Source: an optimization exercise on an open RTL-to-GDS flow (aim: small area and a short achievable clock period). Production flows keep margins and buffers that such runs may drop.
At most, simulation tests tie the RTL to the original design; equivalence was not proved.
Not every run is shown, and edits may drop behaviour that the tests do not exercise.
Only the layout flow was run in run 2; the RTL was not checked for function there.

Run 1, clock tree after CTS:
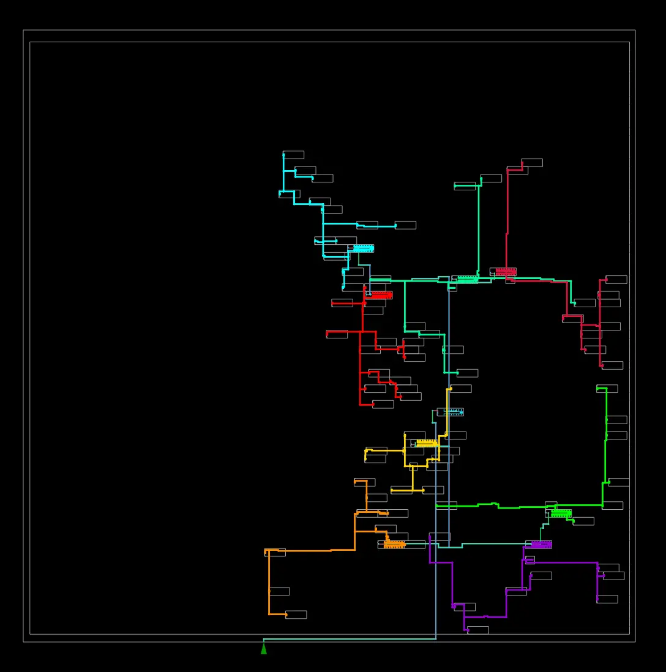
Run 1, ports around the boundary:
Scale: 2 px per um. Pins as bars across the die edge, other pins in grey.
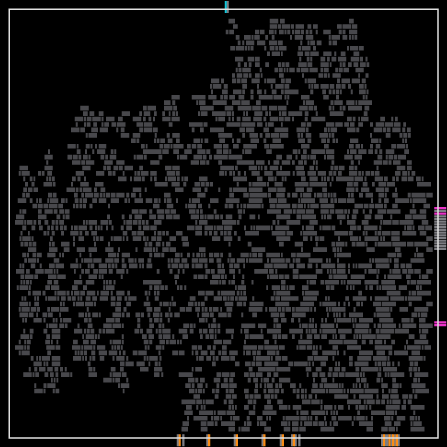
Run 1, met1 routing:
Scale: 3 px per um.
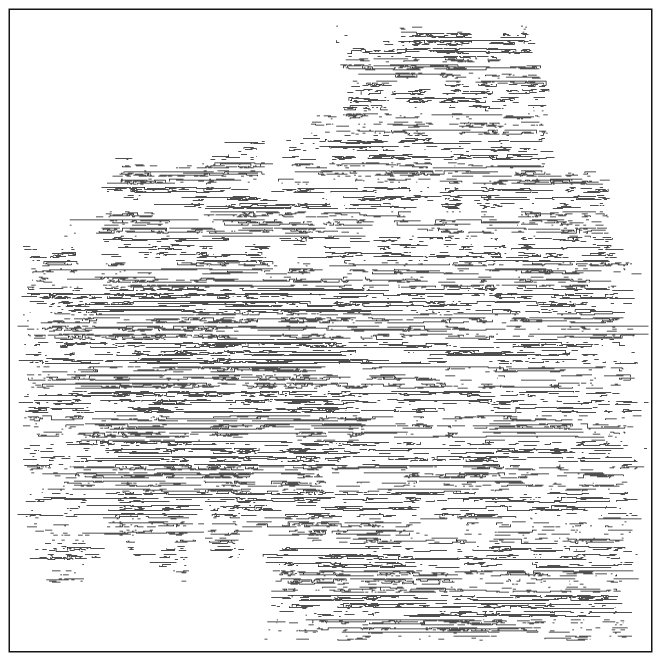
===== flow/constraint.sdc =====
create_clock -name core_clock -period 22.0 [get_ports {clk}]
set_input_delay 4.4000 -clock core_clock [delete_from_list [all_inputs] [get_ports {clk}]]
set_output_delay 4.4000 -clock core_clock [all_outputs]
set_load 0.01 [all_outputs]

===== flow/run.sh =====
#!/bin/bash
# synth_recipe.tcl (not shown) runs the flow's synth.tcl, then flattens the netlist and writes it again
# the make line also repeats each setting of config.mk as NAME=value (left out here)
make -C /OpenROAD-flow-scripts/flow DESIGN_CONFIG=/design/flow/config.mk WORK_HOME=/design/flow/orfs CLKGATE_MAP_FILE= SYNTH_SCRIPT=/design/flow/synth_recipe.tcl finish

===== flow/design.v =====
`timescale 1ns / 1ps
module Fuzzy_logic_based_tuner(
 input [9:0] target_vel, 
 input [9:0] current_vel,
 output reg[3:0] Kp,Kd,
 input clk,rst,enable
 );
   reg[9:0] target_vel_r; 
   reg[9:0] current_vel_r;
   wire[3:0] Kp_final,Kd_final;
	reg signed[10:0] Error,D_Error,prev_error;
	reg signed[10:0] Negative_Error,Zero_Error,Positive_Error,Negative_D_Error,Zero_D_Error,Positive_D_Error;
	reg[3:0] Kp_Small, Kp_Medium, Kp_Large, Kd_Small, Kd_Medium, Kd_Large;
	reg[3:0] Kp_Small_q, Kp_Medium_q, Kp_Large_q, Kd_Small_q, Kd_Medium_q, Kd_Large_q;
	reg[9:0] Fuzzy_Matrix[0:2][0:2];
	wire[3:0] Kp_Small_Value,Kp_Medium_Value,Kp_Large_Value;
	wire[3:0] Kd_Small_Value,Kd_Medium_Value,Kd_Large_Value;
	wire[7:0] Kp_Small_prod,Kp_Medium_prod,Kp_Large_prod,Kp_num;
	wire[7:0] Kd_Small_prod,Kd_Medium_prod,Kd_Large_prod,Kd_num;
	wire[5:0] Kp_deno,Kd_deno;
	assign Kp_Small_Value=1;
	assign Kp_Medium_Value=4;
	assign Kp_Large_Value=7;
	assign Kd_Small_Value=2;
	assign Kd_Medium_Value=9;
	assign Kd_Large_Value=12;
	assign Kp_Small_prod=Kp_Small_q*Kp_Small_Value;
	assign Kp_Medium_prod=Kp_Medium_q*Kp_Medium_Value;
	assign Kp_Large_prod=Kp_Large_q*Kp_Large_Value;
	assign Kd_Small_prod=Kd_Small_q*Kd_Small_Value;
	assign Kd_Medium_prod=Kd_Medium_q*Kd_Medium_Value;
	assign Kd_Large_prod=Kd_Large_q*Kd_Large_Value;
	assign Kp_num=Kp_Small_prod+Kp_Medium_prod+Kp_Large_prod;
	assign Kd_num=Kd_Small_prod+Kd_Medium_prod+Kd_Large_prod;
   assign Kp_deno=Kp_Small_q+Kp_Medium_q+Kp_Large_q;	
	assign Kd_deno=Kd_Small_q+Kd_Medium_q+Kd_Large_q;
   assign Kp_final=(Kp_deno==0)?4'd0:Kp_num/Kp_deno;
   assign Kd_final=(Kd_deno==0)?4'd0:Kd_num/Kd_deno;	
   always@ (posedge clk)
	begin
		if(rst==1)begin
			Error=0;
			prev_error=0;
			Kp_Small_q<=0;
			Kp_Medium_q<=0;
			Kp_Large_q<=0;
			Kd_Small_q<=0;
			Kd_Medium_q<=0;
			Kd_Large_q<=0;
			Kp<=0;
			Kd<=0;
			end
		else if(enable==1)begin
			Kp<=Kp_final;
			Kd<=Kd_final;
         Error=target_vel-current_vel;
			D_Error=Error-prev_error;
			Negative_Error=0;
			Zero_Error=0;
			Positive_Error=0;
			Negative_D_Error=0;
			Zero_D_Error=0;
			Positive_D_Error=0;
			if(Error>10)begin
			   Positive_Error = 10;
		   end
		   else if(Error<-10)begin
			   Negative_Error = 10;
		   end
		   else begin
			  if(Error > 0) begin
				   Positive_Error = Error;
				   Zero_Error = 10 - Error;
			  end
			  else begin
					Negative_Error =  -Error;
					Zero_Error = 10 + Error;
			  end
		   end
			if(D_Error>10)begin
				Positive_D_Error = 10;
			end
			else if(D_Error<-10)begin
				Negative_D_Error = 10;
			end
			else begin
				if(D_Error > 0)begin
					Positive_D_Error = D_Error;
					Zero_D_Error = 10 - D_Error;
				end
				else begin
					Negative_D_Error =  - D_Error;
					Zero_D_Error = 10 + D_Error;
				end
			end
			Fuzzy_Matrix[0][0] = Negative_D_Error < Negative_Error ? Negative_D_Error : Negative_Error;
			Fuzzy_Matrix[0][1] = Zero_D_Error < Negative_Error ? Zero_D_Error : Negative_Error;
			Fuzzy_Matrix[0][2] = Positive_D_Error < Negative_Error ? Positive_D_Error : Negative_Error;
			Fuzzy_Matrix[1][0] = Negative_D_Error < Zero_Error ? Negative_D_Error : Zero_Error;
			Fuzzy_Matrix[1][1] = Zero_D_Error < Zero_Error ? Zero_D_Error : Zero_Error;
			Fuzzy_Matrix[1][2] = Positive_D_Error < Zero_Error ? Positive_D_Error : Zero_Error;
			Fuzzy_Matrix[2][0] = Negative_D_Error < Positive_Error ? Negative_D_Error : Positive_Error;
			Fuzzy_Matrix[2][1] = Zero_D_Error < Positive_Error ? Zero_D_Error : Positive_Error;
			Fuzzy_Matrix[2][2] = Positive_D_Error < Positive_Error ? Positive_D_Error : Positive_Error;
			Kp_Small = Fuzzy_Matrix[1][1];
			Kp_Medium = Fuzzy_Matrix[1][0] > Fuzzy_Matrix[0][1] ? Fuzzy_Matrix[1][0] : Fuzzy_Matrix[0][1];
			Kp_Medium = Kp_Medium > Fuzzy_Matrix[2][1] ? Kp_Medium : Fuzzy_Matrix[2][1];
			Kp_Medium = Kp_Medium > Fuzzy_Matrix[1][2] ? Kp_Medium : Fuzzy_Matrix[1][2];
			Kp_Medium = Kp_Medium > Fuzzy_Matrix[0][0] ? Kp_Medium : Fuzzy_Matrix[0][0];
			Kp_Medium = Kp_Medium > Fuzzy_Matrix[2][2] ? Kp_Medium : Fuzzy_Matrix[2][2];
			Kp_Large =  Fuzzy_Matrix[0][2] > Fuzzy_Matrix[2][0] ? Fuzzy_Matrix[0][2] : Fuzzy_Matrix[2][0];
			Kd_Small = Fuzzy_Matrix[0][2] > Fuzzy_Matrix[2][0] ? Fuzzy_Matrix[0][2] : Fuzzy_Matrix[2][0];
			Kd_Small = Kd_Small > Fuzzy_Matrix[1][1] ? Kd_Small : Fuzzy_Matrix[1][1];
			Kd_Medium = Fuzzy_Matrix[0][0] > Fuzzy_Matrix[0][1] ? Fuzzy_Matrix[0][0] : Fuzzy_Matrix[0][1];
			Kd_Medium = Kd_Medium > Fuzzy_Matrix[2][1] ? Kd_Medium : Fuzzy_Matrix[2][1];
			Kd_Medium = Kd_Medium > Fuzzy_Matrix[2][2] ? Kd_Medium : Fuzzy_Matrix[2][2];
			Kd_Large = Fuzzy_Matrix[1][0] > Fuzzy_Matrix[1][2] ? Fuzzy_Matrix[1][0] : Fuzzy_Matrix[1][2];
			Kp_Small_q<=Kp_Small;
			Kp_Medium_q<=Kp_Medium;
			Kp_Large_q<=Kp_Large;
			Kd_Small_q<=Kd_Small;
			Kd_Medium_q<=Kd_Medium;
			Kd_Large_q<=Kd_Large;
			prev_error=Error;
			end
		else begin
		end
	end
endmodule
`timescale 1ns / 1ps
module PID_Controller(
 input [9:0] target_vel, 
 input [9:0] current_vel,
 input [3:0] Kp,Kd,Ki,
 input clk,rst,en,
 output reg[9:0] vel_output
    );
	reg[9:0] target_vel_r; 
   reg[9:0] current_vel_r;
   reg[3:0] Kp_r,Kd_r,Ki_r;
	reg signed[10:0] error,error_diff,error_accum,prev_error;
	wire[9:0] vel_output_w;
   assign vel_output_w=Kp*error+Ki*error_accum+Kd*error_diff;	 
   always@ (posedge clk)
	begin
		if(rst==1)begin
			error<=0;
			error_diff<=0;
			error_accum<=0;
			prev_error<=0;
			vel_output<=0;
			end
		else if(en==1)begin
			vel_output<=vel_output_w;
		   target_vel_r=target_vel;
			current_vel_r=current_vel;
			Kp_r=Kp;
			Kd_r=Kd;
			Ki_r=Ki;
			error<=target_vel-current_vel;
			error_diff<=target_vel-current_vel-prev_error;
	      error_accum<=error_accum+target_vel-current_vel;
			prev_error<=target_vel-current_vel;
			end
		else begin
		   prev_error<=0;
			error_accum<=0;
			end
	end
endmodule
`timescale 1ns / 1ps
module Main_module(
 input clk,
 input rst,
 input enable,
 input [9:0] target_vel,
 input [9:0] current_vel,
 input [3:0] Ki,
 output [3:0] Kp,
 output [3:0] Kd,
 output [9:0] vel_output
 );
   Fuzzy_logic_based_tuner XLXI_2 (.target_vel(target_vel),
                                   .current_vel(current_vel),
                                   .Kp(Kp),
                                   .Kd(Kd),
                                   .clk(clk),
                                   .rst(rst),
                                   .enable(enable));
   PID_Controller XLXI_1 (.target_vel(target_vel),
                          .current_vel(current_vel),
                          .Kp(Kp),
                          .Kd(Kd),
                          .Ki(Ki),
                          .clk(clk),
                          .rst(rst),
                          .en(enable),
                          .vel_output(vel_output));
endmodule

===== flow/config.mk =====
export PLATFORM = sky130hd
export DESIGN_NAME = Main_module
export DESIGN_NICKNAME = Main_module
export VERILOG_FILES = /design/flow/design.v
export SDC_FILE = /design/flow/constraint.sdc
export NUM_CORES = 4
export LEC_CHECK = 0
export CAP_MARGIN = 20
export CORE_MARGIN = 2
export CORE_UTILIZATION = 40
export SLEW_MARGIN = 20

==> run summary, run 1 <==
CTS tree -> yes
Clock skew -> 9.96 ps
Vias in the first global route -> 15641
Pin count of the biggest net entering global routing -> 42
Hold_buf cts -> 0
Die area -> 45600 sq um
Drt wl/cell -> 17.1 um
Worst-path fanout max -> 14
Status -> timing/DRC/antenna clean
Final GP Congestion -> 0.982
Worst path arrival time -> 20840 ps
Critical Path Sink Type -> flip-flop
Final Hold Fails -> 0
Startpoint Class -> input port
Required @ worst endpoint -> 22260 ps
# setup viols final -> 0
Post-Layout Cell Count -> 2880
Worst-path clk slew -> 70 ps
Post-DRT Antenna Nets -> 0
Most frequent cell on the critical path -> o21ai_0
Die H -> 214 um
Layout cells sized above 1 -> 4.36%
Max Slew Vio Count -> 0
Min Clock Period, post-route -> 20580 ps
Placed instance count -> 2864
Total track usage -> 22.2%
Max-cap viol count -> 0
Hold/Removal Path Class -> flip-flop to flip-flop
Flops & latches, synth -> 83
Max stage delay on crit path -> 670 ps
First-pass GRT wire length -> 80800 um
CTS Buffer Depth -> 2
Final cycle utilization of the critical path -> 93.5%
Synth area leaders -> ha_1 (25%), fa_1 (11%), dfxtp_1 (9.5%)
-- 'clock tree after CTS' (at the start) --
CTS Buf Count: 9
root buf cell: clkbuf_16
Sink Count: 83
FF+latch count: 83
CTS H-tree depth: 3

-- 'ports around the boundary' (at the start) --
Orange stands for `current_vel`, pins 10, direction input, edge bottom. Magenta stands for `Kd`, pins 4, direction output, edge right. Cyan stands for `enable`, pins 1, direction input, edge top.
All pins by edge: 25 bottom, 18 right, 2 top.

-- 'met1 routing' (at the start) --
The longest straight run is 64.4 um. The layer carries 23.3 mm of wire. The wires run mostly horizontal. The layer holds 47% of the routed length. 2622 nets have wire on it.

## run 1: critical path: cells and delay by family
kind | cells | cell delay (ps)
adders and majority gates | 9 | 2790
xor gates and xnor gates | 2 | 1150
buffers and inverters | 6 | 1090
muxes | 2 | 720
and+or+nand+nor | 19 | 3340
AOI/OAI and AO/OA | 33 | 7270
## run 1: layer usage
metal  GRT usage [%]  up-vias  routed length [um]
met1            29.7     7512               23300
met2            39.1      328               23200
met4            4.74        0                 837
met5               0        -                   0
met3            1.65       57                1840
li1                -     7849                   -
## run 1: sequential cells by signal, indices dropped and copies added, names as in the netlist
name,count
XLXI_1.error,11
XLXI_1.error_accum,10
XLXI_1.error_diff,10
XLXI_1.prev_error,10
XLXI_1.vel_output,10
XLXI_2.Kd,4
XLXI_2.Kd_Large_q,4
XLXI_2.Kd_Medium_q,4
XLXI_2.Kd_Small_q,4
XLXI_2.Kp,4
XLXI_2.Kp_Large_q,4
XLXI_2.Kp_Medium_q,4
XLXI_2.Kp_Small_q,4
## run 1: through the flow
step	hold WS [ps]	setup slack, ps	util, %	cell area (sq um)
final	487	1420	44.5	19300
after global placement	471	1610	43.9	19000
after detailed placement	484	1050	43.9	19000
after global routing	518	155	44.5	19300
after floorplan	448	3890	-	17900
after CTS	494	1360	44.5	19300
## run 1: cells by family (layout without fill, tap and decap cells)
kind of cell	Yosys count	in the layout	share of synthesized area, %
AOI/OAI and AO/OA	552	552	21.3
xor gates and xnor gates	100	100	4.98
muxes	75	75	4.45
and+or+nand+nor	632	632	18.0
DFF	83	83	9.45
buffers and inverters	301	328	6.58
other	2	87	0.0427
adders and majority gates	438	438	35.2
## run 1: cell usage in the layout (no fill, tap or decap), types with 9 or more instances in the layout
cell type	Yosys	routed
a211o_1	9	9
a211oi_1	17	17
a21o_1	88	88
a21oi_1	144	144
and2_1	57	57
and3_1	10	10
buf_4	0	16
clkbuf_16	0	9
clkdlybuf4s50_1	0	43
conb_1	2	87
dfxtp_1	83	83
fa_1	93	93
ha_1	345	345
inv_1	250	250
mux2_2	25	25
mux2i_1	50	50
nand2_1	170	170
nand2b_1	39	39
nand3_1	38	38
nand4_1	21	21
nor2_1	135	134
nor2b_1	44	44
nor3_1	54	54
o211ai_1	9	9
o21a_1	59	59
o21ai_0	94	94
o21bai_1	14	14
o31ai_1	21	21
or2_2	10	10
xnor2_1	75	75
xor2_1	25	25
## run 1: final timing paths
| kind | slack [ps] | cells after the start | endpoint | from |
|---|---|---|---|---|
| worst max-delay path | 1420 | 71 | XLXI_2.Kp_Medium_q[0] | target_vel[0] |
| worst min-delay path | 490 | 2 | XLXI_1.vel_output[7] | XLXI_1.vel_output[7] |
| worst max register to register | 6940 | 65 | XLXI_2.Kp_Medium_q[0] | XLXI_1.error[0] |
| worst min register to register | 490 | 2 | XLXI_1.vel_output[7] | XLXI_1.vel_output[7] |
## run 1: area by class of cell
class	instances	area, sq um	area share (%)
inverter	252	946	4.91
timing repair buffer	60	556	2.88
sequential	83	1660	8.62
tap	585	732	3.80
clock inverter	7	58.8	0.305
multi-input combinational	1884	15100	78.3
clock buffer	9	225	1.17
## run 1: repair_timing
item / 4_1_cts / 5_1_grt
resized for setup: 0 / 2
endpoints found under the hold margin: 0 / 0
buffers inserted: 0 / 0
endpoints found under the setup margin: 0 / 4
Run 1, register map, names as in the netlist:
Scale: 2 px per um. Other sequential cells in the stronger grey, the rest of the logic in the fainter grey.
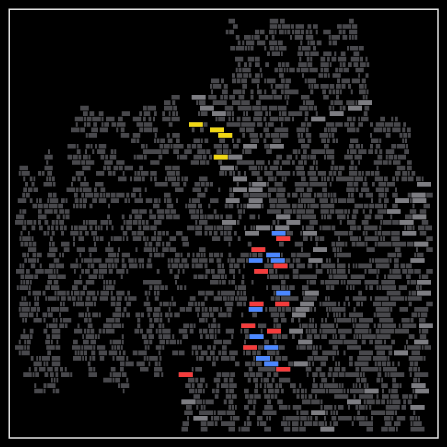

==> run 2: a larger rewrite; changed files in full <==
==> flow/design.v <==
`timescale 1ns / 1ps
module Fuzzy_logic_based_tuner(
 input clk, rst, enable,
 input [10:0] err,
 input [10:0] D,
 input valid,
 output reg [3:0] Kp, Kd
 );
   wire e_hi = ~err[10] & ((|err[9:4]) | (err[3:0] > 4'd10));
   wire e_lo =  err[10] & (~(&err[9:4]) | (err[3:0] < 4'd6));
   wire [3:0] e_abs = err[10] ? (4'd0 - err[3:0]) : err[3:0];
   wire [3:0] a = (e_hi | e_lo) ? 4'd10 : e_abs;
   wire d_hi = ~D[10] & ((|D[9:4]) | (D[3:0] > 4'd10));
   wire d_lo =  D[10] & (~(&D[9:4]) | (D[3:0] < 4'd6));
   wire [3:0] d_abs = D[10] ? (4'd0 - D[3:0]) : D[3:0];
   wire [3:0] b = (d_hi | d_lo) ? 4'd10 : d_abs;
   wire same = ~(err[10] ^ D[10]);
   reg [7:0] kpd;
   always @* begin
      case ({same, a, b})
        9'd0: kpd = 8'h12;
        9'd1: kpd = 8'h13;
        9'd2: kpd = 8'h14;
        9'd3: kpd = 8'h15;
        9'd4: kpd = 8'h26;
        9'd5: kpd = 8'h27;
        9'd6: kpd = 8'h28;
        9'd7: kpd = 8'h39;
        9'd8: kpd = 8'h3a;
        9'd9: kpd = 8'h3b;
        9'd10: kpd = 8'h4c;
        9'd16: kpd = 8'h12;
        9'd17: kpd = 8'h13;
        9'd18: kpd = 8'h24;
        9'd19: kpd = 8'h25;
        9'd20: kpd = 8'h26;
        9'd21: kpd = 8'h27;
        9'd22: kpd = 8'h38;
        9'd23: kpd = 8'h39;
        9'd24: kpd = 8'h39;
        9'd25: kpd = 8'h4a;
        9'd26: kpd = 8'h4b;
        9'd32: kpd = 8'h13;
        9'd33: kpd = 8'h24;
        9'd34: kpd = 8'h24;
        9'd35: kpd = 8'h25;
        9'd36: kpd = 8'h36;
        9'd37: kpd = 8'h37;
        9'd38: kpd = 8'h38;
        9'd39: kpd = 8'h39;
        9'd40: kpd = 8'h49;
        9'd41: kpd = 8'h49;
        9'd42: kpd = 8'h4a;
        9'd48: kpd = 8'h14;
        9'd49: kpd = 8'h24;
        9'd50: kpd = 8'h25;
        9'd51: kpd = 8'h35;
        9'd52: kpd = 8'h36;
        9'd53: kpd = 8'h37;
        9'd54: kpd = 8'h38;
        9'd55: kpd = 8'h49;
        9'd56: kpd = 8'h49;
        9'd57: kpd = 8'h49;
        9'd58: kpd = 8'h49;
        9'd64: kpd = 8'h24;
        9'd65: kpd = 8'h25;
        9'd66: kpd = 8'h36;
        9'd67: kpd = 8'h36;
        9'd68: kpd = 8'h36;
        9'd69: kpd = 8'h37;
        9'd70: kpd = 8'h48;
        9'd71: kpd = 8'h48;
        9'd72: kpd = 8'h48;
        9'd73: kpd = 8'h48;
        9'd74: kpd = 8'h58;
        9'd80: kpd = 8'h25;
        9'd81: kpd = 8'h26;
        9'd82: kpd = 8'h36;
        9'd83: kpd = 8'h37;
        9'd84: kpd = 8'h37;
        9'd85: kpd = 8'h47;
        9'd86: kpd = 8'h47;
        9'd87: kpd = 8'h47;
        9'd88: kpd = 8'h47;
        9'd89: kpd = 8'h57;
        9'd90: kpd = 8'h57;
        9'd96: kpd = 8'h26;
        9'd97: kpd = 8'h36;
        9'd98: kpd = 8'h37;
        9'd99: kpd = 8'h37;
        9'd100: kpd = 8'h47;
        9'd101: kpd = 8'h47;
        9'd102: kpd = 8'h46;
        9'd103: kpd = 8'h46;
        9'd104: kpd = 8'h56;
        9'd105: kpd = 8'h56;
        9'd106: kpd = 8'h56;
        9'd112: kpd = 8'h36;
        9'd113: kpd = 8'h37;
        9'd114: kpd = 8'h37;
        9'd115: kpd = 8'h48;
        9'd116: kpd = 8'h47;
        9'd117: kpd = 8'h47;
        9'd118: kpd = 8'h46;
        9'd119: kpd = 8'h45;
        9'd120: kpd = 8'h55;
        9'd121: kpd = 8'h55;
        9'd122: kpd = 8'h65;
        9'd128: kpd = 8'h37;
        9'd129: kpd = 8'h38;
        9'd130: kpd = 8'h48;
        9'd131: kpd = 8'h47;
        9'd132: kpd = 8'h47;
        9'd133: kpd = 8'h46;
        9'd134: kpd = 8'h56;
        9'd135: kpd = 8'h55;
        9'd136: kpd = 8'h54;
        9'd137: kpd = 8'h54;
        9'd138: kpd = 8'h64;
        9'd144: kpd = 8'h38;
        9'd145: kpd = 8'h48;
        9'd146: kpd = 8'h48;
        9'd147: kpd = 8'h47;
        9'd148: kpd = 8'h46;
        9'd149: kpd = 8'h56;
        9'd150: kpd = 8'h55;
        9'd151: kpd = 8'h54;
        9'd152: kpd = 8'h54;
        9'd153: kpd = 8'h63;
        9'd154: kpd = 8'h63;
        9'd160: kpd = 8'h49;
        9'd161: kpd = 8'h48;
        9'd162: kpd = 8'h47;
        9'd163: kpd = 8'h46;
        9'd164: kpd = 8'h56;
        9'd165: kpd = 8'h55;
        9'd166: kpd = 8'h54;
        9'd167: kpd = 8'h64;
        9'd168: kpd = 8'h63;
        9'd169: kpd = 8'h62;
        9'd170: kpd = 8'h72;
        9'd256: kpd = 8'h12;
        9'd257: kpd = 8'h13;
        9'd258: kpd = 8'h14;
        9'd259: kpd = 8'h15;
        9'd260: kpd = 8'h26;
        9'd261: kpd = 8'h27;
        9'd262: kpd = 8'h28;
        9'd263: kpd = 8'h39;
        9'd264: kpd = 8'h3a;
        9'd265: kpd = 8'h3b;
        9'd266: kpd = 8'h4c;
        9'd272: kpd = 8'h12;
        9'd273: kpd = 8'h13;
        9'd274: kpd = 8'h14;
        9'd275: kpd = 8'h15;
        9'd276: kpd = 8'h26;
        9'd277: kpd = 8'h27;
        9'd278: kpd = 8'h28;
        9'd279: kpd = 8'h39;
        9'd280: kpd = 8'h39;
        9'd281: kpd = 8'h3a;
        9'd282: kpd = 8'h4b;
        9'd288: kpd = 8'h13;
        9'd289: kpd = 8'h14;
        9'd290: kpd = 8'h14;
        9'd291: kpd = 8'h15;
        9'd292: kpd = 8'h26;
        9'd293: kpd = 8'h27;
        9'd294: kpd = 8'h28;
        9'd295: kpd = 8'h39;
        9'd296: kpd = 8'h39;
        9'd297: kpd = 8'h3a;
        9'd298: kpd = 8'h4b;
        9'd304: kpd = 8'h14;
        9'd305: kpd = 8'h14;
        9'd306: kpd = 8'h15;
        9'd307: kpd = 8'h15;
        9'd308: kpd = 8'h26;
        9'd309: kpd = 8'h27;
        9'd310: kpd = 8'h28;
        9'd311: kpd = 8'h39;
        9'd312: kpd = 8'h39;
        9'd313: kpd = 8'h3a;
        9'd314: kpd = 8'h4b;
        9'd320: kpd = 8'h24;
        9'd321: kpd = 8'h25;
        9'd322: kpd = 8'h26;
        9'd323: kpd = 8'h26;
        9'd324: kpd = 8'h26;
        9'd325: kpd = 8'h27;
        9'd326: kpd = 8'h28;
        9'd327: kpd = 8'h38;
        9'd328: kpd = 8'h39;
        9'd329: kpd = 8'h3a;
        9'd330: kpd = 8'h4a;
        9'd336: kpd = 8'h25;
        9'd337: kpd = 8'h26;
        9'd338: kpd = 8'h26;
        9'd339: kpd = 8'h27;
        9'd340: kpd = 8'h27;
        9'd341: kpd = 8'h27;
        9'd342: kpd = 8'h28;
        9'd343: kpd = 8'h28;
        9'd344: kpd = 8'h39;
        9'd345: kpd = 8'h39;
        9'd346: kpd = 8'h4a;
        9'd352: kpd = 8'h26;
        9'd353: kpd = 8'h26;
        9'd354: kpd = 8'h27;
        9'd355: kpd = 8'h27;
        9'd356: kpd = 8'h27;
        9'd357: kpd = 8'h27;
        9'd358: kpd = 8'h27;
        9'd359: kpd = 8'h38;
        9'd360: kpd = 8'h38;
        9'd361: kpd = 8'h39;
        9'd362: kpd = 8'h4a;
        9'd368: kpd = 8'h36;
        9'd369: kpd = 8'h37;
        9'd370: kpd = 8'h37;
        9'd371: kpd = 8'h38;
        9'd372: kpd = 8'h38;
        9'd373: kpd = 8'h27;
        9'd374: kpd = 8'h38;
        9'd375: kpd = 8'h38;
        9'd376: kpd = 8'h38;
        9'd377: kpd = 8'h39;
        9'd378: kpd = 8'h49;
        9'd384: kpd = 8'h37;
        9'd385: kpd = 8'h38;
        9'd386: kpd = 8'h38;
        9'd387: kpd = 8'h38;
        9'd388: kpd = 8'h38;
        9'd389: kpd = 8'h38;
        9'd390: kpd = 8'h38;
        9'd391: kpd = 8'h38;
        9'd392: kpd = 8'h38;
        9'd393: kpd = 8'h38;
        9'd394: kpd = 8'h49;
        9'd400: kpd = 8'h38;
        9'd401: kpd = 8'h38;
        9'd402: kpd = 8'h38;
        9'd403: kpd = 8'h38;
        9'd404: kpd = 8'h38;
        9'd405: kpd = 8'h38;
        9'd406: kpd = 8'h38;
        9'd407: kpd = 8'h38;
        9'd408: kpd = 8'h38;
        9'd409: kpd = 8'h38;
        9'd410: kpd = 8'h49;
        9'd416: kpd = 8'h49;
        9'd417: kpd = 8'h49;
        9'd418: kpd = 8'h49;
        9'd419: kpd = 8'h49;
        9'd420: kpd = 8'h49;
        9'd421: kpd = 8'h49;
        9'd422: kpd = 8'h49;
        9'd423: kpd = 8'h49;
        9'd424: kpd = 8'h49;
        9'd425: kpd = 8'h49;
        9'd426: kpd = 8'h49;
        default: kpd = 8'h00;
      endcase
   end
   always @(posedge clk) begin
      if (rst) begin
         Kp <= 0;
         Kd <= 0;
      end else if (enable) begin
         Kp <= valid ? kpd[7:4] : 4'd0;
         Kd <= valid ? kpd[3:0] : 4'd0;
      end
   end
endmodule
`timescale 1ns / 1ps
module PID_Controller(
 input clk, rst, en,
 input [9:0] target_vel,
 input [9:0] current_vel,
 input [3:0] Ki, Kp, Kd,
 output reg [10:0] err,
 output [10:0] D,
 output reg valid,
 output [9:0] vel_output
 );
   reg [10:0] perr;
   reg [9:0]  accb;
   reg        pv, pvo;
   wire [10:0] E = {1'b0, target_vel} - {1'b0, current_vel};
   assign D = err - perr;
   wire [9:0] diff = pvo ? D[9:0] : err[9:0];
   wire [9:0] acc_s = accb + err[9:0];
   wire [9:0] acc = pv ? acc_s : 10'd0;
   wire [9:0] p0 = Kp[0] ? err[9:0] : 10'd0;
   wire [9:0] p1 = Kp[1] ? {err[8:0], 1'b0} : 10'd0;
   wire [9:0] p2 = Kp[2] ? {err[7:0], 2'b0} : 10'd0;
   wire [9:0] p3 = Kp[3] ? {err[6:0], 3'b0} : 10'd0;
   wire [9:0] d0 = Kd[0] ? diff : 10'd0;
   wire [9:0] d1 = Kd[1] ? {diff[8:0], 1'b0} : 10'd0;
   wire [9:0] d2 = Kd[2] ? {diff[7:0], 2'b0} : 10'd0;
   wire [9:0] d3 = Kd[3] ? {diff[6:0], 3'b0} : 10'd0;
   function [19:0] csa(input [9:0] a, input [9:0] b, input [9:0] c);
      csa = {(a & b | a & c | b & c) << 1, a ^ b ^ c};
   endfunction
   wire [9:0] s1, c1, s2, c2, s3, c3, s4, c4, s5, c5, rs, rc;
   assign {c1, s1} = csa(p0, p1, p2);
   assign {c2, s2} = csa(d0, d1, d2);
   assign {c3, s3} = csa(s1, c1, p3);
   assign {c4, s4} = csa(s2, c2, d3);
   assign {c5, s5} = csa(s3, c3, s4);
   assign {rc, rs} = csa(s5, c5, c4);
   reg [9:0] vs, vc;
   wire go = en & ~rst;
   wire [9:0] hs = rst ? 10'd0 : (en ? rs : vs);
   wire [9:0] hc = rst ? 10'd0 : (en ? rc : vc);
   wire [3:0] kg = Ki & {4{go}};
   wire [9:0] i0 = kg[0] ? acc : 10'd0;
   wire [9:0] i1 = kg[1] ? {acc[8:0], 1'b0} : 10'd0;
   wire [9:0] i2 = kg[2] ? {acc[7:0], 2'b0} : 10'd0;
   wire [9:0] i3 = kg[3] ? {acc[6:0], 3'b0} : 10'd0;
   wire [9:0] s6, c6, s7, c7, s8, c8, ns, nc;
   assign {c6, s6} = csa(i0, i1, i2);
   assign {c7, s7} = csa(i3, hs, hc);
   assign {c8, s8} = csa(s6, c6, s7);
   assign {nc, ns} = csa(s8, c8, c7);
   assign vel_output = vs + vc;
   always @(posedge clk) begin
      vs <= ns;
      vc <= nc;
      accb <= pv ? acc_s : 10'd0;
      if (rst) begin
         err <= 0;
         perr <= 0;
         pv <= 0;
         pvo <= 0;
         valid <= 0;
      end else if (en) begin
         err <= E;
         perr <= err;
         pv <= 1'b1;
         pvo <= pv;
         valid <= 1'b1;
      end else begin
         pv <= 1'b0;
      end
   end
endmodule
`timescale 1ns / 1ps
module Main_module(
 input clk,
 input rst,
 input enable,
 input [9:0] target_vel,
 input [9:0] current_vel,
 input [3:0] Ki,
 output [3:0] Kp,
 output [3:0] Kd,
 output [9:0] vel_output
 );
   wire [10:0] err, D;
   wire        valid;
   PID_Controller XLXI_1 (.clk(clk), .rst(rst), .en(enable),
                          .target_vel(target_vel), .current_vel(current_vel),
                          .Ki(Ki), .Kp(Kp), .Kd(Kd),
                          .err(err), .D(D), .valid(valid),
                          .vel_output(vel_output));
   Fuzzy_logic_based_tuner XLXI_2 (.clk(clk), .rst(rst), .enable(enable),
                                   .err(err), .D(D), .valid(valid),
                                   .Kp(Kp), .Kd(Kd));
endmodule
Run 2, register map, names as in the netlist:
Scale: 3 px per um. Other sequential cells in the stronger grey, the rest of the logic in the fainter grey.
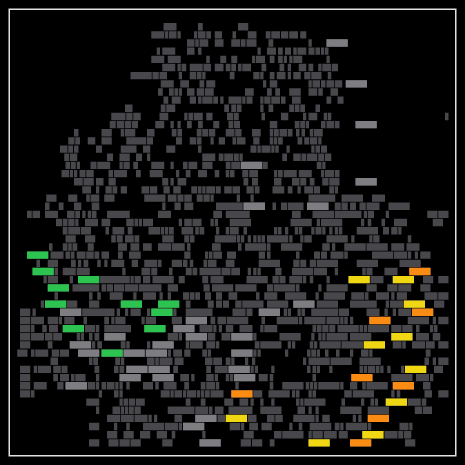
Yellow stands for `XLXI_1.vs`, sequential cells 10, where bottom right. Orange stands for `XLXI_1.vc`, sequential cells 8, where bottom right. Green stands for `XLXI_1.perr`, sequential cells 11.

Run 2, ports around the boundary:
Scale: 3 px per um. Pins as bars across the die edge, other pins in grey.
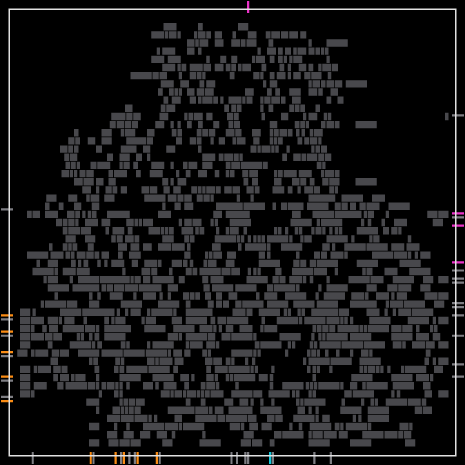
Cyan stands for `enable`, pins 1, direction input, edge bottom. Orange stands for `current_vel`, pins 10, direction input, edge 5 bottom, 5 left. Magenta stands for `Kd`, pins 4, direction output, edge 3 right, 1 top.

Run 2, met1 routing:
Scale: 4 px per um.
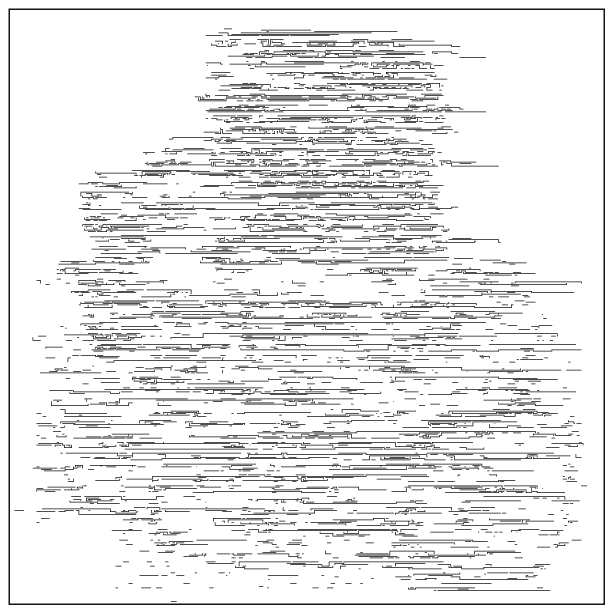
The layer holds 46% of the routed length. The longest straight run is 50.1 um. The layer carries 11000 um of wire. The wires run mostly horizontal.

==> run summary, run 2 <==
Commonest non-fill, non-tap cell in the layout -> nor2_1
Die area -> 22000 sq um
Busiest layer in global routing -> met2
Final cycle utilization of the critical path -> 37.7%
CTS H-tree depth -> 3
Worst slack on hold paths -> 474 ps
Worst r2r src -> XLXI_1.err[0]
Met1 Use GR -> 32.1%
First-pass GRT wire length -> 39600 um
Required @ worst endpoint -> 22230 ps
Final core area utilization -> 45.2%
Setup WS pre-CTS -> 13390 ps
Post-Layout Cell Count -> 1338
Reg2Reg Depth -> 24
PostCTS Resize Cnt -> 0
Total track usage -> 22.6%
# setup viols final -> 0
Pin count of the biggest net entering global routing -> 49
CTS tree -> yes
Clock skew -> 11.6 ps
Post-DRT Antenna Nets -> 0
Design area -> 9200 sq um
Die H -> 148 um
Worst-path fanout max -> 48
Max-cap viol count -> 0
Flops & latches, synth -> 60
Post-CTS repair timing setup buffer count -> 0
Startpoint Class -> input port
Status -> timing/DRC/antenna clean
Gr ovfl total -> 0
Synth area leaders -> fa_1 (15%), dfxtp_1 (14%), ha_1 (11%)
Sink Count -> 60
Grt met2 use -> 34.7%
Drt wl/cell -> 18.0 um
Hold_buf cts -> 0
Worst-path clk slew -> 50 ps
Dpl cell area -> 8910 sq um
M3 GR Usage -> 3.90%
WHS Endpoint -> XLXI_1.valid
Placed instance count -> 1322
Final Hold Fails -> 0
Top Registers -> XLXI_1.err x11, XLXI_1.perr x11
Min Clock Period, post-route -> 8290 ps
Worst path arrival time -> 8510 ps
Setup crit start -> enable
Critical Path Sink Type -> flip-flop
PnR worst setup slack -> 13710 ps
Register-to-register setup slack -> 14270 ps
Vias in the first global route -> 7463
Hold Path Depth -> 2
Most frequent cells in the layout -> nor2_1 (114), nand2_1 (105), inv_1 (105)
Min-delay src -> XLXI_1.valid
Max Slew Vio Count -> 0
[run 2: critical path, stage by stage]
cell and delay (ps):
buf_2 70, buf_4 500, inv_1 440, nor2_1 480, nand2_1 320, nor2_1 220, fa_1 460, fa_1 390
xor2_1 170, xnor2_1 190, xnor2_1 140, xnor3_1 420, xnor2_1 150, xnor2_1 130
[run 2: logic make-up (layout without fill, tap and decap cells)]
kind of cell | Yosys count | after routing | synth area share, %
xor gates and xnor gates | 47 | 47 | 5.27
other | 1 | 1 | 0.0450
buffers and inverters | 170 | 176 | 8.16
AOI/OAI and AO/OA | 237 | 237 | 20.3
muxes | 34 | 34 | 4.25
and+or+nand+nor | 379 | 379 | 21.8
adders and majority gates | 134 | 134 | 25.7
DFF | 60 | 60 | 14.4
[run 2: area by class of cell]
cell class	instances	area, sq um	share of cell area (%)
clock buffer	11	233	2.53
clock inverter	5	52.6	0.572
inverter	106	398	4.33
multi-input combinational	832	6470	70.4
sequential	60	1200	13.1
tap	270	338	3.67
timing repair buffer	54	503	5.47
[run 2: metal layers]
metal,routed length (um),vias to the layer above
met5,0,-
met4,631,0
met3,1900,54
met2,10500,355
met1,11000,3614
li1,-,3684
[run 2: how the worst max path moves through the flow]
stage	endpoint	cells past startpoint
detailed placement	XLXI_1.vs[9]	14
CTS	XLXI_1.vs[9]	14
global placement	XLXI_1.vs[9]	14
finish	XLXI_1.vs[9]	14
floorplan	XLXI_1.vs[9]	12
global route	XLXI_1.vs[9]	14
Run 2, signal metal coverage by tile:
Scale: 2 px per um. The die is cut into 30 by 30 equal tiles; dark blue is low, red is high, scaled to the fullest tile. Values are wire area over tile area, all layers added.
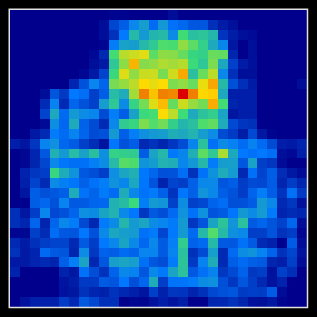

--- run 3 (diff from run 2) ---
--- a/flow/design.v
+++ b/flow/design.v
@@ -2,22 +2,18 @@
 module Fuzzy_logic_based_tuner(
  input clk, rst, enable,
  input [10:0] err,
- input [10:0] D,
- input valid,
+ input [3:0] dmag,
+ input dneg,
  output reg [3:0] Kp, Kd
  );
    wire e_hi = ~err[10] & ((|err[9:4]) | (err[3:0] > 4'd10));
    wire e_lo =  err[10] & (~(&err[9:4]) | (err[3:0] < 4'd6));
    wire [3:0] e_abs = err[10] ? (4'd0 - err[3:0]) : err[3:0];
    wire [3:0] a = (e_hi | e_lo) ? 4'd10 : e_abs;
-   wire d_hi = ~D[10] & ((|D[9:4]) | (D[3:0] > 4'd10));
-   wire d_lo =  D[10] & (~(&D[9:4]) | (D[3:0] < 4'd6));
-   wire [3:0] d_abs = D[10] ? (4'd0 - D[3:0]) : D[3:0];
-   wire [3:0] b = (d_hi | d_lo) ? 4'd10 : d_abs;
-   wire same = ~(err[10] ^ D[10]);
+   wire same = ~(err[10] ^ dneg);
    reg [7:0] kpd;
    always @* begin
-      case ({same, a, b})
+      case ({same, a, dmag})
         9'd0: kpd = 8'h12;
         9'd1: kpd = 8'h13;
         9'd2: kpd = 8'h14;
@@ -268,8 +264,8 @@
          Kp <= 0;
          Kd <= 0;
       end else if (enable) begin
-         Kp <= valid ? kpd[7:4] : 4'd0;
-         Kd <= valid ? kpd[3:0] : 4'd0;
+         Kp <= kpd[7:4];
+         Kd <= kpd[3:0];
       end
    end
 endmodule
@@ -280,69 +276,39 @@
  input [9:0] current_vel,
  input [3:0] Ki, Kp, Kd,
  output reg [10:0] err,
- output [10:0] D,
- output reg valid,
- output [9:0] vel_output
+ output reg [3:0] dmag,
+ output reg dneg,
+ output reg [9:0] vel_output
  );
-   reg [10:0] perr;
-   reg [9:0]  accb;
-   reg        pv, pvo;
+   reg [9:0] diff, acc;
+   reg       pv;
    wire [10:0] E = {1'b0, target_vel} - {1'b0, current_vel};
-   assign D = err - perr;
-   wire [9:0] diff = pvo ? D[9:0] : err[9:0];
-   wire [9:0] acc_s = accb + err[9:0];
-   wire [9:0] acc = pv ? acc_s : 10'd0;
-   wire [9:0] p0 = Kp[0] ? err[9:0] : 10'd0;
-   wire [9:0] p1 = Kp[1] ? {err[8:0], 1'b0} : 10'd0;
-   wire [9:0] p2 = Kp[2] ? {err[7:0], 2'b0} : 10'd0;
-   wire [9:0] p3 = Kp[3] ? {err[6:0], 3'b0} : 10'd0;
-   wire [9:0] d0 = Kd[0] ? diff : 10'd0;
-   wire [9:0] d1 = Kd[1] ? {diff[8:0], 1'b0} : 10'd0;
-   wire [9:0] d2 = Kd[2] ? {diff[7:0], 2'b0} : 10'd0;
-   wire [9:0] d3 = Kd[3] ? {diff[6:0], 3'b0} : 10'd0;
-   function [19:0] csa(input [9:0] a, input [9:0] b, input [9:0] c);
-      csa = {(a & b | a & c | b & c) << 1, a ^ b ^ c};
-   endfunction
-   wire [9:0] s1, c1, s2, c2, s3, c3, s4, c4, s5, c5, rs, rc;
-   assign {c1, s1} = csa(p0, p1, p2);
-   assign {c2, s2} = csa(d0, d1, d2);
-   assign {c3, s3} = csa(s1, c1, p3);
-   assign {c4, s4} = csa(s2, c2, d3);
-   assign {c5, s5} = csa(s3, c3, s4);
-   assign {rc, rs} = csa(s5, c5, c4);
-   reg [9:0] vs, vc;
-   wire go = en & ~rst;
-   wire [9:0] hs = rst ? 10'd0 : (en ? rs : vs);
-   wire [9:0] hc = rst ? 10'd0 : (en ? rc : vc);
-   wire [3:0] kg = Ki & {4{go}};
-   wire [9:0] i0 = kg[0] ? acc : 10'd0;
-   wire [9:0] i1 = kg[1] ? {acc[8:0], 1'b0} : 10'd0;
-   wire [9:0] i2 = kg[2] ? {acc[7:0], 2'b0} : 10'd0;
-   wire [9:0] i3 = kg[3] ? {acc[6:0], 3'b0} : 10'd0;
-   wire [9:0] s6, c6, s7, c7, s8, c8, ns, nc;
-   assign {c6, s6} = csa(i0, i1, i2);
-   assign {c7, s7} = csa(i3, hs, hc);
-   assign {c8, s8} = csa(s6, c6, s7);
-   assign {nc, ns} = csa(s8, c8, c7);
-   assign vel_output = vs + vc;
+   wire [10:0] D = E - err;
+   wire d_hi = ~D[10] & ((|D[9:4]) | (D[3:0] > 4'd10));
+   wire d_lo =  D[10] & (~(&D[9:4]) | (D[3:0] < 4'd6));
+   wire [3:0] d_abs = D[10] ? (4'd0 - D[3:0]) : D[3:0];
+   wire [3:0] d_mag = (d_hi | d_lo) ? 4'd10 : d_abs;
+   wire [9:0] vel_w = Kp * err[9:0] + Ki * acc + Kd * diff;
    always @(posedge clk) begin
-      vs <= ns;
-      vc <= nc;
-      accb <= pv ? acc_s : 10'd0;
       if (rst) begin
          err <= 0;
-         perr <= 0;
+         diff <= 0;
+         acc <= 0;
          pv <= 0;
-         pvo <= 0;
-         valid <= 0;
+         dmag <= 4'd15;
+         dneg <= 0;
+         vel_output <= 0;
       end else if (en) begin
+         vel_output <= vel_w;
          err <= E;
-         perr <= err;
+         diff <= pv ? D[9:0] : E[9:0];
+         acc <= acc + E[9:0];
          pv <= 1'b1;
-         pvo <= pv;
-         valid <= 1'b1;
+         dmag <= d_mag;
+         dneg <= D[10];
       end else begin
          pv <= 1'b0;
+         acc <= 0;
       end
    end
 endmodule
@@ -358,14 +324,15 @@
  output [3:0] Kd,
  output [9:0] vel_output
  );
-   wire [10:0] err, D;
-   wire        valid;
+   wire [10:0] err;
+   wire [3:0]  dmag;
+   wire        dneg;
    PID_Controller XLXI_1 (.clk(clk), .rst(rst), .en(enable),
                           .target_vel(target_vel), .current_vel(current_vel),
                           .Ki(Ki), .Kp(Kp), .Kd(Kd),
-                          .err(err), .D(D), .valid(valid),
+                          .err(err), .dmag(dmag), .dneg(dneg),
                           .vel_output(vel_output));
    Fuzzy_logic_based_tuner XLXI_2 (.clk(clk), .rst(rst), .enable(enable),
-                                   .err(err), .D(D), .valid(valid),
+                                   .err(err), .dmag(dmag), .dneg(dneg),
                                    .Kp(Kp), .Kd(Kd));
 endmodule
Run 3, signal metal coverage by tile:
Scale: 3 px per um. The die is cut into 29 by 29 equal tiles; dark blue is low, red is high, scaled to the fullest tile. Values are wire area over tile area, all layers added.
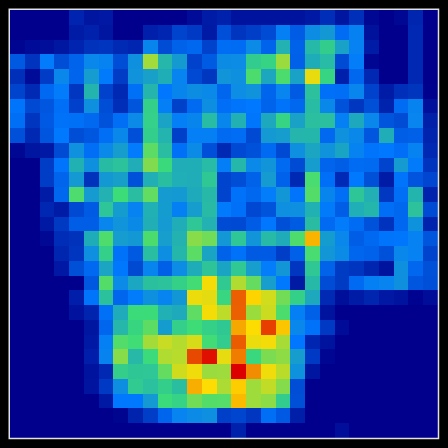
23% of the tiles are nearly empty. The densest ninth of the die: bottom middle. The emptiest ninth of the die: bottom right.

Run 3, clock tree after CTS:
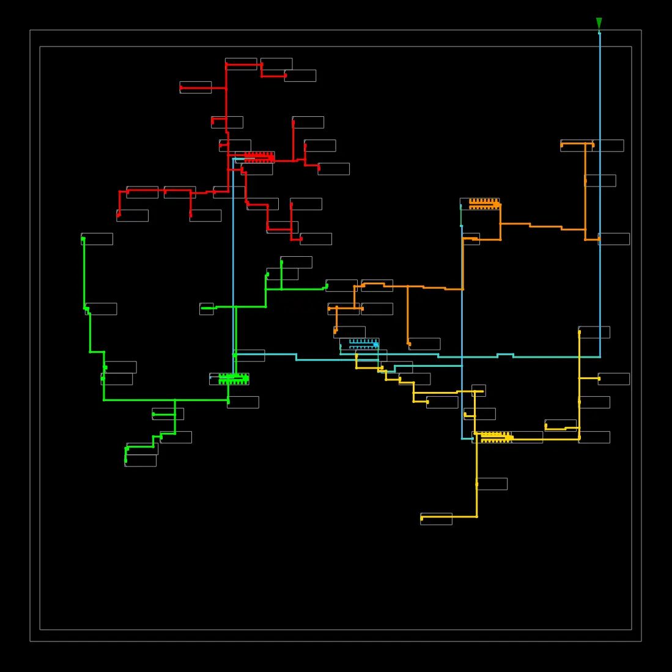
CTS Buf Count: 5
Sink Count: 54
FF+latch count: 54
CTS H-tree depth: 2

==> run summary, run 3 <==
Post-DRT Antenna Nets -> 0
Commonest non-fill, non-tap cell in the layout -> inv_1
First-pass detailed-route iteration total -> 5
Total track usage -> 21.6%
Required @ worst endpoint -> 22240 ps
Pin count of the biggest net entering global routing -> 58
Die area -> 20300 sq um
Hold/Removal Path Class -> flip-flop to flip-flop
Critical Path Sink Type -> flip-flop
Vias in the first global route -> 6627
Die H -> 143 um
Min Clock Period, post-route -> 9420 ps
Synth area leaders -> fa_1 (16%), dfxtp_1 (14%), ha_1 (12%)
Layout cells sized above 1 -> 4.44%
Worst-path clk slew -> 70 ps
Final Hold Fails -> 0
Dpl cell area -> 8270 sq um
Status -> timing/DRC/antenna clean
Startpoint Class -> input port
Largest register FFs -> 11
Fmax -> 106 MHz
Max-cap viol count -> 0
Max Slew Vio Count -> 0
CTS Buffer Depth -> 2
PostCTS Resize Cnt -> 0
Most frequent cells in the layout -> inv_1 (99), nand2_1 (91), nor2_1 (76)
Clock skew -> 6.10 ps
Cell Area, Synth -> 7680 sq um
Flops & latches, synth -> 54
Root buf cell -> clkbuf_16
Hold_buf cts -> 0
Final cycle utilization of the critical path -> 42.8%
Final GP Congestion -> 0.907
Post-CTS repair timing setup buffer count -> 0
# setup viols final -> 0
Reg with most FFs -> XLXI_1.err
Drt wl/cell -> 17.6 um
CTS tree -> yes
Run 3, met1 routing:
Scale: 4 px per um.
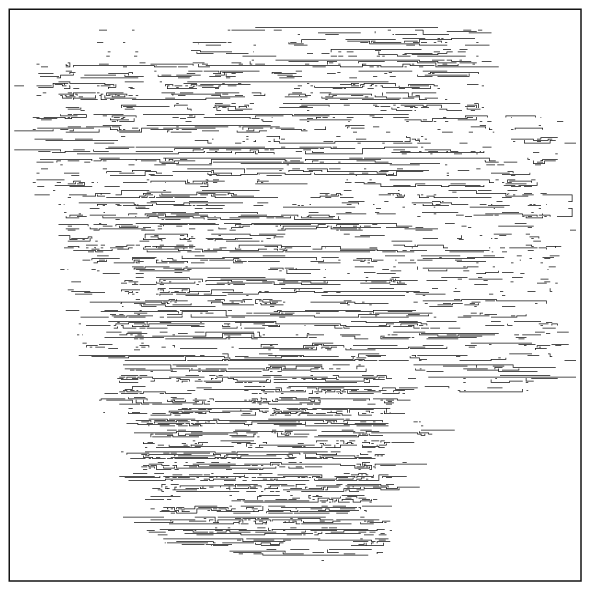
met1 Use GR: 30.8%
DR vias: 6814

run 3: cell count changes after synthesis, sizes merged, moves of 10 or more:
cell and change:
and2 +19, nor2 -37, clkbuf -16, nand2 -14, nor3 -16, nand3 -16, o21ai +18, xnor2 +10
run 3: logic make-up after synthesis:
logic type                 synth area share (%)
and+or+nand+nor                            19.9
AOI/OAI and AO/OA                          20.1
buffers and inverters                      7.52
adders and majority gates                  27.7
xor gates and xnor gates                   6.38
DFF                                        14.1
muxes                                      4.22
other                                    0.0488
run 3: path summary, 6_finish.rpt:
kind / startpoint / end / cells past startpoint
setup / recovery: Ki[0] / XLXI_1.vel_output[9] / 19
hold / removal: XLXI_1.vel_output[4] / XLXI_1.vel_output[4] / 2
setup reg to reg: XLXI_2.Kd[3] / XLXI_1.vel_output[9] / 18
hold reg to reg: XLXI_1.vel_output[4] / XLXI_1.vel_output[4] / 2
run 3: area by class of cell:
cell class	instances	area (sq um)
clock buffers	5	125
clock inverters	3	28.8
fillers	1917	10300
inverters	100	375
multi-input cells	754	6020
flip-flops and latches	54	1080
well taps	234	293
repair buffers	52	493
run 3: stage by stage:
| stage | util [%] | std cells | hold WS (ps) | setup slack, ps |
|---|---|---|---|---|
| floorplan | - | 954 | 463 | 12980 |
| global placement | 44.0 | 1194 | 473 | 12340 |
| detailed placement | 44.0 | 1194 | 476 | 12170 |
| CTS | 44.9 | 1202 | 486 | 12500 |
| global route | 44.9 | 1202 | 520 | 12190 |
| finish | 44.9 | 1202 | 484 | 12580 |
run 3: per-layer routing:
metal  wire length (um)  share of wire [%]  track usage (%)
met4                366                1.7             6.04
met5                  0                  0                0
met2               9560                 45             34.0
met3               1320                6.2             3.26
met1               9960                 47             30.8
run 3: worst max-delay path, stage by stage:
cell and delay (ps):
clkdlybuf4s50_1 590, and2_1 250, fa_1 530, inv_1 50, fa_1 480, inv_1 70, fa_1 540, inv_1 60
fa_1 510, fa_1 550, inv_1 70, ha_1 290, a21o_1 150, a21oi_1 220, nor2b_1 70, o21a_1 180
o41ai_1 310, xnor2_1 120, a211oi_1 220
Run 3, ports around the boundary:
Scale: 3 px per um. Pins as bars across the die edge, other pins in grey.
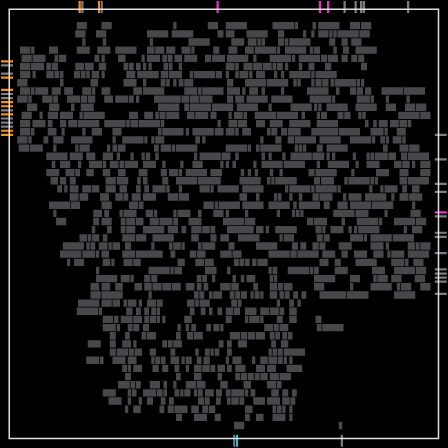

==> run 4: a larger rewrite; changed files in full <==
removed: flow/run.sh
==> flow/design.v <==
`timescale 1ns / 1ps
module Fuzzy_logic_based_tuner(
 input clk, rst, enable,
 input [10:0] err,
 input [10:0] D,
 input valid,
 output reg [3:0] Kp, Kd
 );
   wire e_hi = ~err[10] & ((|err[9:4]) | (err[3:0] > 4'd10));
   wire e_lo =  err[10] & (~(&err[9:4]) | (err[3:0] < 4'd6));
   wire [3:0] e_abs = err[10] ? (4'd0 - err[3:0]) : err[3:0];
   wire [3:0] a = (e_hi | e_lo) ? 4'd10 : e_abs;
   wire d_hi = ~D[10] & ((|D[9:4]) | (D[3:0] > 4'd10));
   wire d_lo =  D[10] & (~(&D[9:4]) | (D[3:0] < 4'd6));
   wire [3:0] d_abs = D[10] ? (4'd0 - D[3:0]) : D[3:0];
   wire [3:0] b = (d_hi | d_lo) ? 4'd10 : d_abs;
   wire same = ~(err[10] ^ D[10]);
   wire [6:0] kpd;
   fuzzy_gain_table table0 (.a(a), .b(b), .s(same), .o(kpd));
   always @(posedge clk) begin
      if (rst) begin
         Kp <= 0;
         Kd <= 0;
      end else if (enable) begin
         Kp <= valid ? {1'b0, kpd[6:4]} : 4'd0;
         Kd <= valid ? kpd[3:0] : 4'd0;
      end
   end
endmodule
module fuzzy_gain_table(
 input [3:0] a,
 input [3:0] b,
 input s,
 output [6:0] o
 );
  wire new_n17, new_n18, new_n19, new_n20, new_n21, new_n22, new_n23,
    new_n24, new_n25, new_n26, new_n27, new_n28, new_n29, new_n30, new_n31,
    new_n32, new_n33, new_n34, new_n35, new_n36, new_n37, new_n38, new_n39,
    new_n40, new_n41, new_n42, new_n43, new_n44, new_n45, new_n46, new_n47,
    new_n48, new_n49, new_n50, new_n51, new_n52, new_n53, new_n54, new_n55,
    new_n56, new_n57, new_n58, new_n59, new_n60, new_n61, new_n62, new_n63,
    new_n64, new_n65, new_n66, new_n67, new_n68, new_n69, new_n70, new_n71,
    new_n72, new_n73, new_n74, new_n75, new_n76, new_n77, new_n78, new_n79,
    new_n80, new_n81, new_n82, new_n83, new_n84, new_n85, new_n86, new_n87,
    new_n88, new_n89, new_n90, new_n91, new_n92, new_n93, new_n94, new_n95,
    new_n96, new_n97, new_n98, new_n99, new_n100, new_n101, new_n102,
    new_n103, new_n104, new_n105, new_n106, new_n107, new_n108, new_n109,
    new_n110, new_n111, new_n112, new_n113, new_n115, new_n116, new_n117,
    new_n118, new_n119, new_n120, new_n121, new_n122, new_n123, new_n124,
    new_n125, new_n126, new_n127, new_n128, new_n129, new_n130, new_n131,
    new_n132, new_n133, new_n134, new_n135, new_n136, new_n137, new_n138,
    new_n139, new_n140, new_n141, new_n142, new_n143, new_n145, new_n146,
    new_n147, new_n148, new_n149, new_n150, new_n152, new_n153, new_n155,
    new_n156, new_n157, new_n158, new_n159, new_n160, new_n161, new_n162,
    new_n163, new_n164, new_n165, new_n166, new_n167, new_n168, new_n169,
    new_n170, new_n171, new_n172, new_n173, new_n174, new_n175, new_n176,
    new_n177, new_n178, new_n179, new_n181, new_n183, new_n184, new_n185,
    new_n186, new_n187, new_n188;
  assign new_n17 = ~a[2] & ~a[3];
  assign new_n18 = ~b[1] & ~b[2];
  assign new_n19 = b[0] & new_n18;
  assign new_n20 = ~a[0] & ~a[1];
  assign new_n21 = b[3] & ~new_n20;
  assign new_n22 = ~new_n19 & new_n21;
  assign new_n23 = new_n17 & ~new_n22;
  assign new_n24 = b[0] & b[1];
  assign new_n25 = ~b[3] & ~new_n24;
  assign new_n26 = b[3] & ~new_n18;
  assign new_n27 = b[2] & ~new_n24;
  assign new_n28 = ~new_n26 & ~new_n27;
  assign new_n29 = ~b[0] & new_n28;
  assign new_n30 = ~b[1] & ~b[3];
  assign new_n31 = ~new_n29 & ~new_n30;
  assign new_n32 = a[0] & ~new_n31;
  assign new_n33 = b[2] & ~b[3];
  assign new_n34 = a[0] & b[0];
  assign new_n35 = new_n33 & new_n34;
  assign new_n36 = ~b[0] & ~b[1];
  assign new_n37 = ~new_n24 & ~new_n36;
  assign new_n38 = ~b[3] & ~new_n37;
  assign new_n39 = ~a[0] & ~new_n38;
  assign new_n40 = ~new_n35 & ~new_n39;
  assign new_n41 = ~new_n32 & new_n40;
  assign new_n42 = ~a[1] & ~a[2];
  assign new_n43 = ~new_n41 & new_n42;
  assign new_n44 = new_n19 & new_n43;
  assign new_n45 = ~b[1] & new_n33;
  assign new_n46 = b[0] & new_n45;
  assign new_n47 = a[3] & new_n29;
  assign new_n48 = ~new_n46 & ~new_n47;
  assign new_n49 = ~new_n44 & new_n48;
  assign new_n50 = a[0] & a[1];
  assign new_n51 = new_n26 & new_n50;
  assign new_n52 = a[2] & ~a[3];
  assign new_n53 = ~new_n51 & new_n52;
  assign new_n54 = ~a[0] & ~b[0];
  assign new_n55 = ~b[3] & new_n54;
  assign new_n56 = ~new_n19 & ~new_n55;
  assign new_n57 = new_n20 & ~new_n56;
  assign new_n58 = ~a[1] & ~b[1];
  assign new_n59 = ~new_n34 & new_n58;
  assign new_n60 = ~b[2] & new_n59;
  assign new_n61 = new_n56 & ~new_n60;
  assign new_n62 = ~b[2] & ~b[3];
  assign new_n63 = ~new_n61 & ~new_n62;
  assign new_n64 = ~new_n57 & new_n63;
  assign new_n65 = new_n53 & ~new_n64;
  assign new_n66 = new_n49 & new_n65;
  assign new_n67 = s & ~new_n29;
  assign new_n68 = ~a[3] & ~new_n67;
  assign new_n69 = a[3] & new_n36;
  assign new_n70 = ~b[3] & ~new_n69;
  assign new_n71 = ~new_n68 & ~new_n70;
  assign new_n72 = ~new_n43 & new_n71;
  assign new_n73 = new_n66 & new_n72;
  assign new_n74 = a[1] & b[1];
  assign new_n75 = new_n34 & new_n74;
  assign new_n76 = ~new_n33 & ~new_n75;
  assign new_n77 = ~new_n59 & ~new_n76;
  assign new_n78 = ~new_n60 & ~new_n77;
  assign new_n79 = new_n42 & ~new_n78;
  assign new_n80 = a[3] & ~new_n79;
  assign new_n81 = ~b[3] & ~new_n77;
  assign new_n82 = ~new_n80 & new_n81;
  assign new_n83 = ~new_n43 & new_n82;
  assign new_n84 = a[3] & b[1];
  assign new_n85 = ~new_n43 & new_n84;
  assign new_n86 = new_n62 & ~new_n85;
  assign new_n87 = ~s & ~new_n86;
  assign new_n88 = a[2] & b[3];
  assign new_n89 = ~a[3] & ~new_n88;
  assign new_n90 = ~new_n66 & new_n89;
  assign new_n91 = ~new_n87 & ~new_n90;
  assign new_n92 = new_n20 & new_n52;
  assign new_n93 = ~new_n91 & ~new_n92;
  assign new_n94 = ~new_n83 & ~new_n93;
  assign new_n95 = a[3] & b[2];
  assign new_n96 = ~new_n43 & new_n95;
  assign new_n97 = new_n52 & new_n62;
  assign new_n98 = ~new_n78 & new_n97;
  assign new_n99 = a[1] & ~new_n54;
  assign new_n100 = new_n18 & ~new_n99;
  assign new_n101 = ~a[2] & new_n100;
  assign new_n102 = ~new_n23 & new_n101;
  assign new_n103 = new_n23 & ~new_n100;
  assign new_n104 = ~a[3] & ~new_n50;
  assign new_n105 = ~new_n25 & ~new_n62;
  assign new_n106 = ~new_n104 & new_n105;
  assign new_n107 = ~new_n103 & ~new_n106;
  assign new_n108 = ~new_n102 & new_n107;
  assign new_n109 = ~new_n45 & ~new_n108;
  assign new_n110 = ~new_n98 & ~new_n109;
  assign new_n111 = ~new_n96 & new_n110;
  assign new_n112 = ~new_n72 & ~new_n111;
  assign new_n113 = ~new_n94 & ~new_n112;
  assign o[1] = new_n73 | new_n113;
  assign new_n115 = ~new_n25 & ~o[1];
  assign new_n116 = new_n23 & ~new_n115;
  assign new_n117 = ~s & ~new_n82;
  assign new_n118 = a[1] & new_n108;
  assign new_n119 = a[0] & ~new_n33;
  assign new_n120 = new_n74 & new_n119;
  assign new_n121 = new_n23 & ~new_n120;
  assign new_n122 = ~new_n118 & new_n121;
  assign new_n123 = ~new_n117 & ~new_n122;
  assign new_n124 = new_n49 & ~new_n123;
  assign new_n125 = new_n41 & new_n42;
  assign new_n126 = ~new_n20 & ~new_n118;
  assign new_n127 = ~new_n30 & ~new_n126;
  assign new_n128 = ~a[3] & ~new_n127;
  assign new_n129 = ~new_n125 & ~new_n128;
  assign new_n130 = new_n124 & ~new_n129;
  assign new_n131 = ~new_n116 & new_n130;
  assign new_n132 = ~new_n54 & new_n59;
  assign new_n133 = ~new_n34 & ~new_n74;
  assign new_n134 = ~new_n58 & ~new_n133;
  assign new_n135 = ~new_n132 & ~new_n134;
  assign new_n136 = new_n83 & ~new_n135;
  assign new_n137 = new_n66 & ~new_n136;
  assign new_n138 = a[3] & ~new_n42;
  assign new_n139 = ~new_n26 & ~new_n138;
  assign new_n140 = a[3] & new_n139;
  assign new_n141 = ~new_n83 & new_n140;
  assign new_n142 = ~new_n137 & ~new_n141;
  assign new_n143 = ~new_n124 & new_n142;
  assign o[0] = new_n131 | new_n143;
  assign new_n145 = b[3] & ~new_n52;
  assign new_n146 = ~new_n43 & new_n145;
  assign new_n147 = b[1] & new_n33;
  assign new_n148 = ~new_n100 & ~new_n147;
  assign new_n149 = new_n17 & ~new_n148;
  assign new_n150 = ~new_n146 & ~new_n149;
  assign o[2] = ~new_n94 & new_n150;
  assign new_n152 = new_n17 & ~new_n30;
  assign new_n153 = ~new_n62 & new_n152;
  assign o[3] = new_n94 | new_n153;
  assign new_n155 = new_n17 & ~new_n106;
  assign new_n156 = ~new_n78 & new_n155;
  assign new_n157 = ~new_n43 & new_n156;
  assign new_n158 = ~b[3] & new_n100;
  assign new_n159 = new_n53 & ~new_n158;
  assign new_n160 = new_n78 & new_n159;
  assign new_n161 = ~new_n28 & new_n138;
  assign new_n162 = new_n17 & new_n62;
  assign new_n163 = ~new_n20 & ~new_n36;
  assign new_n164 = ~new_n58 & new_n163;
  assign new_n165 = new_n162 & ~new_n164;
  assign new_n166 = ~new_n161 & ~new_n165;
  assign new_n167 = ~new_n160 & new_n166;
  assign new_n168 = ~new_n157 & new_n167;
  assign new_n169 = ~s & ~new_n168;
  assign new_n170 = new_n27 & new_n142;
  assign new_n171 = ~s & ~new_n79;
  assign new_n172 = ~a[0] & b[0];
  assign new_n173 = b[2] & new_n172;
  assign new_n174 = a[2] & ~b[3];
  assign new_n175 = ~new_n50 & new_n174;
  assign new_n176 = ~new_n173 & new_n175;
  assign new_n177 = new_n139 & ~new_n176;
  assign new_n178 = ~new_n171 & new_n177;
  assign new_n179 = ~new_n170 & new_n178;
  assign o[4] = new_n169 | new_n179;
  assign new_n181 = new_n117 & ~new_n156;
  assign o[6] = ~new_n139 | new_n181;
  assign new_n183 = ~new_n53 & new_n106;
  assign new_n184 = ~new_n79 & new_n183;
  assign new_n185 = ~o[3] & new_n184;
  assign new_n186 = o[6] & ~new_n185;
  assign new_n187 = ~new_n117 & new_n162;
  assign new_n188 = o[4] & new_n187;
  assign o[5] = ~new_n186 & ~new_n188;
endmodule
`timescale 1ns / 1ps
module PID_Controller(
 input clk, rst, en,
 input [9:0] target_vel,
 input [9:0] current_vel,
 input [3:0] Ki, Kp, Kd,
 output reg [10:0] err,
 output [10:0] D,
 output reg valid,
 output [9:0] vel_output
 );
   reg [10:0] perr;
   reg [9:0]  accb;
   reg        pv, pvo;
   wire [10:0] E = {1'b0, target_vel} - {1'b0, current_vel};
   assign D = err - perr;
   wire [9:0] diff = pvo ? D[9:0] : err[9:0];
   wire [9:0] acc_s = accb + err[9:0];
   wire [9:0] acc = pv ? acc_s : 10'd0;
   wire [9:0] p0 = Kp[0] ? err[9:0] : 10'd0;
   wire [9:0] p1 = Kp[1] ? {err[8:0], 1'b0} : 10'd0;
   wire [9:0] p2 = Kp[2] ? {err[7:0], 2'b0} : 10'd0;
   wire [9:0] p3 = Kp[3] ? {err[6:0], 3'b0} : 10'd0;
   wire [9:0] d0 = Kd[0] ? diff : 10'd0;
   wire [9:0] d1 = Kd[1] ? {diff[8:0], 1'b0} : 10'd0;
   wire [9:0] d2 = Kd[2] ? {diff[7:0], 2'b0} : 10'd0;
   wire [9:0] d3 = Kd[3] ? {diff[6:0], 3'b0} : 10'd0;
   function [19:0] csa(input [9:0] a, input [9:0] b, input [9:0] c);
      csa = {(a & b | a & c | b & c) << 1, a ^ b ^ c};
   endfunction
   wire [9:0] s1, c1, s2, c2, s3, c3, s4, c4, s5, c5, rs, rc;
   assign {c1, s1} = csa(p0, p1, p2);
   assign {c2, s2} = csa(d0, d1, d2);
   assign {c3, s3} = csa(s1, c1, p3);
   assign {c4, s4} = csa(s2, c2, d3);
   assign {c5, s5} = csa(s3, c3, s4);
   assign {rc, rs} = csa(s5, c5, c4);
   reg [9:0] vs, vc;
   wire go = en & ~rst;
   wire [9:0] hs = rst ? 10'd0 : (en ? rs : vs);
   wire [9:0] hc = rst ? 10'd0 : (en ? rc : vc);
   wire [3:0] kg = Ki & {4{go}};
   wire [9:0] i0 = kg[0] ? acc : 10'd0;
   wire [9:0] i1 = kg[1] ? {acc[8:0], 1'b0} : 10'd0;
   wire [9:0] i2 = kg[2] ? {acc[7:0], 2'b0} : 10'd0;
   wire [9:0] i3 = kg[3] ? {acc[6:0], 3'b0} : 10'd0;
   wire [9:0] s6, c6, s7, c7, s8, c8, ns, nc;
   assign {c6, s6} = csa(i0, i1, i2);
   assign {c7, s7} = csa(i3, hs, hc);
   assign {c8, s8} = csa(s6, c6, s7);
   assign {nc, ns} = csa(s8, c8, c7);
   assign vel_output = vs + vc;
   always @(posedge clk) begin
      vs <= ns;
      vc <= nc;
      accb <= pv ? acc_s : 10'd0;
      if (rst) begin
         err <= 0;
         perr <= 0;
         pv <= 0;
         pvo <= 0;
         valid <= 0;
      end else if (en) begin
         err <= E;
         perr <= err;
         pv <= 1'b1;
         pvo <= pv;
         valid <= 1'b1;
      end else begin
         pv <= 1'b0;
      end
   end
endmodule
`timescale 1ns / 1ps
module Main_module(
 input clk,
 input rst,
 input enable,
 input [9:0] target_vel,
 input [9:0] current_vel,
 input [3:0] Ki,
 output [3:0] Kp,
 output [3:0] Kd,
 output [9:0] vel_output
 );
   wire [10:0] err, D;
   wire        valid;
   PID_Controller XLXI_1 (.clk(clk), .rst(rst), .en(enable),
                          .target_vel(target_vel), .current_vel(current_vel),
                          .Ki(Ki), .Kp(Kp), .Kd(Kd),
                          .err(err), .D(D), .valid(valid),
                          .vel_output(vel_output));
   Fuzzy_logic_based_tuner XLXI_2 (.clk(clk), .rst(rst), .enable(enable),
                                   .err(err), .D(D), .valid(valid),
                                   .Kp(Kp), .Kd(Kd));
endmodule
==> flow/flow/run.sh <==
#!/bin/bash
# Layout: the standard flow (standard.sh), with two changes made on
# make's command line after the standard synthesis:
#  - every port gets a plain buf_1 as its port buffer (instead of the
#    delay-cell buffer the flow picks by default);
#  - repair_timing aims for 15 ns of setup slack at the design's 22 ns
#    clock, so that it shortens the critical paths instead of stopping as soon
#    as the 22 ns period is met.
# The SDC, clock period and I/O constraints are the design's, unchanged.
set -euo pipefail
bash standard.sh synth > run_synth.log 2>&1
bash standard.sh \
  'BUFFER_PORTS_ARGS=-buffer_cell sky130_fd_sc_hd__buf_1' \
  SETUP_SLACK_MARGIN=15 \
  finish > run_layout.log 2>&1
==> flow/standard.sh <==
#!/bin/bash
# synth_recipe.tcl (not shown) runs the flow's synth.tcl, then flattens the netlist and writes it again
# the make line also repeats each setting of config.mk as NAME=value (left out here)
make -C /OpenROAD-flow-scripts/flow DESIGN_CONFIG=/design/flow/config.mk WORK_HOME=/design/flow/orfs CLKGATE_MAP_FILE= SYNTH_SCRIPT=/design/flow/synth_recipe.tcl "${@:-finish}"
==> flow/config.mk <==
export PLATFORM = sky130hd
export DESIGN_NAME = Main_module
export DESIGN_NICKNAME = Main_module
export VERILOG_FILES = /design/flow/design.v
export SDC_FILE = /design/flow/constraint.sdc
export NUM_CORES = 4
export LEC_CHECK = 0
export CAP_MARGIN = 20
export CORE_MARGIN = 2
export CORE_UTILIZATION = 70
export CTS_BUF_LIST = sky130_fd_sc_hd__clkbuf_4
export SLEW_MARGIN = 20
Run 4, ports around the boundary:
Scale: 4 px per um. Pins as bars across the die edge, other pins in grey.
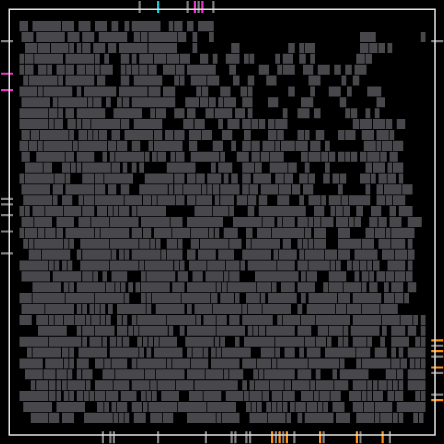
Orange stands for `current_vel`, pins 10, direction input, edge 6 bottom, 4 right. Magenta stands for `Kd`, pins 4, direction output, edge 2 top, 2 left. Cyan stands for `enable`, pins 1, direction input, edge top.
All pins by edge: 21 bottom, 9 right, 8 left, 7 top.

Run 4, signal metal coverage by tile:
Scale: 4 px per um. The die is cut into 21 by 21 equal tiles; dark blue is low, red is high, scaled to the fullest tile. Values are wire area over tile area, all layers added.
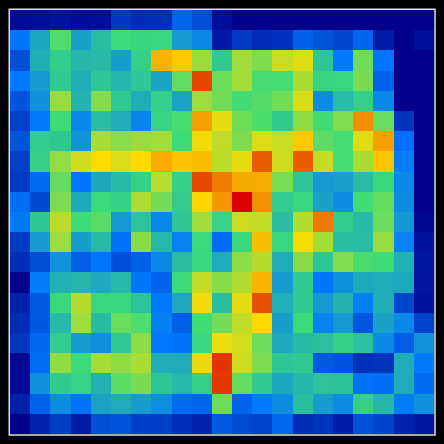
total track usage: 37.3%
DRT Wirelength: 20500 um

==> run summary, run 4 <==
Status -> timing/DRC/antenna clean
Final Hold Fails -> 0
Most frequent cells in the layout -> inv_1 (108), nor2_1 (96), fa_1 (60), ha_1 (60), dfxtp_1 (54)
Required @ worst endpoint -> 22370 ps
CTS H-tree depth -> 3
CTS Buf Count -> 9
Worst slack on hold paths -> 510 ps
PnR worst setup slack -> 15040 ps
Critical Path Sink Type -> flip-flop
Commonest cells in the synthesized netlist -> inv_1 (108), nor2_1 (99), fa_1 (62)
CTS Buffer Depth -> 2
CP cell instances -> buf_2 > buf_12 > nor2b_4 > nand2_4 > nor2_1 > fa_1 > fa_2 > xnor2_2 > xnor2_2 > xnor2_1 > xnor3_1 > xnor2_1 > xor2_1
CTS tree -> yes
CP max-delay cell -> fa_1
Hold/Removal Path Class -> flip-flop to flip-flop
Root buf cell -> clkbuf_4
Final cycle utilization of the critical path -> 31.7%
Worst-path fanout max -> 17
Layout cells sized above 1 -> 7.59%
Vias in the first global route -> 6607
Die area -> 11200 sq um
Min Clock Period, post-route -> 6960 ps
Hold_buf cts -> 0
Worst path arrival time -> 7340 ps
Setup WS pre-CTS -> 13850 ps
Cell Area, Synth -> 7290 sq um
Max stage delay on crit path -> 460 ps
Gr ovfl total -> 0
Final GP Congestion -> 0.949
Worst-path clk slew -> 120 ps
Pin count of the biggest net entering global routing -> 51
Placed instance count -> 1024
Clock skew -> 12.2 ps
Synth area leaders -> fa_1 (17%), dfxtp_1 (16%), ha_1 (10%)
Commonest non-fill, non-tap cell in the layout -> inv_1
Flops & latches, synth -> 60
Max-cap viol count -> 0
DR vias -> 6656
Number of flops mapped to enable cells by yosys -> 0
Sink Count -> 60
Die H -> 106 um
CP Buf/Inv Count -> 2
# setup viols final -> 0
Num ports -> 45
CP delay by family, top -> XOR/XNOR gates
Fmax -> 144 MHz
Drt wl/cell -> 19.6 um
Run 4, register map, names as in the netlist:
Scale: 4 px per um. Other sequential cells in the stronger grey, the rest of the logic in the fainter grey.
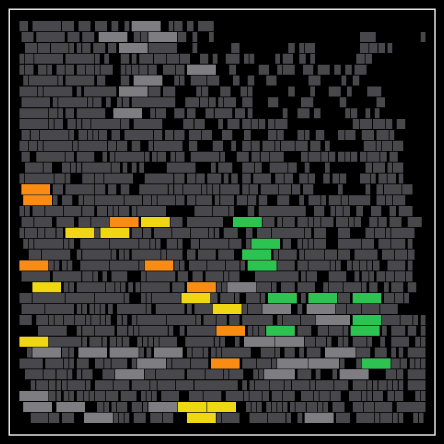
final core area utilization: 77.3%

==> run 4: changes by cell type in the layout (fill, tap and decap cells not counted), sizes merged, moves of 14 or more <==
cell | before | now
a21oi | 54 | 40
clkdlybuf4s50 | 42 | 0
buf | 10 | 48
nor2 | 80 | 99
nand2 | 92 | 53
o21ai | 51 | 24
==> run 4: area by class of cell <==
class / count / area, sq um
clock buffers: 9 / 67.6
multi-input cells: 674 / 5640
inverters: 108 / 405
clock inverters: 7 / 124
well taps: 136 / 170
repair buffers: 51 / 283
flip-flops and latches: 60 / 1210
fillers: 681 / 2330
==> run 4: through the flow <==
stage	area [sq um]
CTS	7800
global route	7910
floorplan	7340
finish	7910
global placement	7510
detailed placement	7510
==> run 4: final timing paths <==
check | startpoint | to | slack [ps] | depth (start not counted)
worst max register to register | XLXI_1.err[0] | XLXI_1.vs[9] | 15220 | 23
worst min register to register | XLXI_1.perr[9] | XLXI_1.perr[9] | 510 | 2
worst min-delay path | XLXI_1.perr[9] | XLXI_1.perr[9] | 510 | 2
worst max-delay path | enable | XLXI_1.vs[9] | 15040 | 13
==> run 4: repair_timing <==
item / 4_1_cts / 5_1_grt
resized for setup: 15 / 21
gates cloned: 1 / 1
pin swaps: 1 / 2
setup buffers: 3 / 0
setup endpoints to repair: 13 / 3
hold endpoints to repair: 0 / 0
==> run 4: cells by family after synthesis <==
logic type / after synthesis / synth area share (%)
muxes: 35 / 4.86
adders and majority gates: 122 / 27.3
buffers and inverters: 144 / 7.78
DFF: 60 / 16.5
other: 1 / 0.0515
and+or+nand+nor: 283 / 19.2
xor gates and xnor gates: 52 / 6.63
AOI/OAI and AO/OA: 181 / 17.7
==> run 4: metal layers <==
metal | vias to the layer above | part of all wire [%] | global-route usage (%)
met5 | - | 0 | 0
met4 | 0 | 4.0 | 14.5
met3 | 74 | 9.3 | 7.30
met2 | 366 | 47 | 61.4
met1 | 3185 | 40 | 48.6
li1 | 3031 | - | -
==> run 4: worst register-to-register path: cells and delay by family, from the launching register on <==
family / cells / cell delay, ps
AO/OA/AOI/OAI: 4 / 950
XOR/XNOR: 6 / 1100
adder cells (fa/ha/maj): 8 / 3470
buffers and inverters: 2 / 210
flip-flops: 1 / 370
AND/OR/NAND/NOR: 3 / 610
Run 4, clock tree after CTS:
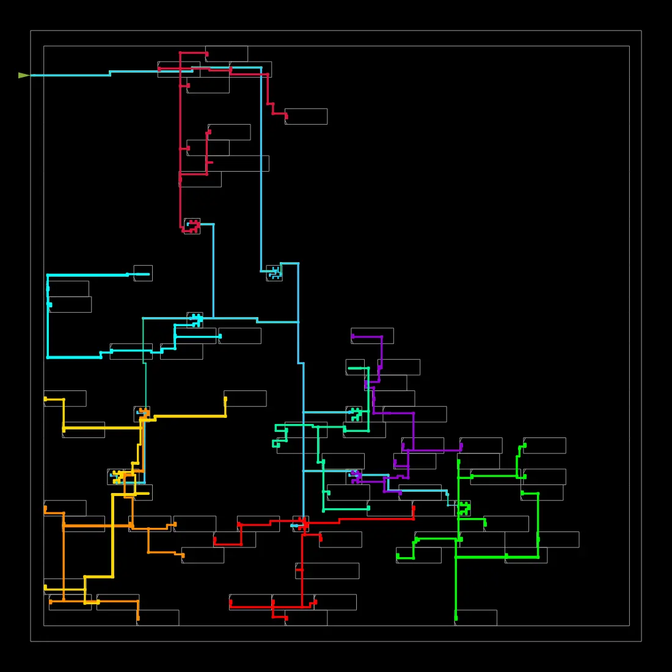

==> run 5: a larger rewrite; changed files in full <==
==> flow/design.v <==
`timescale 1ns / 1ps
module Fuzzy_logic_based_tuner(
 input clk, rst, enable,
 input [10:0] err,
 input [10:0] D,
 input valid,
 output reg [3:0] Kp, Kd
 );
   wire e_hi = ~err[10] & ((|err[9:4]) | (err[3:0] > 4'd10));
   wire e_lo =  err[10] & (~(&err[9:4]) | (err[3:0] < 4'd6));
   wire [3:0] e_abs = err[10] ? (4'd0 - err[3:0]) : err[3:0];
   wire [3:0] a = (e_hi | e_lo) ? 4'd10 : e_abs;
   wire d_hi = ~D[10] & ((|D[9:4]) | (D[3:0] > 4'd10));
   wire d_lo =  D[10] & (~(&D[9:4]) | (D[3:0] < 4'd6));
   wire [3:0] d_abs = D[10] ? (4'd0 - D[3:0]) : D[3:0];
   wire [3:0] b = (d_hi | d_lo) ? 4'd10 : d_abs;
   wire same = ~(err[10] ^ D[10]);
   wire [6:0] kpd;
   fuzzy_gain_table table0 (.a(a), .b(b), .s(same), .o(kpd));
   always @(posedge clk) begin
      if (rst) begin
         Kp <= 0;
         Kd <= 0;
      end else if (enable) begin
         Kp <= valid ? {1'b0, kpd[6:4]} : 4'd0;
         Kd <= valid ? kpd[3:0] : 4'd0;
      end
   end
endmodule
module fuzzy_gain_table(
 input [3:0] a,
 input [3:0] b,
 input s,
 output [6:0] o
 );
   wire new_n17, new_n18, new_n19, new_n20, new_n21, new_n22, new_n23, new_n24, new_n25, new_n26, new_n27, new_n28, new_n29, new_n30, new_n31, new_n32, new_n33, new_n34, new_n35, new_n36, new_n37, new_n38, new_n39, new_n40, new_n41, new_n42, new_n43, new_n44, new_n45, new_n46, new_n47, new_n48, new_n49, new_n50, new_n51, new_n52, new_n53, new_n54, new_n55, new_n56, new_n57, new_n58, new_n59, new_n60, new_n61, new_n62, new_n63, new_n64, new_n65, new_n66, new_n67, new_n68, new_n69, new_n70, new_n71, new_n72, new_n73, new_n74, new_n75, new_n76, new_n77, new_n78, new_n79, new_n80, new_n81, new_n82, new_n83, new_n84, new_n85, new_n86, new_n87, new_n88, new_n89, new_n90, new_n91, new_n92, new_n93, new_n94, new_n95, new_n96, new_n97, new_n98, new_n99, new_n100, new_n101, new_n102, new_n103, new_n104, new_n105, new_n107, new_n108, new_n109, new_n110, new_n111, new_n112, new_n113, new_n114, new_n115, new_n116, new_n118, new_n119, new_n122, new_n123, new_n124, new_n125, new_n126, new_n127, new_n128, new_n129, new_n130, new_n131, new_n132, new_n135, new_n136;
   tg_clkinv g000 (.A(b[0]), .Y(new_n17));
   tg_nor2 g001 (.A(b[1]), .B(b[2]), .Y(new_n18));
   tg_clkinv g002 (.A(new_n18), .Y(new_n19));
   tg_nor2 g003 (.A(new_n17), .B(new_n19), .Y(new_n20));
   tg_clkinv g004 (.A(new_n20), .Y(new_n21));
   tg_clkinv g005 (.A(b[3]), .Y(new_n22));
   tg_nor2 g006 (.A(new_n22), .B(new_n18), .Y(new_n23));
   tg_clkinv g007 (.A(new_n23), .Y(new_n24));
   tg_clkinv g008 (.A(b[1]), .Y(new_n25));
   tg_o21ai g009 (.A1(new_n17), .A2(new_n25), .B1(b[2]), .Y(new_n26));
   tg_nand2 g010 (.A(new_n24), .B(new_n26), .Y(new_n27));
   tg_nor2 g011 (.A(b[0]), .B(new_n27), .Y(new_n28));
   tg_nor2 g012 (.A(b[1]), .B(b[3]), .Y(new_n29));
   tg_o21ai g013 (.A1(new_n29), .A2(new_n28), .B1(a[0]), .Y(new_n30));
   tg_clkinv g014 (.A(a[0]), .Y(new_n31));
   tg_clkinv g015 (.A(b[2]), .Y(new_n32));
   tg_nor2 g016 (.A(b[3]), .B(new_n32), .Y(new_n33));
   tg_nor2 g017 (.A(new_n31), .B(new_n17), .Y(new_n34));
   tg_nor2 g018 (.A(new_n17), .B(new_n25), .Y(new_n35));
   tg_nor2 g019 (.A(b[0]), .B(b[1]), .Y(new_n36));
   tg_o21ai g020 (.A1(new_n36), .A2(new_n35), .B1(new_n22), .Y(new_n37));
   tg_a22oi g021 (.A1(new_n33), .A2(new_n34), .B1(new_n37), .B2(new_n31), .Y(new_n38));
   tg_nand2 g022 (.A(new_n30), .B(new_n38), .Y(new_n39));
   tg_nor2 g023 (.A(a[1]), .B(a[2]), .Y(new_n40));
   tg_nand2 g024 (.A(new_n39), .B(new_n40), .Y(new_n41));
   tg_nand2 g025 (.A(new_n33), .B(new_n25), .Y(new_n42));
   tg_nand2 g026 (.A(new_n28), .B(a[3]), .Y(new_n43));
   tg_o221ai g027 (.A1(new_n17), .A2(new_n42), .B1(new_n21), .B2(new_n41), .C1(new_n43), .Y(new_n44));
   tg_clkinv g028 (.A(s), .Y(new_n45));
   tg_clkinv g029 (.A(new_n40), .Y(new_n46));
   tg_nor2 g030 (.A(a[1]), .B(b[1]), .Y(new_n47));
   tg_clkinv g031 (.A(new_n47), .Y(new_n48));
   tg_nor2 g032 (.A(new_n34), .B(new_n48), .Y(new_n49));
   tg_nand2 g033 (.A(new_n49), .B(new_n32), .Y(new_n50));
   tg_clkinv g034 (.A(new_n49), .Y(new_n51));
   tg_clkinv g035 (.A(new_n33), .Y(new_n52));
   tg_clkinv g036 (.A(a[1]), .Y(new_n53));
   tg_nor2 g037 (.A(new_n53), .B(new_n25), .Y(new_n54));
   tg_nand2 g038 (.A(new_n34), .B(new_n54), .Y(new_n55));
   tg_nand2 g039 (.A(new_n55), .B(new_n52), .Y(new_n56));
   tg_nand2 g040 (.A(new_n51), .B(new_n56), .Y(new_n57));
   tg_nand2 g041 (.A(new_n57), .B(new_n50), .Y(new_n58));
   tg_clkinv g042 (.A(new_n58), .Y(new_n59));
   tg_nor2 g043 (.A(new_n46), .B(new_n59), .Y(new_n60));
   tg_clkinv g044 (.A(new_n60), .Y(new_n61));
   tg_nand2 g045 (.A(new_n57), .B(new_n22), .Y(new_n62));
   tg_a21oi g046 (.A1(new_n61), .A2(a[3]), .B1(new_n62), .Y(new_n63));
   tg_clkinv g047 (.A(new_n63), .Y(new_n64));
   tg_nand2 g048 (.A(new_n64), .B(new_n45), .Y(new_n65));
   tg_nor2 g049 (.A(a[2]), .B(a[3]), .Y(new_n66));
   tg_clkinv g050 (.A(new_n66), .Y(new_n67));
   tg_nor2 g051 (.A(a[0]), .B(a[1]), .Y(new_n68));
   tg_clkinv g052 (.A(new_n68), .Y(new_n69));
   tg_a31oi g053 (.A1(new_n21), .A2(new_n69), .A3(b[3]), .B1(new_n67), .Y(new_n70));
   tg_nor2 g054 (.A(a[0]), .B(b[0]), .Y(new_n71));
   tg_o21ai g055 (.A1(new_n53), .A2(new_n71), .B1(new_n18), .Y(new_n72));
   tg_clkinv g056 (.A(a[3]), .Y(new_n73));
   tg_nor2 g057 (.A(b[3]), .B(new_n35), .Y(new_n74));
   tg_nand2 g058 (.A(a[0]), .B(a[1]), .Y(new_n75));
   tg_nor2 g059 (.A(b[2]), .B(b[3]), .Y(new_n76));
   tg_a211oi g060 (.A1(new_n73), .A2(new_n75), .B1(new_n76), .C1(new_n74), .Y(new_n77));
   tg_a21oi g061 (.A1(new_n70), .A2(new_n72), .B1(new_n77), .Y(new_n78));
   tg_o31ai g062 (.A1(a[2]), .A2(new_n70), .A3(new_n72), .B1(new_n78), .Y(new_n79));
   tg_or2 g063 (.A(new_n53), .B(new_n79), .X(new_n80));
   tg_nand3 g064 (.A(new_n52), .B(a[0]), .C(new_n54), .Y(new_n81));
   tg_nand3 g065 (.A(new_n80), .B(new_n70), .C(new_n81), .Y(new_n82));
   tg_a21oi g066 (.A1(new_n65), .A2(new_n82), .B1(new_n44), .Y(new_n83));
   tg_clkinv g067 (.A(a[2]), .Y(new_n84));
   tg_nor2 g068 (.A(a[3]), .B(new_n84), .Y(new_n85));
   tg_o21ai g069 (.A1(new_n75), .A2(new_n24), .B1(new_n85), .Y(new_n86));
   tg_a21oi g070 (.A1(new_n22), .A2(new_n71), .B1(new_n20), .Y(new_n87));
   tg_a21oi g071 (.A1(new_n87), .A2(new_n50), .B1(new_n76), .Y(new_n88));
   tg_o21a g072 (.A1(new_n69), .A2(new_n87), .B1(new_n88), .X(new_n89));
   tg_or3 g073 (.A(new_n86), .B(new_n89), .C(new_n44), .X(new_n90));
   tg_o21ai g074 (.A1(new_n45), .A2(new_n28), .B1(new_n73), .Y(new_n91));
   tg_clkinv g075 (.A(new_n36), .Y(new_n92));
   tg_o21ai g076 (.A1(new_n73), .A2(new_n92), .B1(new_n22), .Y(new_n93));
   tg_nand3 g077 (.A(new_n41), .B(new_n91), .C(new_n93), .Y(new_n94));
   tg_clkinv g078 (.A(new_n41), .Y(new_n95));
   tg_nor2 g079 (.A(new_n95), .B(new_n64), .Y(new_n96));
   tg_clkinv g080 (.A(new_n76), .Y(new_n97));
   tg_nor3 g081 (.A(new_n73), .B(new_n25), .C(new_n95), .Y(new_n98));
   tg_o21ai g082 (.A1(new_n97), .A2(new_n98), .B1(new_n45), .Y(new_n99));
   tg_o211ai g083 (.A1(new_n84), .A2(new_n22), .B1(new_n73), .C1(new_n90), .Y(new_n100));
   tg_a22oi g084 (.A1(new_n68), .A2(new_n85), .B1(new_n100), .B2(new_n99), .Y(new_n101));
   tg_nor2 g085 (.A(new_n96), .B(new_n101), .Y(new_n102));
   tg_nand3 g086 (.A(new_n41), .B(a[3]), .C(b[2]), .Y(new_n103));
   tg_a32oi g087 (.A1(new_n85), .A2(new_n76), .A3(new_n58), .B1(new_n79), .B2(new_n42), .Y(new_n104));
   tg_a21boi g088 (.A1(new_n104), .A2(new_n103), .B1_N(new_n94), .Y(new_n105));
   tg_o22ai g089 (.A1(new_n90), .A2(new_n94), .B1(new_n105), .B2(new_n102), .Y(o[1]));
   tg_o21ai g090 (.A1(new_n74), .A2(o[1]), .B1(new_n70), .Y(new_n107));
   tg_a21oi g091 (.A1(new_n80), .A2(new_n69), .B1(new_n29), .Y(new_n108));
   tg_o22ai g092 (.A1(new_n39), .A2(new_n46), .B1(a[3]), .B2(new_n108), .Y(new_n109));
   tg_nand3 g093 (.A(new_n107), .B(new_n83), .C(new_n109), .Y(new_n110));
   tg_o21ai g094 (.A1(new_n34), .A2(new_n54), .B1(new_n48), .Y(new_n111));
   tg_o21ai g095 (.A1(new_n71), .A2(new_n51), .B1(new_n111), .Y(new_n112));
   tg_a21oi g096 (.A1(new_n96), .A2(new_n112), .B1(new_n90), .Y(new_n113));
   tg_a21oi g097 (.A1(new_n46), .A2(a[3]), .B1(new_n23), .Y(new_n114));
   tg_nand2 g098 (.A(new_n114), .B(a[3]), .Y(new_n115));
   tg_o21bai g099 (.A1(new_n96), .A2(new_n115), .B1_N(new_n113), .Y(new_n116));
   tg_o21ai g100 (.A1(new_n83), .A2(new_n116), .B1(new_n110), .Y(o[0]));
   tg_nor3 g101 (.A(new_n22), .B(new_n85), .C(new_n95), .Y(new_n118));
   tg_o21ai g102 (.A1(new_n25), .A2(new_n52), .B1(new_n72), .Y(new_n119));
   tg_a211oi g103 (.A1(new_n66), .A2(new_n119), .B1(new_n118), .C1(new_n102), .Y(o[2]));
   tg_o32ai g104 (.A1(new_n67), .A2(new_n29), .A3(new_n76), .B1(new_n96), .B2(new_n101), .Y(o[3]));
   tg_nor3 g105 (.A(new_n67), .B(new_n77), .C(new_n59), .Y(new_n122));
   tg_nor2 g106 (.A(b[3]), .B(new_n72), .Y(new_n123));
   tg_nor2 g107 (.A(new_n67), .B(new_n97), .Y(new_n124));
   tg_nand3 g108 (.A(new_n69), .B(new_n92), .C(new_n48), .Y(new_n125));
   tg_a32oi g109 (.A1(new_n27), .A2(a[3]), .A3(new_n46), .B1(new_n124), .B2(new_n125), .Y(new_n126));
   tg_o31ai g110 (.A1(new_n86), .A2(new_n123), .A3(new_n58), .B1(new_n126), .Y(new_n127));
   tg_a21oi g111 (.A1(new_n122), .A2(new_n41), .B1(new_n127), .Y(new_n128));
   tg_nand2 g112 (.A(new_n61), .B(new_n45), .Y(new_n129));
   tg_nand3 g113 (.A(new_n31), .B(b[0]), .C(b[2]), .Y(new_n130));
   tg_nand4 g114 (.A(new_n130), .B(a[2]), .C(new_n22), .D(new_n75), .Y(new_n131));
   tg_o2111ai g115 (.A1(new_n26), .A2(new_n116), .B1(new_n114), .C1(new_n129), .D1(new_n131), .Y(new_n132));
   tg_o21ai g116 (.A1(s), .A2(new_n128), .B1(new_n132), .Y(o[4]));
   tg_o21ai g117 (.A1(new_n122), .A2(new_n65), .B1(new_n114), .Y(o[6]));
   tg_nand3 g118 (.A(new_n61), .B(new_n86), .C(new_n77), .Y(new_n135));
   tg_o21a g119 (.A1(new_n135), .A2(o[3]), .B1(o[6]), .X(new_n136));
   tg_a31oi g120 (.A1(o[4]), .A2(new_n65), .A3(new_n124), .B1(new_n136), .Y(o[5]));
endmodule
module tg_a211oi(input A1, input A2, input B1, input C1, output Y);
  assign Y = (~A1&~B1&~C1) | (~A2&~B1&~C1);
endmodule
module tg_a21boi(input A1, input A2, input B1_N, output Y);
  assign Y = (~A1&B1_N) | (~A2&B1_N);
endmodule
module tg_a21oi(input A1, input A2, input B1, output Y);
  assign Y = (~A1&~B1) | (~A2&~B1);
endmodule
module tg_a22oi(input A1, input A2, input B1, input B2, output Y);
  assign Y = (~A1&~B1) | (~A1&~B2) | (~A2&~B1) | (~A2&~B2);
endmodule
module tg_a31oi(input A1, input A2, input A3, input B1, output Y);
  assign Y = (~A1&~B1) | (~A2&~B1) | (~A3&~B1);
endmodule
module tg_a32oi(input A1, input A2, input A3, input B1, input B2, output Y);
  assign Y = (~A1&~B1) | (~A1&~B2) | (~A2&~B1) | (~A3&~B1) | (~A2&~B2) | (~A3&~B2);
endmodule
module tg_clkinv(input A, output Y);
  assign Y = (~A);
endmodule
module tg_nand2(input A, input B, output Y);
  assign Y = (~A) | (~B);
endmodule
module tg_nand3(input A, input B, input C, output Y);
  assign Y = (~A) | (~B) | (~C);
endmodule
module tg_nand4(input A, input B, input C, input D, output Y);
  assign Y = (~A) | (~B) | (~C) | (~D);
endmodule
module tg_nor2(input A, input B, output Y);
  assign Y = (~A&~B);
endmodule
module tg_nor3(input A, input B, input C, output Y);
  assign Y = (~A&~B&~C);
endmodule
module tg_o2111ai(input A1, input A2, input B1, input C1, input D1, output Y);
  assign Y = (~A1&~A2) | (~B1) | (~C1) | (~D1);
endmodule
module tg_o211ai(input A1, input A2, input B1, input C1, output Y);
  assign Y = (~A1&~A2) | (~B1) | (~C1);
endmodule
module tg_o21a(input A1, input A2, input B1, output X);
  assign X = (A1&B1) | (A2&B1);
endmodule
module tg_o21ai(input A1, input A2, input B1, output Y);
  assign Y = (~A1&~A2) | (~B1);
endmodule
module tg_o21bai(input A1, input A2, input B1_N, output Y);
  assign Y = (~A1&~A2) | (B1_N);
endmodule
module tg_o221ai(input A1, input A2, input B1, input B2, input C1, output Y);
  assign Y = (~B1&~B2) | (~A1&~A2) | (~C1);
endmodule
module tg_o22ai(input A1, input A2, input B1, input B2, output Y);
  assign Y = (~B1&~B2) | (~A1&~A2);
endmodule
module tg_o31ai(input A1, input A2, input A3, input B1, output Y);
  assign Y = (~A1&~A2&~A3) | (~B1);
endmodule
module tg_o32ai(input A1, input A2, input A3, input B1, input B2, output Y);
  assign Y = (~A1&~A2&~A3) | (~B1&~B2);
endmodule
module tg_or2(input A, input B, output X);
  assign X = (A) | (B);
endmodule
module tg_or3(input A, input B, input C, output X);
  assign X = (A) | (B) | (C);
endmodule
`timescale 1ns / 1ps
module PID_Controller(
 input clk, rst, en,
 input [9:0] target_vel,
 input [9:0] current_vel,
 input [3:0] Ki, Kp, Kd,
 output reg [10:0] err,
 output [10:0] D,
 output reg valid,
 output [9:0] vel_output
 );
   reg [10:0] perr;
   reg [9:0]  accb;
   reg        pv, pvo;
   wire [10:0] E;
   pid_sub11 sub_e (.a({1'b0, target_vel}), .b({1'b0, current_vel}), .y(E));
   pid_sub11 sub_d (.a(err), .b(perr), .y(D));
   wire [9:0] diff = pvo ? D[9:0] : err[9:0];
   wire [9:0] acc_s;
   pid_add10_ripple add_acc (.a(accb), .b(err[9:0]), .y(acc_s));
   wire [9:0] acc = pv ? acc_s : 10'd0;
   wire [9:0] p0 = Kp[0] ? err[9:0] : 10'd0;
   wire [9:0] p1 = Kp[1] ? {err[8:0], 1'b0} : 10'd0;
   wire [9:0] p2 = Kp[2] ? {err[7:0], 2'b0} : 10'd0;
   wire [9:0] d0 = Kd[0] ? diff : 10'd0;
   wire [9:0] d1 = Kd[1] ? {diff[8:0], 1'b0} : 10'd0;
   wire [9:0] d2 = Kd[2] ? {diff[7:0], 2'b0} : 10'd0;
   wire [9:0] d3 = Kd[3] ? {diff[6:0], 3'b0} : 10'd0;
   function [19:0] csa(input [9:0] a, input [9:0] b, input [9:0] c);
      csa = {(a & b | a & c | b & c) << 1, a ^ b ^ c};
   endfunction
   wire [9:0] s1, c1, s2, c2, s3, c3, s4, c4, rs, rc;
   assign {c1, s1} = csa(p0, p1, p2);
   assign {c2, s2} = csa(d0, d1, d2);
   assign {c3, s3} = csa(d3, s1, c1);
   assign {c4, s4} = csa(s2, c2, s3);
   assign {rc, rs} = csa(s4, c4, c3);
   reg [9:0] vs, vc;
   reg       vx;
   wire [9:0] i0 = Ki[0] ? acc : 10'd0;
   wire [9:0] i1 = Ki[1] ? {acc[8:0], 1'b0} : 10'd0;
   wire [9:0] i2 = Ki[2] ? {acc[7:0], 2'b0} : 10'd0;
   wire [9:0] i3 = Ki[3] ? {acc[6:0], 3'b0} : 10'd0;
   wire [9:0] s6, c6, s7, c7, s8, c8, ns, nc;
   assign {c6, s6} = csa(i0, i1, i2);
   assign {c7, s7} = csa(i3, rs, rc);
   assign {c8, s8} = csa(s6, c6, s7);
   assign {nc, ns} = csa(s8, c8, c7);
   wire ns9;
   pid_xor8 x9 (.x({i0[9], i1[9], i2[9], i3[9], rs[9], rc[9], c6[9], c7[9]}), .y(ns9));
   wire [9:0] vsum;
   pid_add10 add_out (.a(vs), .b(vc), .y(vsum));
   assign vel_output = {vsum[9] ^ vx, vsum[8:0]};
   always @(posedge clk) begin
      accb <= pv ? acc_s : 10'd0;
      if (en)
         perr <= err;
      if (rst) begin
         vs <= 0;
         vc <= 0;
         vx <= 0;
         err <= 0;
         pv <= 0;
         pvo <= 0;
         valid <= 0;
      end else if (en) begin
         vs <= {ns9, ns[8:0]};
         vc <= nc;
         vx <= c8[9];
         err <= E;
         pv <= 1'b1;
         pvo <= pv;
         valid <= 1'b1;
      end else begin
         pv <= 1'b0;
      end
   end
endmodule
module pid_sub11(input [10:0] a, input [10:0] b, output [10:0] y);
   assign y = a - b;
endmodule
module pid_add10(input [9:0] a, input [9:0] b, output [9:0] y);
   assign y = a + b;
endmodule
module pid_xor8(input [7:0] x, output y);
   assign y = ^x;
endmodule
module pid_add10_ripple(input [9:0] a, input [9:0] b, output [9:0] y);
   wire [10:0] c;
   assign c[0] = 1'b0;
   genvar k;
   generate
      for (k = 0; k < 10; k = k + 1) begin : bitk
         assign y[k] = a[k] ^ b[k] ^ c[k];
         assign c[k+1] = (a[k] & b[k]) | (a[k] & c[k]) | (b[k] & c[k]);
      end
   endgenerate
endmodule
`timescale 1ns / 1ps
module Main_module(
 input clk,
 input rst,
 input enable,
 input [9:0] target_vel,
 input [9:0] current_vel,
 input [3:0] Ki,
 output [3:0] Kp,
 output [3:0] Kd,
 output [9:0] vel_output
 );
   wire [10:0] err, D;
   wire        valid;
   PID_Controller XLXI_1 (.clk(clk), .rst(rst), .en(enable),
                          .target_vel(target_vel), .current_vel(current_vel),
                          .Ki(Ki), .Kp(Kp), .Kd(Kd),
                          .err(err), .D(D), .valid(valid),
                          .vel_output(vel_output));
   Fuzzy_logic_based_tuner XLXI_2 (.clk(clk), .rst(rst), .enable(enable),
                                   .err(err), .D(D), .valid(valid),
                                   .Kp(Kp), .Kd(Kd));
endmodule
==> flow/flow/run.sh <==
#!/bin/bash
# Layout: the standard flow (standard.sh), with two changes made on
# make's command line after the standard synthesis:
#  - every port gets a plain buf_1 as its port buffer (instead of the
#    delay-cell buffer the flow picks by default);
#  - repair_timing aims for 15.5 ns of setup slack at the design's 22 ns
#    clock, so that it keeps shortening the critical paths instead of
#    stopping as soon as the 22 ns period is met.
# The SDC, clock period and I/O constraints are the design's, unchanged.
# Each step's full log is in orfs/logs/; make's own output is in
# run_synth.log and run_layout.log.
set -euo pipefail
bash standard.sh synth > run_synth.log 2>&1
bash standard.sh \
  'BUFFER_PORTS_ARGS=-buffer_cell sky130_fd_sc_hd__buf_1' \
  SETUP_SLACK_MARGIN=15.5 \
  finish > run_layout.log 2>&1
==> flow/config.mk <==
export PLATFORM = sky130hd
export DESIGN_NAME = Main_module
export DESIGN_NICKNAME = Main_module
export VERILOG_FILES = /design/flow/design.v
export SDC_FILE = /design/flow/constraint.sdc
export NUM_CORES = 4
export LEC_CHECK = 0
export CAP_MARGIN = 20
export CORE_MARGIN = 2
export CORE_UTILIZATION = 60
export CTS_BUF_LIST = sky130_fd_sc_hd__clkbuf_8
export SLEW_MARGIN = 20
export SYNTH_HIERARCHICAL = 1
export SYNTH_MINIMUM_KEEP_SIZE = 0
Run 5, clock tree after CTS:
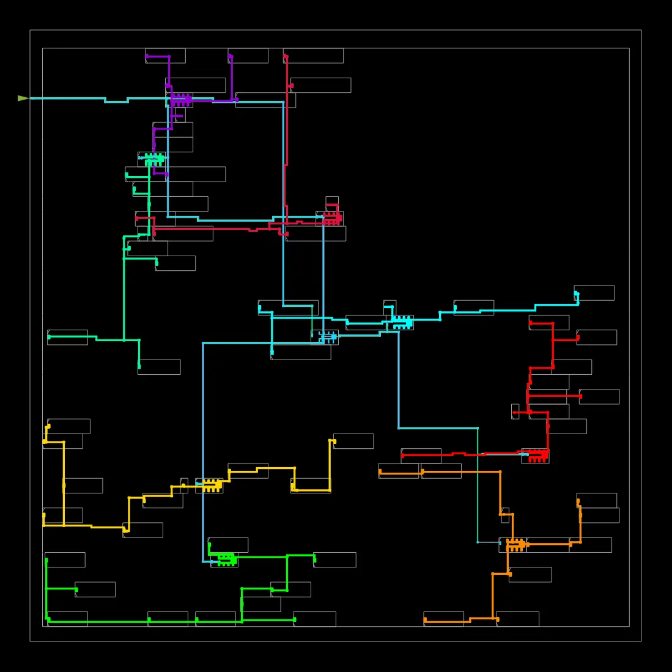
FF+latch count: 61
root buf cell: clkbuf_8
CTS H-tree depth: 3
CTS Buf Count: 9
Sink Count: 61

Run 5, register map, names as in the netlist:
Scale: 4 px per um. Other sequential cells in the stronger grey, the rest of the logic in the fainter grey.
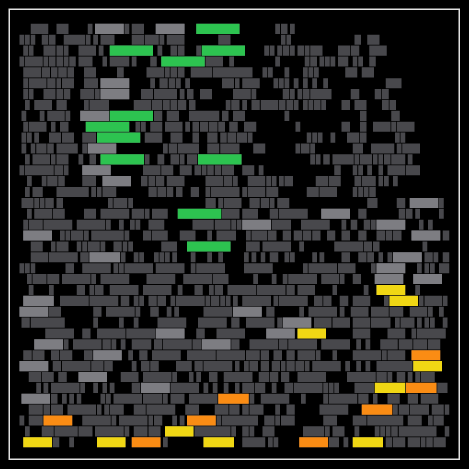
Yellow stands for `XLXI_1.vs`, sequential cells 10. Green stands for `XLXI_1.perr`, sequential cells 11. Orange stands for `XLXI_1.vc`, sequential cells 8.
Another 32 sequential cells are not coloured.

==> run summary, run 5 <==
Hold/Removal Path Class -> flip-flop to flip-flop
Max-cap viol count -> 0
Drt wl/cell -> 15.4 um
Status -> timing/DRC/antenna clean
Min Clock Period, post-route -> 6510 ps
Num ports -> 45
Final GP Congestion -> 0.904
Worst-path fanout max -> 5
DR vias -> 5544
Required @ worst endpoint -> 17600 ps
Max Slew Vio Count -> 0
Cell Area, Synth -> 7020 sq um
DRT Wirelength -> 15300 um
First-pass detailed-route iteration total -> 5
Post-DRT Antenna Nets -> 0
Post-synthesis mux area share -> 5.79%
Final cycle utilization of the critical path -> 29.6%
Final Hold Fails -> 0
Layout cells sized above 1 -> 11.3%
Die H -> 112 um
Hold_buf cts -> 0
Vias in the first global route -> 5694
Worst path arrival time -> 2110 ps
Critical Path Sink Type -> output port
XOR/XNOR Fraction of Synth Area -> 6.72%
First-pass GRT wire length -> 26700 um
Compound-Gate Fraction of Synth Area -> 12.0%
Fmax -> 154 MHz
Commonest non-fill, non-tap cell in the layout -> inv_1
Run 5, signal metal coverage by tile:
Scale: 3 px per um. The die is cut into 22 by 22 equal tiles; dark blue is low, red is high, scaled to the fullest tile. Values are wire area over tile area, all layers added.
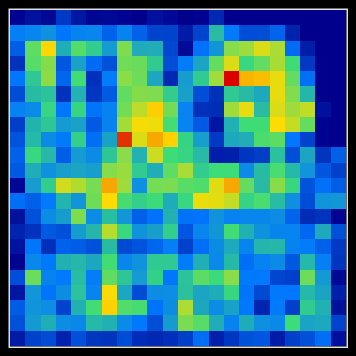
The emptiest ninth of the die: bottom right. The fullest tile reaches 0.59. The densest ninth of the die: middle.

-- run 5: changes by cell type in the layout (fill, tap and decap cells not counted), moves of 13 or more --
cell,change
ha_1,-18
and3_1,+28
a21oi_1,-16
o21ai_0,-13
a21o_1,-14
nand2_1,+16
inv_1,+18
o21ai_1,+15
-- run 5: metrics by stage --
stage / instances / utilization (%) / setup WS (ps) / hold WS (ps) / cell area [sq um]
floorplan: 807 / - / 15520 / 432 / 7030
global placement: 973 / 63.7 / 15190 / 446 / 7270
detailed placement: 973 / 63.7 / 15100 / 455 / 7270
CTS: 991 / 65.7 / 15480 / 472 / 7510
global route: 994 / 66.5 / 15430 / 508 / 7590
finish: 994 / 66.5 / 15490 / 464 / 7590
-- run 5: per-layer routing --
metal / vias to the layer above / GRT usage, % / wire (um) / share of wire, %
li1: 2702 / - / - / -
met1: 2689 / 34.8 / 6940 / 45
met2: 131 / 43.9 / 7450 / 49
met3: 22 / 4.64 / 693 / 4.5
met4: 0 / 6.91 / 227 / 1.5
met5: - / 0 / 0 / 0
-- run 5: cell type report --
type / count / area, sq um / share of cell area, %
timing repair buffer: 49 / 213 / 2.80
clock inverter: 7 / 33.8 / 0.445
sequential: 61 / 1340 / 17.7
clock buffer: 9 / 124 / 1.63
multi-input combinational: 602 / 5240 / 69.0
inverter: 123 / 462 / 6.08
tap: 143 / 179 / 2.36
-- run 5: path summary, 6_finish.rpt --
| check | to | from | slack [ps] |
|---|---|---|---|
| setup / recovery | vel_output[9] | XLXI_1.vc[4] | 15490 |
| setup reg to reg | XLXI_1.vs[7] | XLXI_1.err[0] | 15900 |
| hold reg to reg | XLXI_1.valid | XLXI_1.valid | 460 |
| hold / removal | XLXI_1.valid | XLXI_1.valid | 460 |
-- run 5: critical path, cell delays in order (launching register included) --
cell	delay [ps]
dfxtp_2	340
ha_4	260
nand2_2	80
o2111ai_4	140
a41o_1	300
a21oi_2	210
xnor2_2	140
xor2_1	140
buf_2	140
-- run 5: repair_timing --
item,CTS,global route
gates resized for setup,12,13
gates cloned,0,0
pin swaps,8,7
buffers inserted,2,3
endpoints found under the setup margin,1,11
-- run 5: logic make-up after synthesis --
logic type               after synthesis
AND/OR/NAND/NOR                      281
other                                  2
AO/OA/AOI/OAI                        110
flip-flops                            61
multiplexers                          39
XOR/XNOR                              49
buffers and inverters                144
adder cells (fa/ha/maj)              117
-- run 5: modules after synthesis (local to each module, per instance), a selection --
module / cells inside / flip-flops and latches
tg_o221ai: 1 / 0
tg_o211ai: 1 / 0
pid_sub11: 71 / 0
tg_a32oi: 1 / 0
tg_a21oi: 1 / 0
tg_o31ai: 1 / 0
Fuzzy_logic_based_tuner: 79 / 7
tg_nand2: 1 / 0
tg_o22ai: 1 / 0
tg_a211oi: 1 / 0
pid_add10: 49 / 0
pid_add10_ripple: 10 / 0
tg_o32ai: 1 / 0
tg_o21bai: 1 / 0
tg_nor2: 1 / 0
tg_nand4: 1 / 0
Run 5, met1 routing:
Scale: 6 px per um.
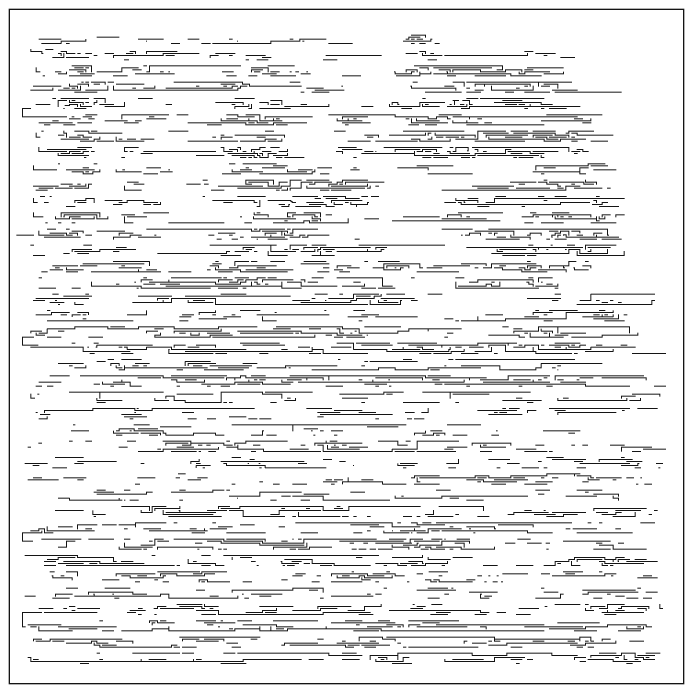

==> run 6: too many edits to list; what changed since run 5 <==
flow/design.v: 348 -> 461 lines; modules unchanged: 28
  Fuzzy_logic_based_tuner: edited, 28 -> 23 lines
  fuzzy_clamp10: new, 32 lines
  tg_nor3b: new, 3 lines
  tg_nor4: new, 3 lines
  tg_xor2: new, 3 lines
  PID_Controller: edited, 77 -> 143 lines
  pid_fa: new, 4 lines
  pid_ha: new, 4 lines
  pid_xor2: new, 3 lines
  pid_xor3: new, 3 lines
  removed: pid_xor8
==> module tg_nor4 as of run 6 <==
module tg_nor4(input A, input B, input C, input D, output Y);
  assign Y = (~A&~B&~C&~D);
endmodule
==> module tg_nor3b as of run 6 <==
module tg_nor3b(input A, input B, input C_N, output Y);
  assign Y = (~A&~B&C_N);
endmodule
==> module Fuzzy_logic_based_tuner as of run 6 <==
module Fuzzy_logic_based_tuner(
 input clk, rst, enable,
 input [10:0] err,
 input [10:0] D,
 input valid,
 output reg [3:0] Kp, Kd
 );
   wire [3:0] a, b;
   fuzzy_clamp10 clamp_e (.x(err), .a(a));
   fuzzy_clamp10 clamp_d (.x(D), .a(b));
   wire same = ~(err[10] ^ D[10]);
   wire [6:0] kpd;
   fuzzy_gain_table table0 (.a(a), .b(b), .s(same), .o(kpd));
   always @(posedge clk) begin
      if (rst) begin
         Kp <= 0;
         Kd <= 0;
      end else if (enable) begin
         Kp <= valid ? {1'b0, kpd[6:4]} : 4'd0;
         Kd <= valid ? kpd[3:0] : 4'd0;
      end
   end
endmodule
==> module pid_xor3 as of run 6 <==
module pid_xor3(input a, input b, input c, output y);
   assign y = a ^ b ^ c;
endmodule
==> module pid_fa as of run 6 <==
module pid_fa(input a, input b, input ci, output s, output co);
   assign s = a ^ b ^ ci;
   assign co = (a & b) | (ci & (a ^ b));
endmodule
==> module pid_ha as of run 6 <==
module pid_ha(input a, input b, output s, output co);
   assign s = a ^ b;
   assign co = a & b;
endmodule
==> module pid_xor2 as of run 6 <==
module pid_xor2(input a, input b, output y);
   assign y = a ^ b;
endmodule
==> module fuzzy_clamp10 as of run 6 <==
module fuzzy_clamp10(
 input [10:0] x,
 output [3:0] a
 );
   wire new_n16, new_n17, new_n18, new_n19, new_n20, new_n21, new_n22, new_n23, new_n24, new_n25, new_n26, new_n27, new_n28, new_n29, new_n30, new_n32, new_n33, new_n35, new_n36, new_n37, new_n39, new_n40;
   tg_clkinv g00 (.A(x[0]), .Y(new_n16));
   tg_clkinv g01 (.A(x[1]), .Y(new_n17));
   tg_clkinv g02 (.A(x[2]), .Y(new_n18));
   tg_nor2 g03 (.A(new_n17), .B(new_n18), .Y(new_n19));
   tg_clkinv g04 (.A(x[10]), .Y(new_n20));
   tg_nand2 g05 (.A(x[8]), .B(x[9]), .Y(new_n21));
   tg_nand4 g06 (.A(x[4]), .B(x[5]), .C(x[6]), .D(x[7]), .Y(new_n22));
   tg_nor3 g07 (.A(new_n20), .B(new_n21), .C(new_n22), .Y(new_n23));
   tg_o21ai g08 (.A1(x[3]), .A2(new_n19), .B1(new_n23), .Y(new_n24));
   tg_o21ai g09 (.A1(x[1]), .A2(x[2]), .B1(x[3]), .Y(new_n25));
   tg_nor3 g10 (.A(x[8]), .B(x[9]), .C(x[10]), .Y(new_n26));
   tg_nor4 g11 (.A(x[4]), .B(x[5]), .C(x[6]), .D(x[7]), .Y(new_n27));
   tg_nand3 g12 (.A(new_n27), .B(new_n25), .C(new_n26), .Y(new_n28));
   tg_nand2 g13 (.A(new_n24), .B(new_n28), .Y(new_n29));
   tg_clkinv g14 (.A(new_n29), .Y(new_n30));
   tg_nor2 g15 (.A(new_n16), .B(new_n30), .Y(a[0]));
   tg_a21oi g16 (.A1(x[0]), .A2(x[10]), .B1(x[1]), .Y(new_n32));
   tg_nor3 g17 (.A(new_n16), .B(new_n17), .C(new_n20), .Y(new_n33));
   tg_o21ai g18 (.A1(new_n32), .A2(new_n33), .B1(new_n29), .Y(a[1]));
   tg_o21ai g19 (.A1(x[0]), .A2(x[1]), .B1(x[10]), .Y(new_n35));
   tg_nand2 g20 (.A(new_n35), .B(new_n18), .Y(new_n36));
   tg_nor2 g21 (.A(new_n18), .B(new_n35), .Y(new_n37));
   tg_nor3b g22 (.A(new_n37), .B(new_n30), .C_N(new_n36), .Y(a[2]));
   tg_nand2 g23 (.A(new_n36), .B(x[10]), .Y(new_n39));
   tg_xor2 g24 (.A(x[3]), .B(new_n39), .X(new_n40));
   tg_nand2 g25 (.A(new_n40), .B(new_n29), .Y(a[3]));
endmodule
==> module tg_xor2 as of run 6 <==
module tg_xor2(input A, input B, output X);
  assign X = (A&~B) | (~A&B);
endmodule
==> flow/flow/run.sh (replaced) <==
#!/bin/bash
# Layout: the standard flow (standard.sh) in three parts:
#  1. the standard synthesis, unchanged;
#  2. flow/downsize.tcl swaps each combinational cell of the synthesized
#     netlist for the smallest cell of its family (same function and pins);
#     registers are left as synthesis made them;
#  3. the rest of the standard flow, with two changes on make's command line:
#     every port gets a plain buf_1 as its port buffer, and repair_timing
#     aims for 15.6 ns of setup slack at the design's 22 ns clock, so that it
#     keeps shortening (and sizing up) the critical paths instead of stopping
#     as soon as the 22 ns period is met.
# The SDC, clock period and I/O constraints are the design's, unchanged.
# Each step's full log is in orfs/logs/; the steps' own output is in
# run_synth.log, run_downsize.log and run_layout.log.
set -euo pipefail
OPENROAD="${FLOW_HOME:-/OpenROAD-flow-scripts/flow}/../tools/install/OpenROAD/bin/openroad"
bash standard.sh synth > run_synth.log 2>&1
ODB_FILE="orfs/results/${FLOW_PLATFORM:-sky130hd}/Main_module/base/1_synth.odb" \
  "$OPENROAD" -no_init -exit flow/downsize.tcl > run_downsize.log 2>&1
bash standard.sh \
  'BUFFER_PORTS_ARGS=-buffer_cell sky130_fd_sc_hd__buf_1' \
  SETUP_SLACK_MARGIN=15.6 \
  finish > run_layout.log 2>&1
==> flow/flow/downsize.tcl (new file) <==
# Swap each combinational standard cell of the synthesized netlist for the
# smallest cell of its family (same function and pins, another drive
# strength). Registers are left as synthesis made them. The timing repairs
# later in the flow size cells up again where the paths need it.
# usage: openroad -no_init -exit downsize.tcl  (ODB_FILE names the database)
read_db $::env(ODB_FILE)
set db [ord::get_db]
set dont_use {}
if {[info exists ::env(DONT_USE_CELLS)]} { set dont_use [split [string trim [regsub -all {\s+} $::env(DONT_USE_CELLS) " "]] " "] }
array set best {}
array set best_area {}
foreach lib [$db getLibs] {
  foreach m [$lib getMasters] {
    set n [$m getName]
    if {![regexp {^(sky130_fd_sc_hd__[a-z0-9]+)_([0-9]+)$} $n -> base size]} { continue }
    if {[lsearch -exact $dont_use $n] >= 0} { continue }
    set a [expr {[$m getWidth] * [$m getHeight]}]
    if {![info exists best($base)] || $a < $best_area($base)} {
      set best($base) $m
      set best_area($base) $a
    }
  }
}
set skip {^sky130_fd_sc_hd__(e?s?df|dl|tap|fill|decap|conb|diode)}
set swapped 0
set saved 0
foreach inst [[[$db getChip] getBlock] getInsts] {
  set m [$inst getMaster]
  set n [$m getName]
  if {[regexp $skip $n]} { continue }
  if {![regexp {^(sky130_fd_sc_hd__[a-z0-9]+)_([0-9]+)$} $n -> base size]} { continue }
  if {![info exists best($base)]} { continue }
  set nm $best($base)
  if {[$nm getName] eq $n} { continue }
  set a0 [expr {[$m getWidth] * [$m getHeight]}]
  if {[$inst swapMaster $nm]} {
    incr swapped
    set saved [expr {$saved + $a0 - $best_area($base)}]
  }
}
puts "downsize: swapped $swapped cells, [expr {$saved / 1e6}] um2 less"
write_db $::env(ODB_FILE)
Run 6, met1 routing:
Scale: 6 px per um.
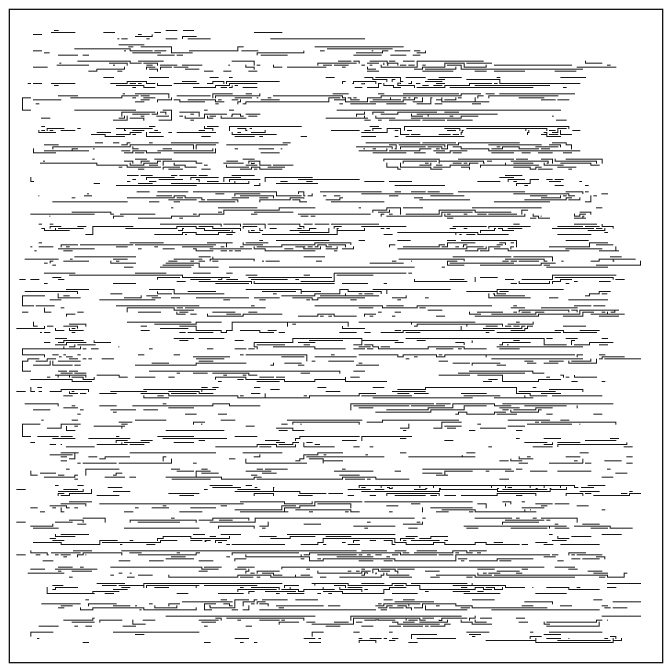
DRT Wirelength: 16500 um
DR vias: 5399
met1 Use GR: 40.0%

Run 6, ports around the boundary:
Scale: 4 px per um. Pins as bars across the die edge, other pins in grey.
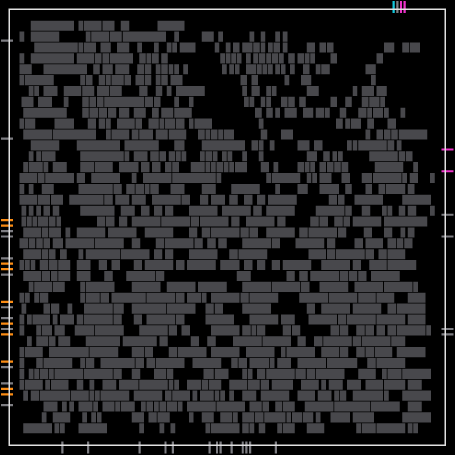
Magenta stands for `Kd`, pins 4, direction output, edge 2 top, 2 right. Cyan stands for `enable`, pins 1, direction input, edge top. Orange stands for `current_vel`, pins 10, direction input, edge left.
All pins by edge: 22 left, 13 bottom, 6 right, 4 top.

==> run summary, run 6 <==
DR WL met3 -> 1000 um
CTS Buf Count -> 9
M1 wire length -> 7240 um
CTS Buffer Depth -> 2
Worst-path clk slew -> 80 ps
Commonest non-fill, non-tap cell in the layout -> fa_1
CTS tree -> yes
DR top layer -> met4
Vias in the first global route -> 5433
Layout cells sized above 1 -> 5.55%
Worst path arrival time -> 1900 ps
Cell Area, Synth -> 6570 sq um
Max-cap viol count -> 0
Dpl cell area -> 6890 sq um
CTS H-tree depth -> 3
Met2 Wirelength -> 7880 um
First-pass detailed-route iteration total -> 5
Num ports -> 45
Status -> timing/DRC/antenna clean
Gr ovfl total -> 0
Startpoint Class -> flip-flop
Critical Path Sink Type -> output port
Final cycle utilization of the critical path -> 28.7%
Clock skew -> 11.7 ps
Min Clock Period, post-route -> 6300 ps
Hold_buf cts -> 0
Most frequent cells in the layout -> fa_1 (70), nor2_1 (67), inv_1 (67)
Max Slew Vio Count -> 0
Required @ worst endpoint -> 17600 ps
Fmax -> 159 MHz
Top Registers -> XLXI_1.err x11, XLXI_1.perr x11
Pin count of the biggest net entering global routing -> 58
Post-Layout Cell Count -> 915
# setup viols final -> 0
Total track usage -> 29.9%
Drt wl/cell -> 18.0 um
Final GP Congestion -> 0.954
Post-DRT Antenna Nets -> 0
Die area -> 11800 sq um
Setup WS pre-CTS -> 15140 ps
Design area -> 7210 sq um
Sink Count -> 60
PnR worst setup slack -> 15700 ps
Run 6, signal metal coverage by tile:
Scale: 3 px per um. The die is cut into 22 by 22 equal tiles; dark blue is low, red is high, scaled to the fullest tile. Values are wire area over tile area, all layers added.
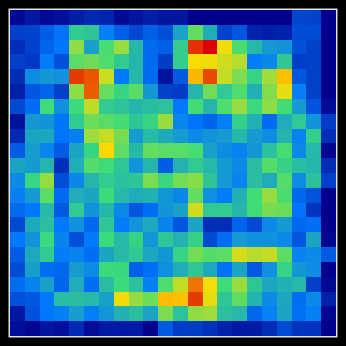
5.4% of the tiles are nearly empty. The mean over all tiles is 0.22. The fullest tile reaches 0.66. 19% of the tiles are over half the peak.

## run 6: timing repair
item / in CTS / in global routing
setup endpoints to repair: 6 / 15
resized for setup: 6 / 20
setup buffers: 0 / 2
gates cloned: 0 / 0
pin swaps: 1 / 6
## run 6: worst paths after layout
| check | startpoint | end | slack [ps] | cells after the start |
|---|---|---|---|---|
| max | XLXI_1.vc[3] | vel_output[9] | 15700 | 6 |
| min | XLXI_1.vc[8] | XLXI_1.vc[8] | 510 | 2 |
| max reg2reg | XLXI_1.err[0] | XLXI_2.Kd[0] | 16120 | 34 |
| min reg2reg | XLXI_1.vc[8] | XLXI_1.vc[8] | 510 | 2 |
## run 6: per-stage QoR
| stage | utilization [%] | hold WS (ps) |
|---|---|---|
| after floorplan | - | 465 |
| after global placement | 64.1 | 483 |
| after detailed placement | 64.1 | 496 |
| after CTS | 66.1 | 514 |
| after global routing | 67.1 | 536 |
| final | 67.1 | 514 |
## run 6: routing by layer
layer,up-vias,track usage (%)
met1,2643,40.0
met4,0,9.62
met5,-,0
li1,2548,-
met2,179,47.8
met3,29,7.71
## run 6: area by class of cell
class,count,area (sq um),share of cell area [%]
well taps,140,175,2.43
flip-flops and latches,60,1320,18.2
repair buffers,50,219,3.04
clock inverters,7,68.8,0.955
clock buffers,9,124,1.72
inverters,66,248,3.44
multi-input cells,583,5060,70.2
## run 6: critical path: stages, from the launching register on
cell      delay (ps)
dfxtp_1          330
ha_2             410
nand3_1           90
o211ai_1         170
o221ai_1         180
xnor2_1          180
buf_1            170

==> re-timing with driven ports <==
Ports are ideal in the flow. The routed layouts listed here were re-timed in OpenROAD. Step 1, drivers: a clkbuf_16 drives clk and a buf_2 each remaining input, both assumed. Step 2, shift: input delay + t, output delay - t, t = (earliest + latest rising clock arrival at the registers) / 2. This alone moves slack from input paths to output paths. Three values: ideal ports, drivers, drivers and shift; two values: the first two.
| run | t (ns) | setup slack, ns | hold WS [ns] | cell pins on the clock port's net |
|---|---|---|---|---|
| run 1 | 0.396 | 1.425 / 1.443 / 1.047 | 0.487 / 0.487 / 0.487 | 1 |
| run 2 | 0.379 | 13.713 / 13.738 / 13.359 | 0.474 / 0.474 / 0.474 | 1 |
| run 3 | 0.363 | 12.576 / 12.598 / 12.234 | 0.484 / 0.484 / 0.484 | 1 |
| run 4 | 0.463 | 15.037 / 15.041 / 14.578 | 0.510 / 0.510 / 0.510 | 1 |
| run 5 | 0.394 | 15.487 / 15.451 / 15.194 | 0.464 / 0.464 / 0.464 | 1 |
| run 6 | 0.407 | 15.695 / 15.655 / 15.341 | 0.514 / 0.514 / 0.514 | 1 |
After both steps every run listed still meets setup and hold. For run 4, which loses most, drivers alone change the setup slack by +0.004 ns; drivers and shift together by -0.459 ns.
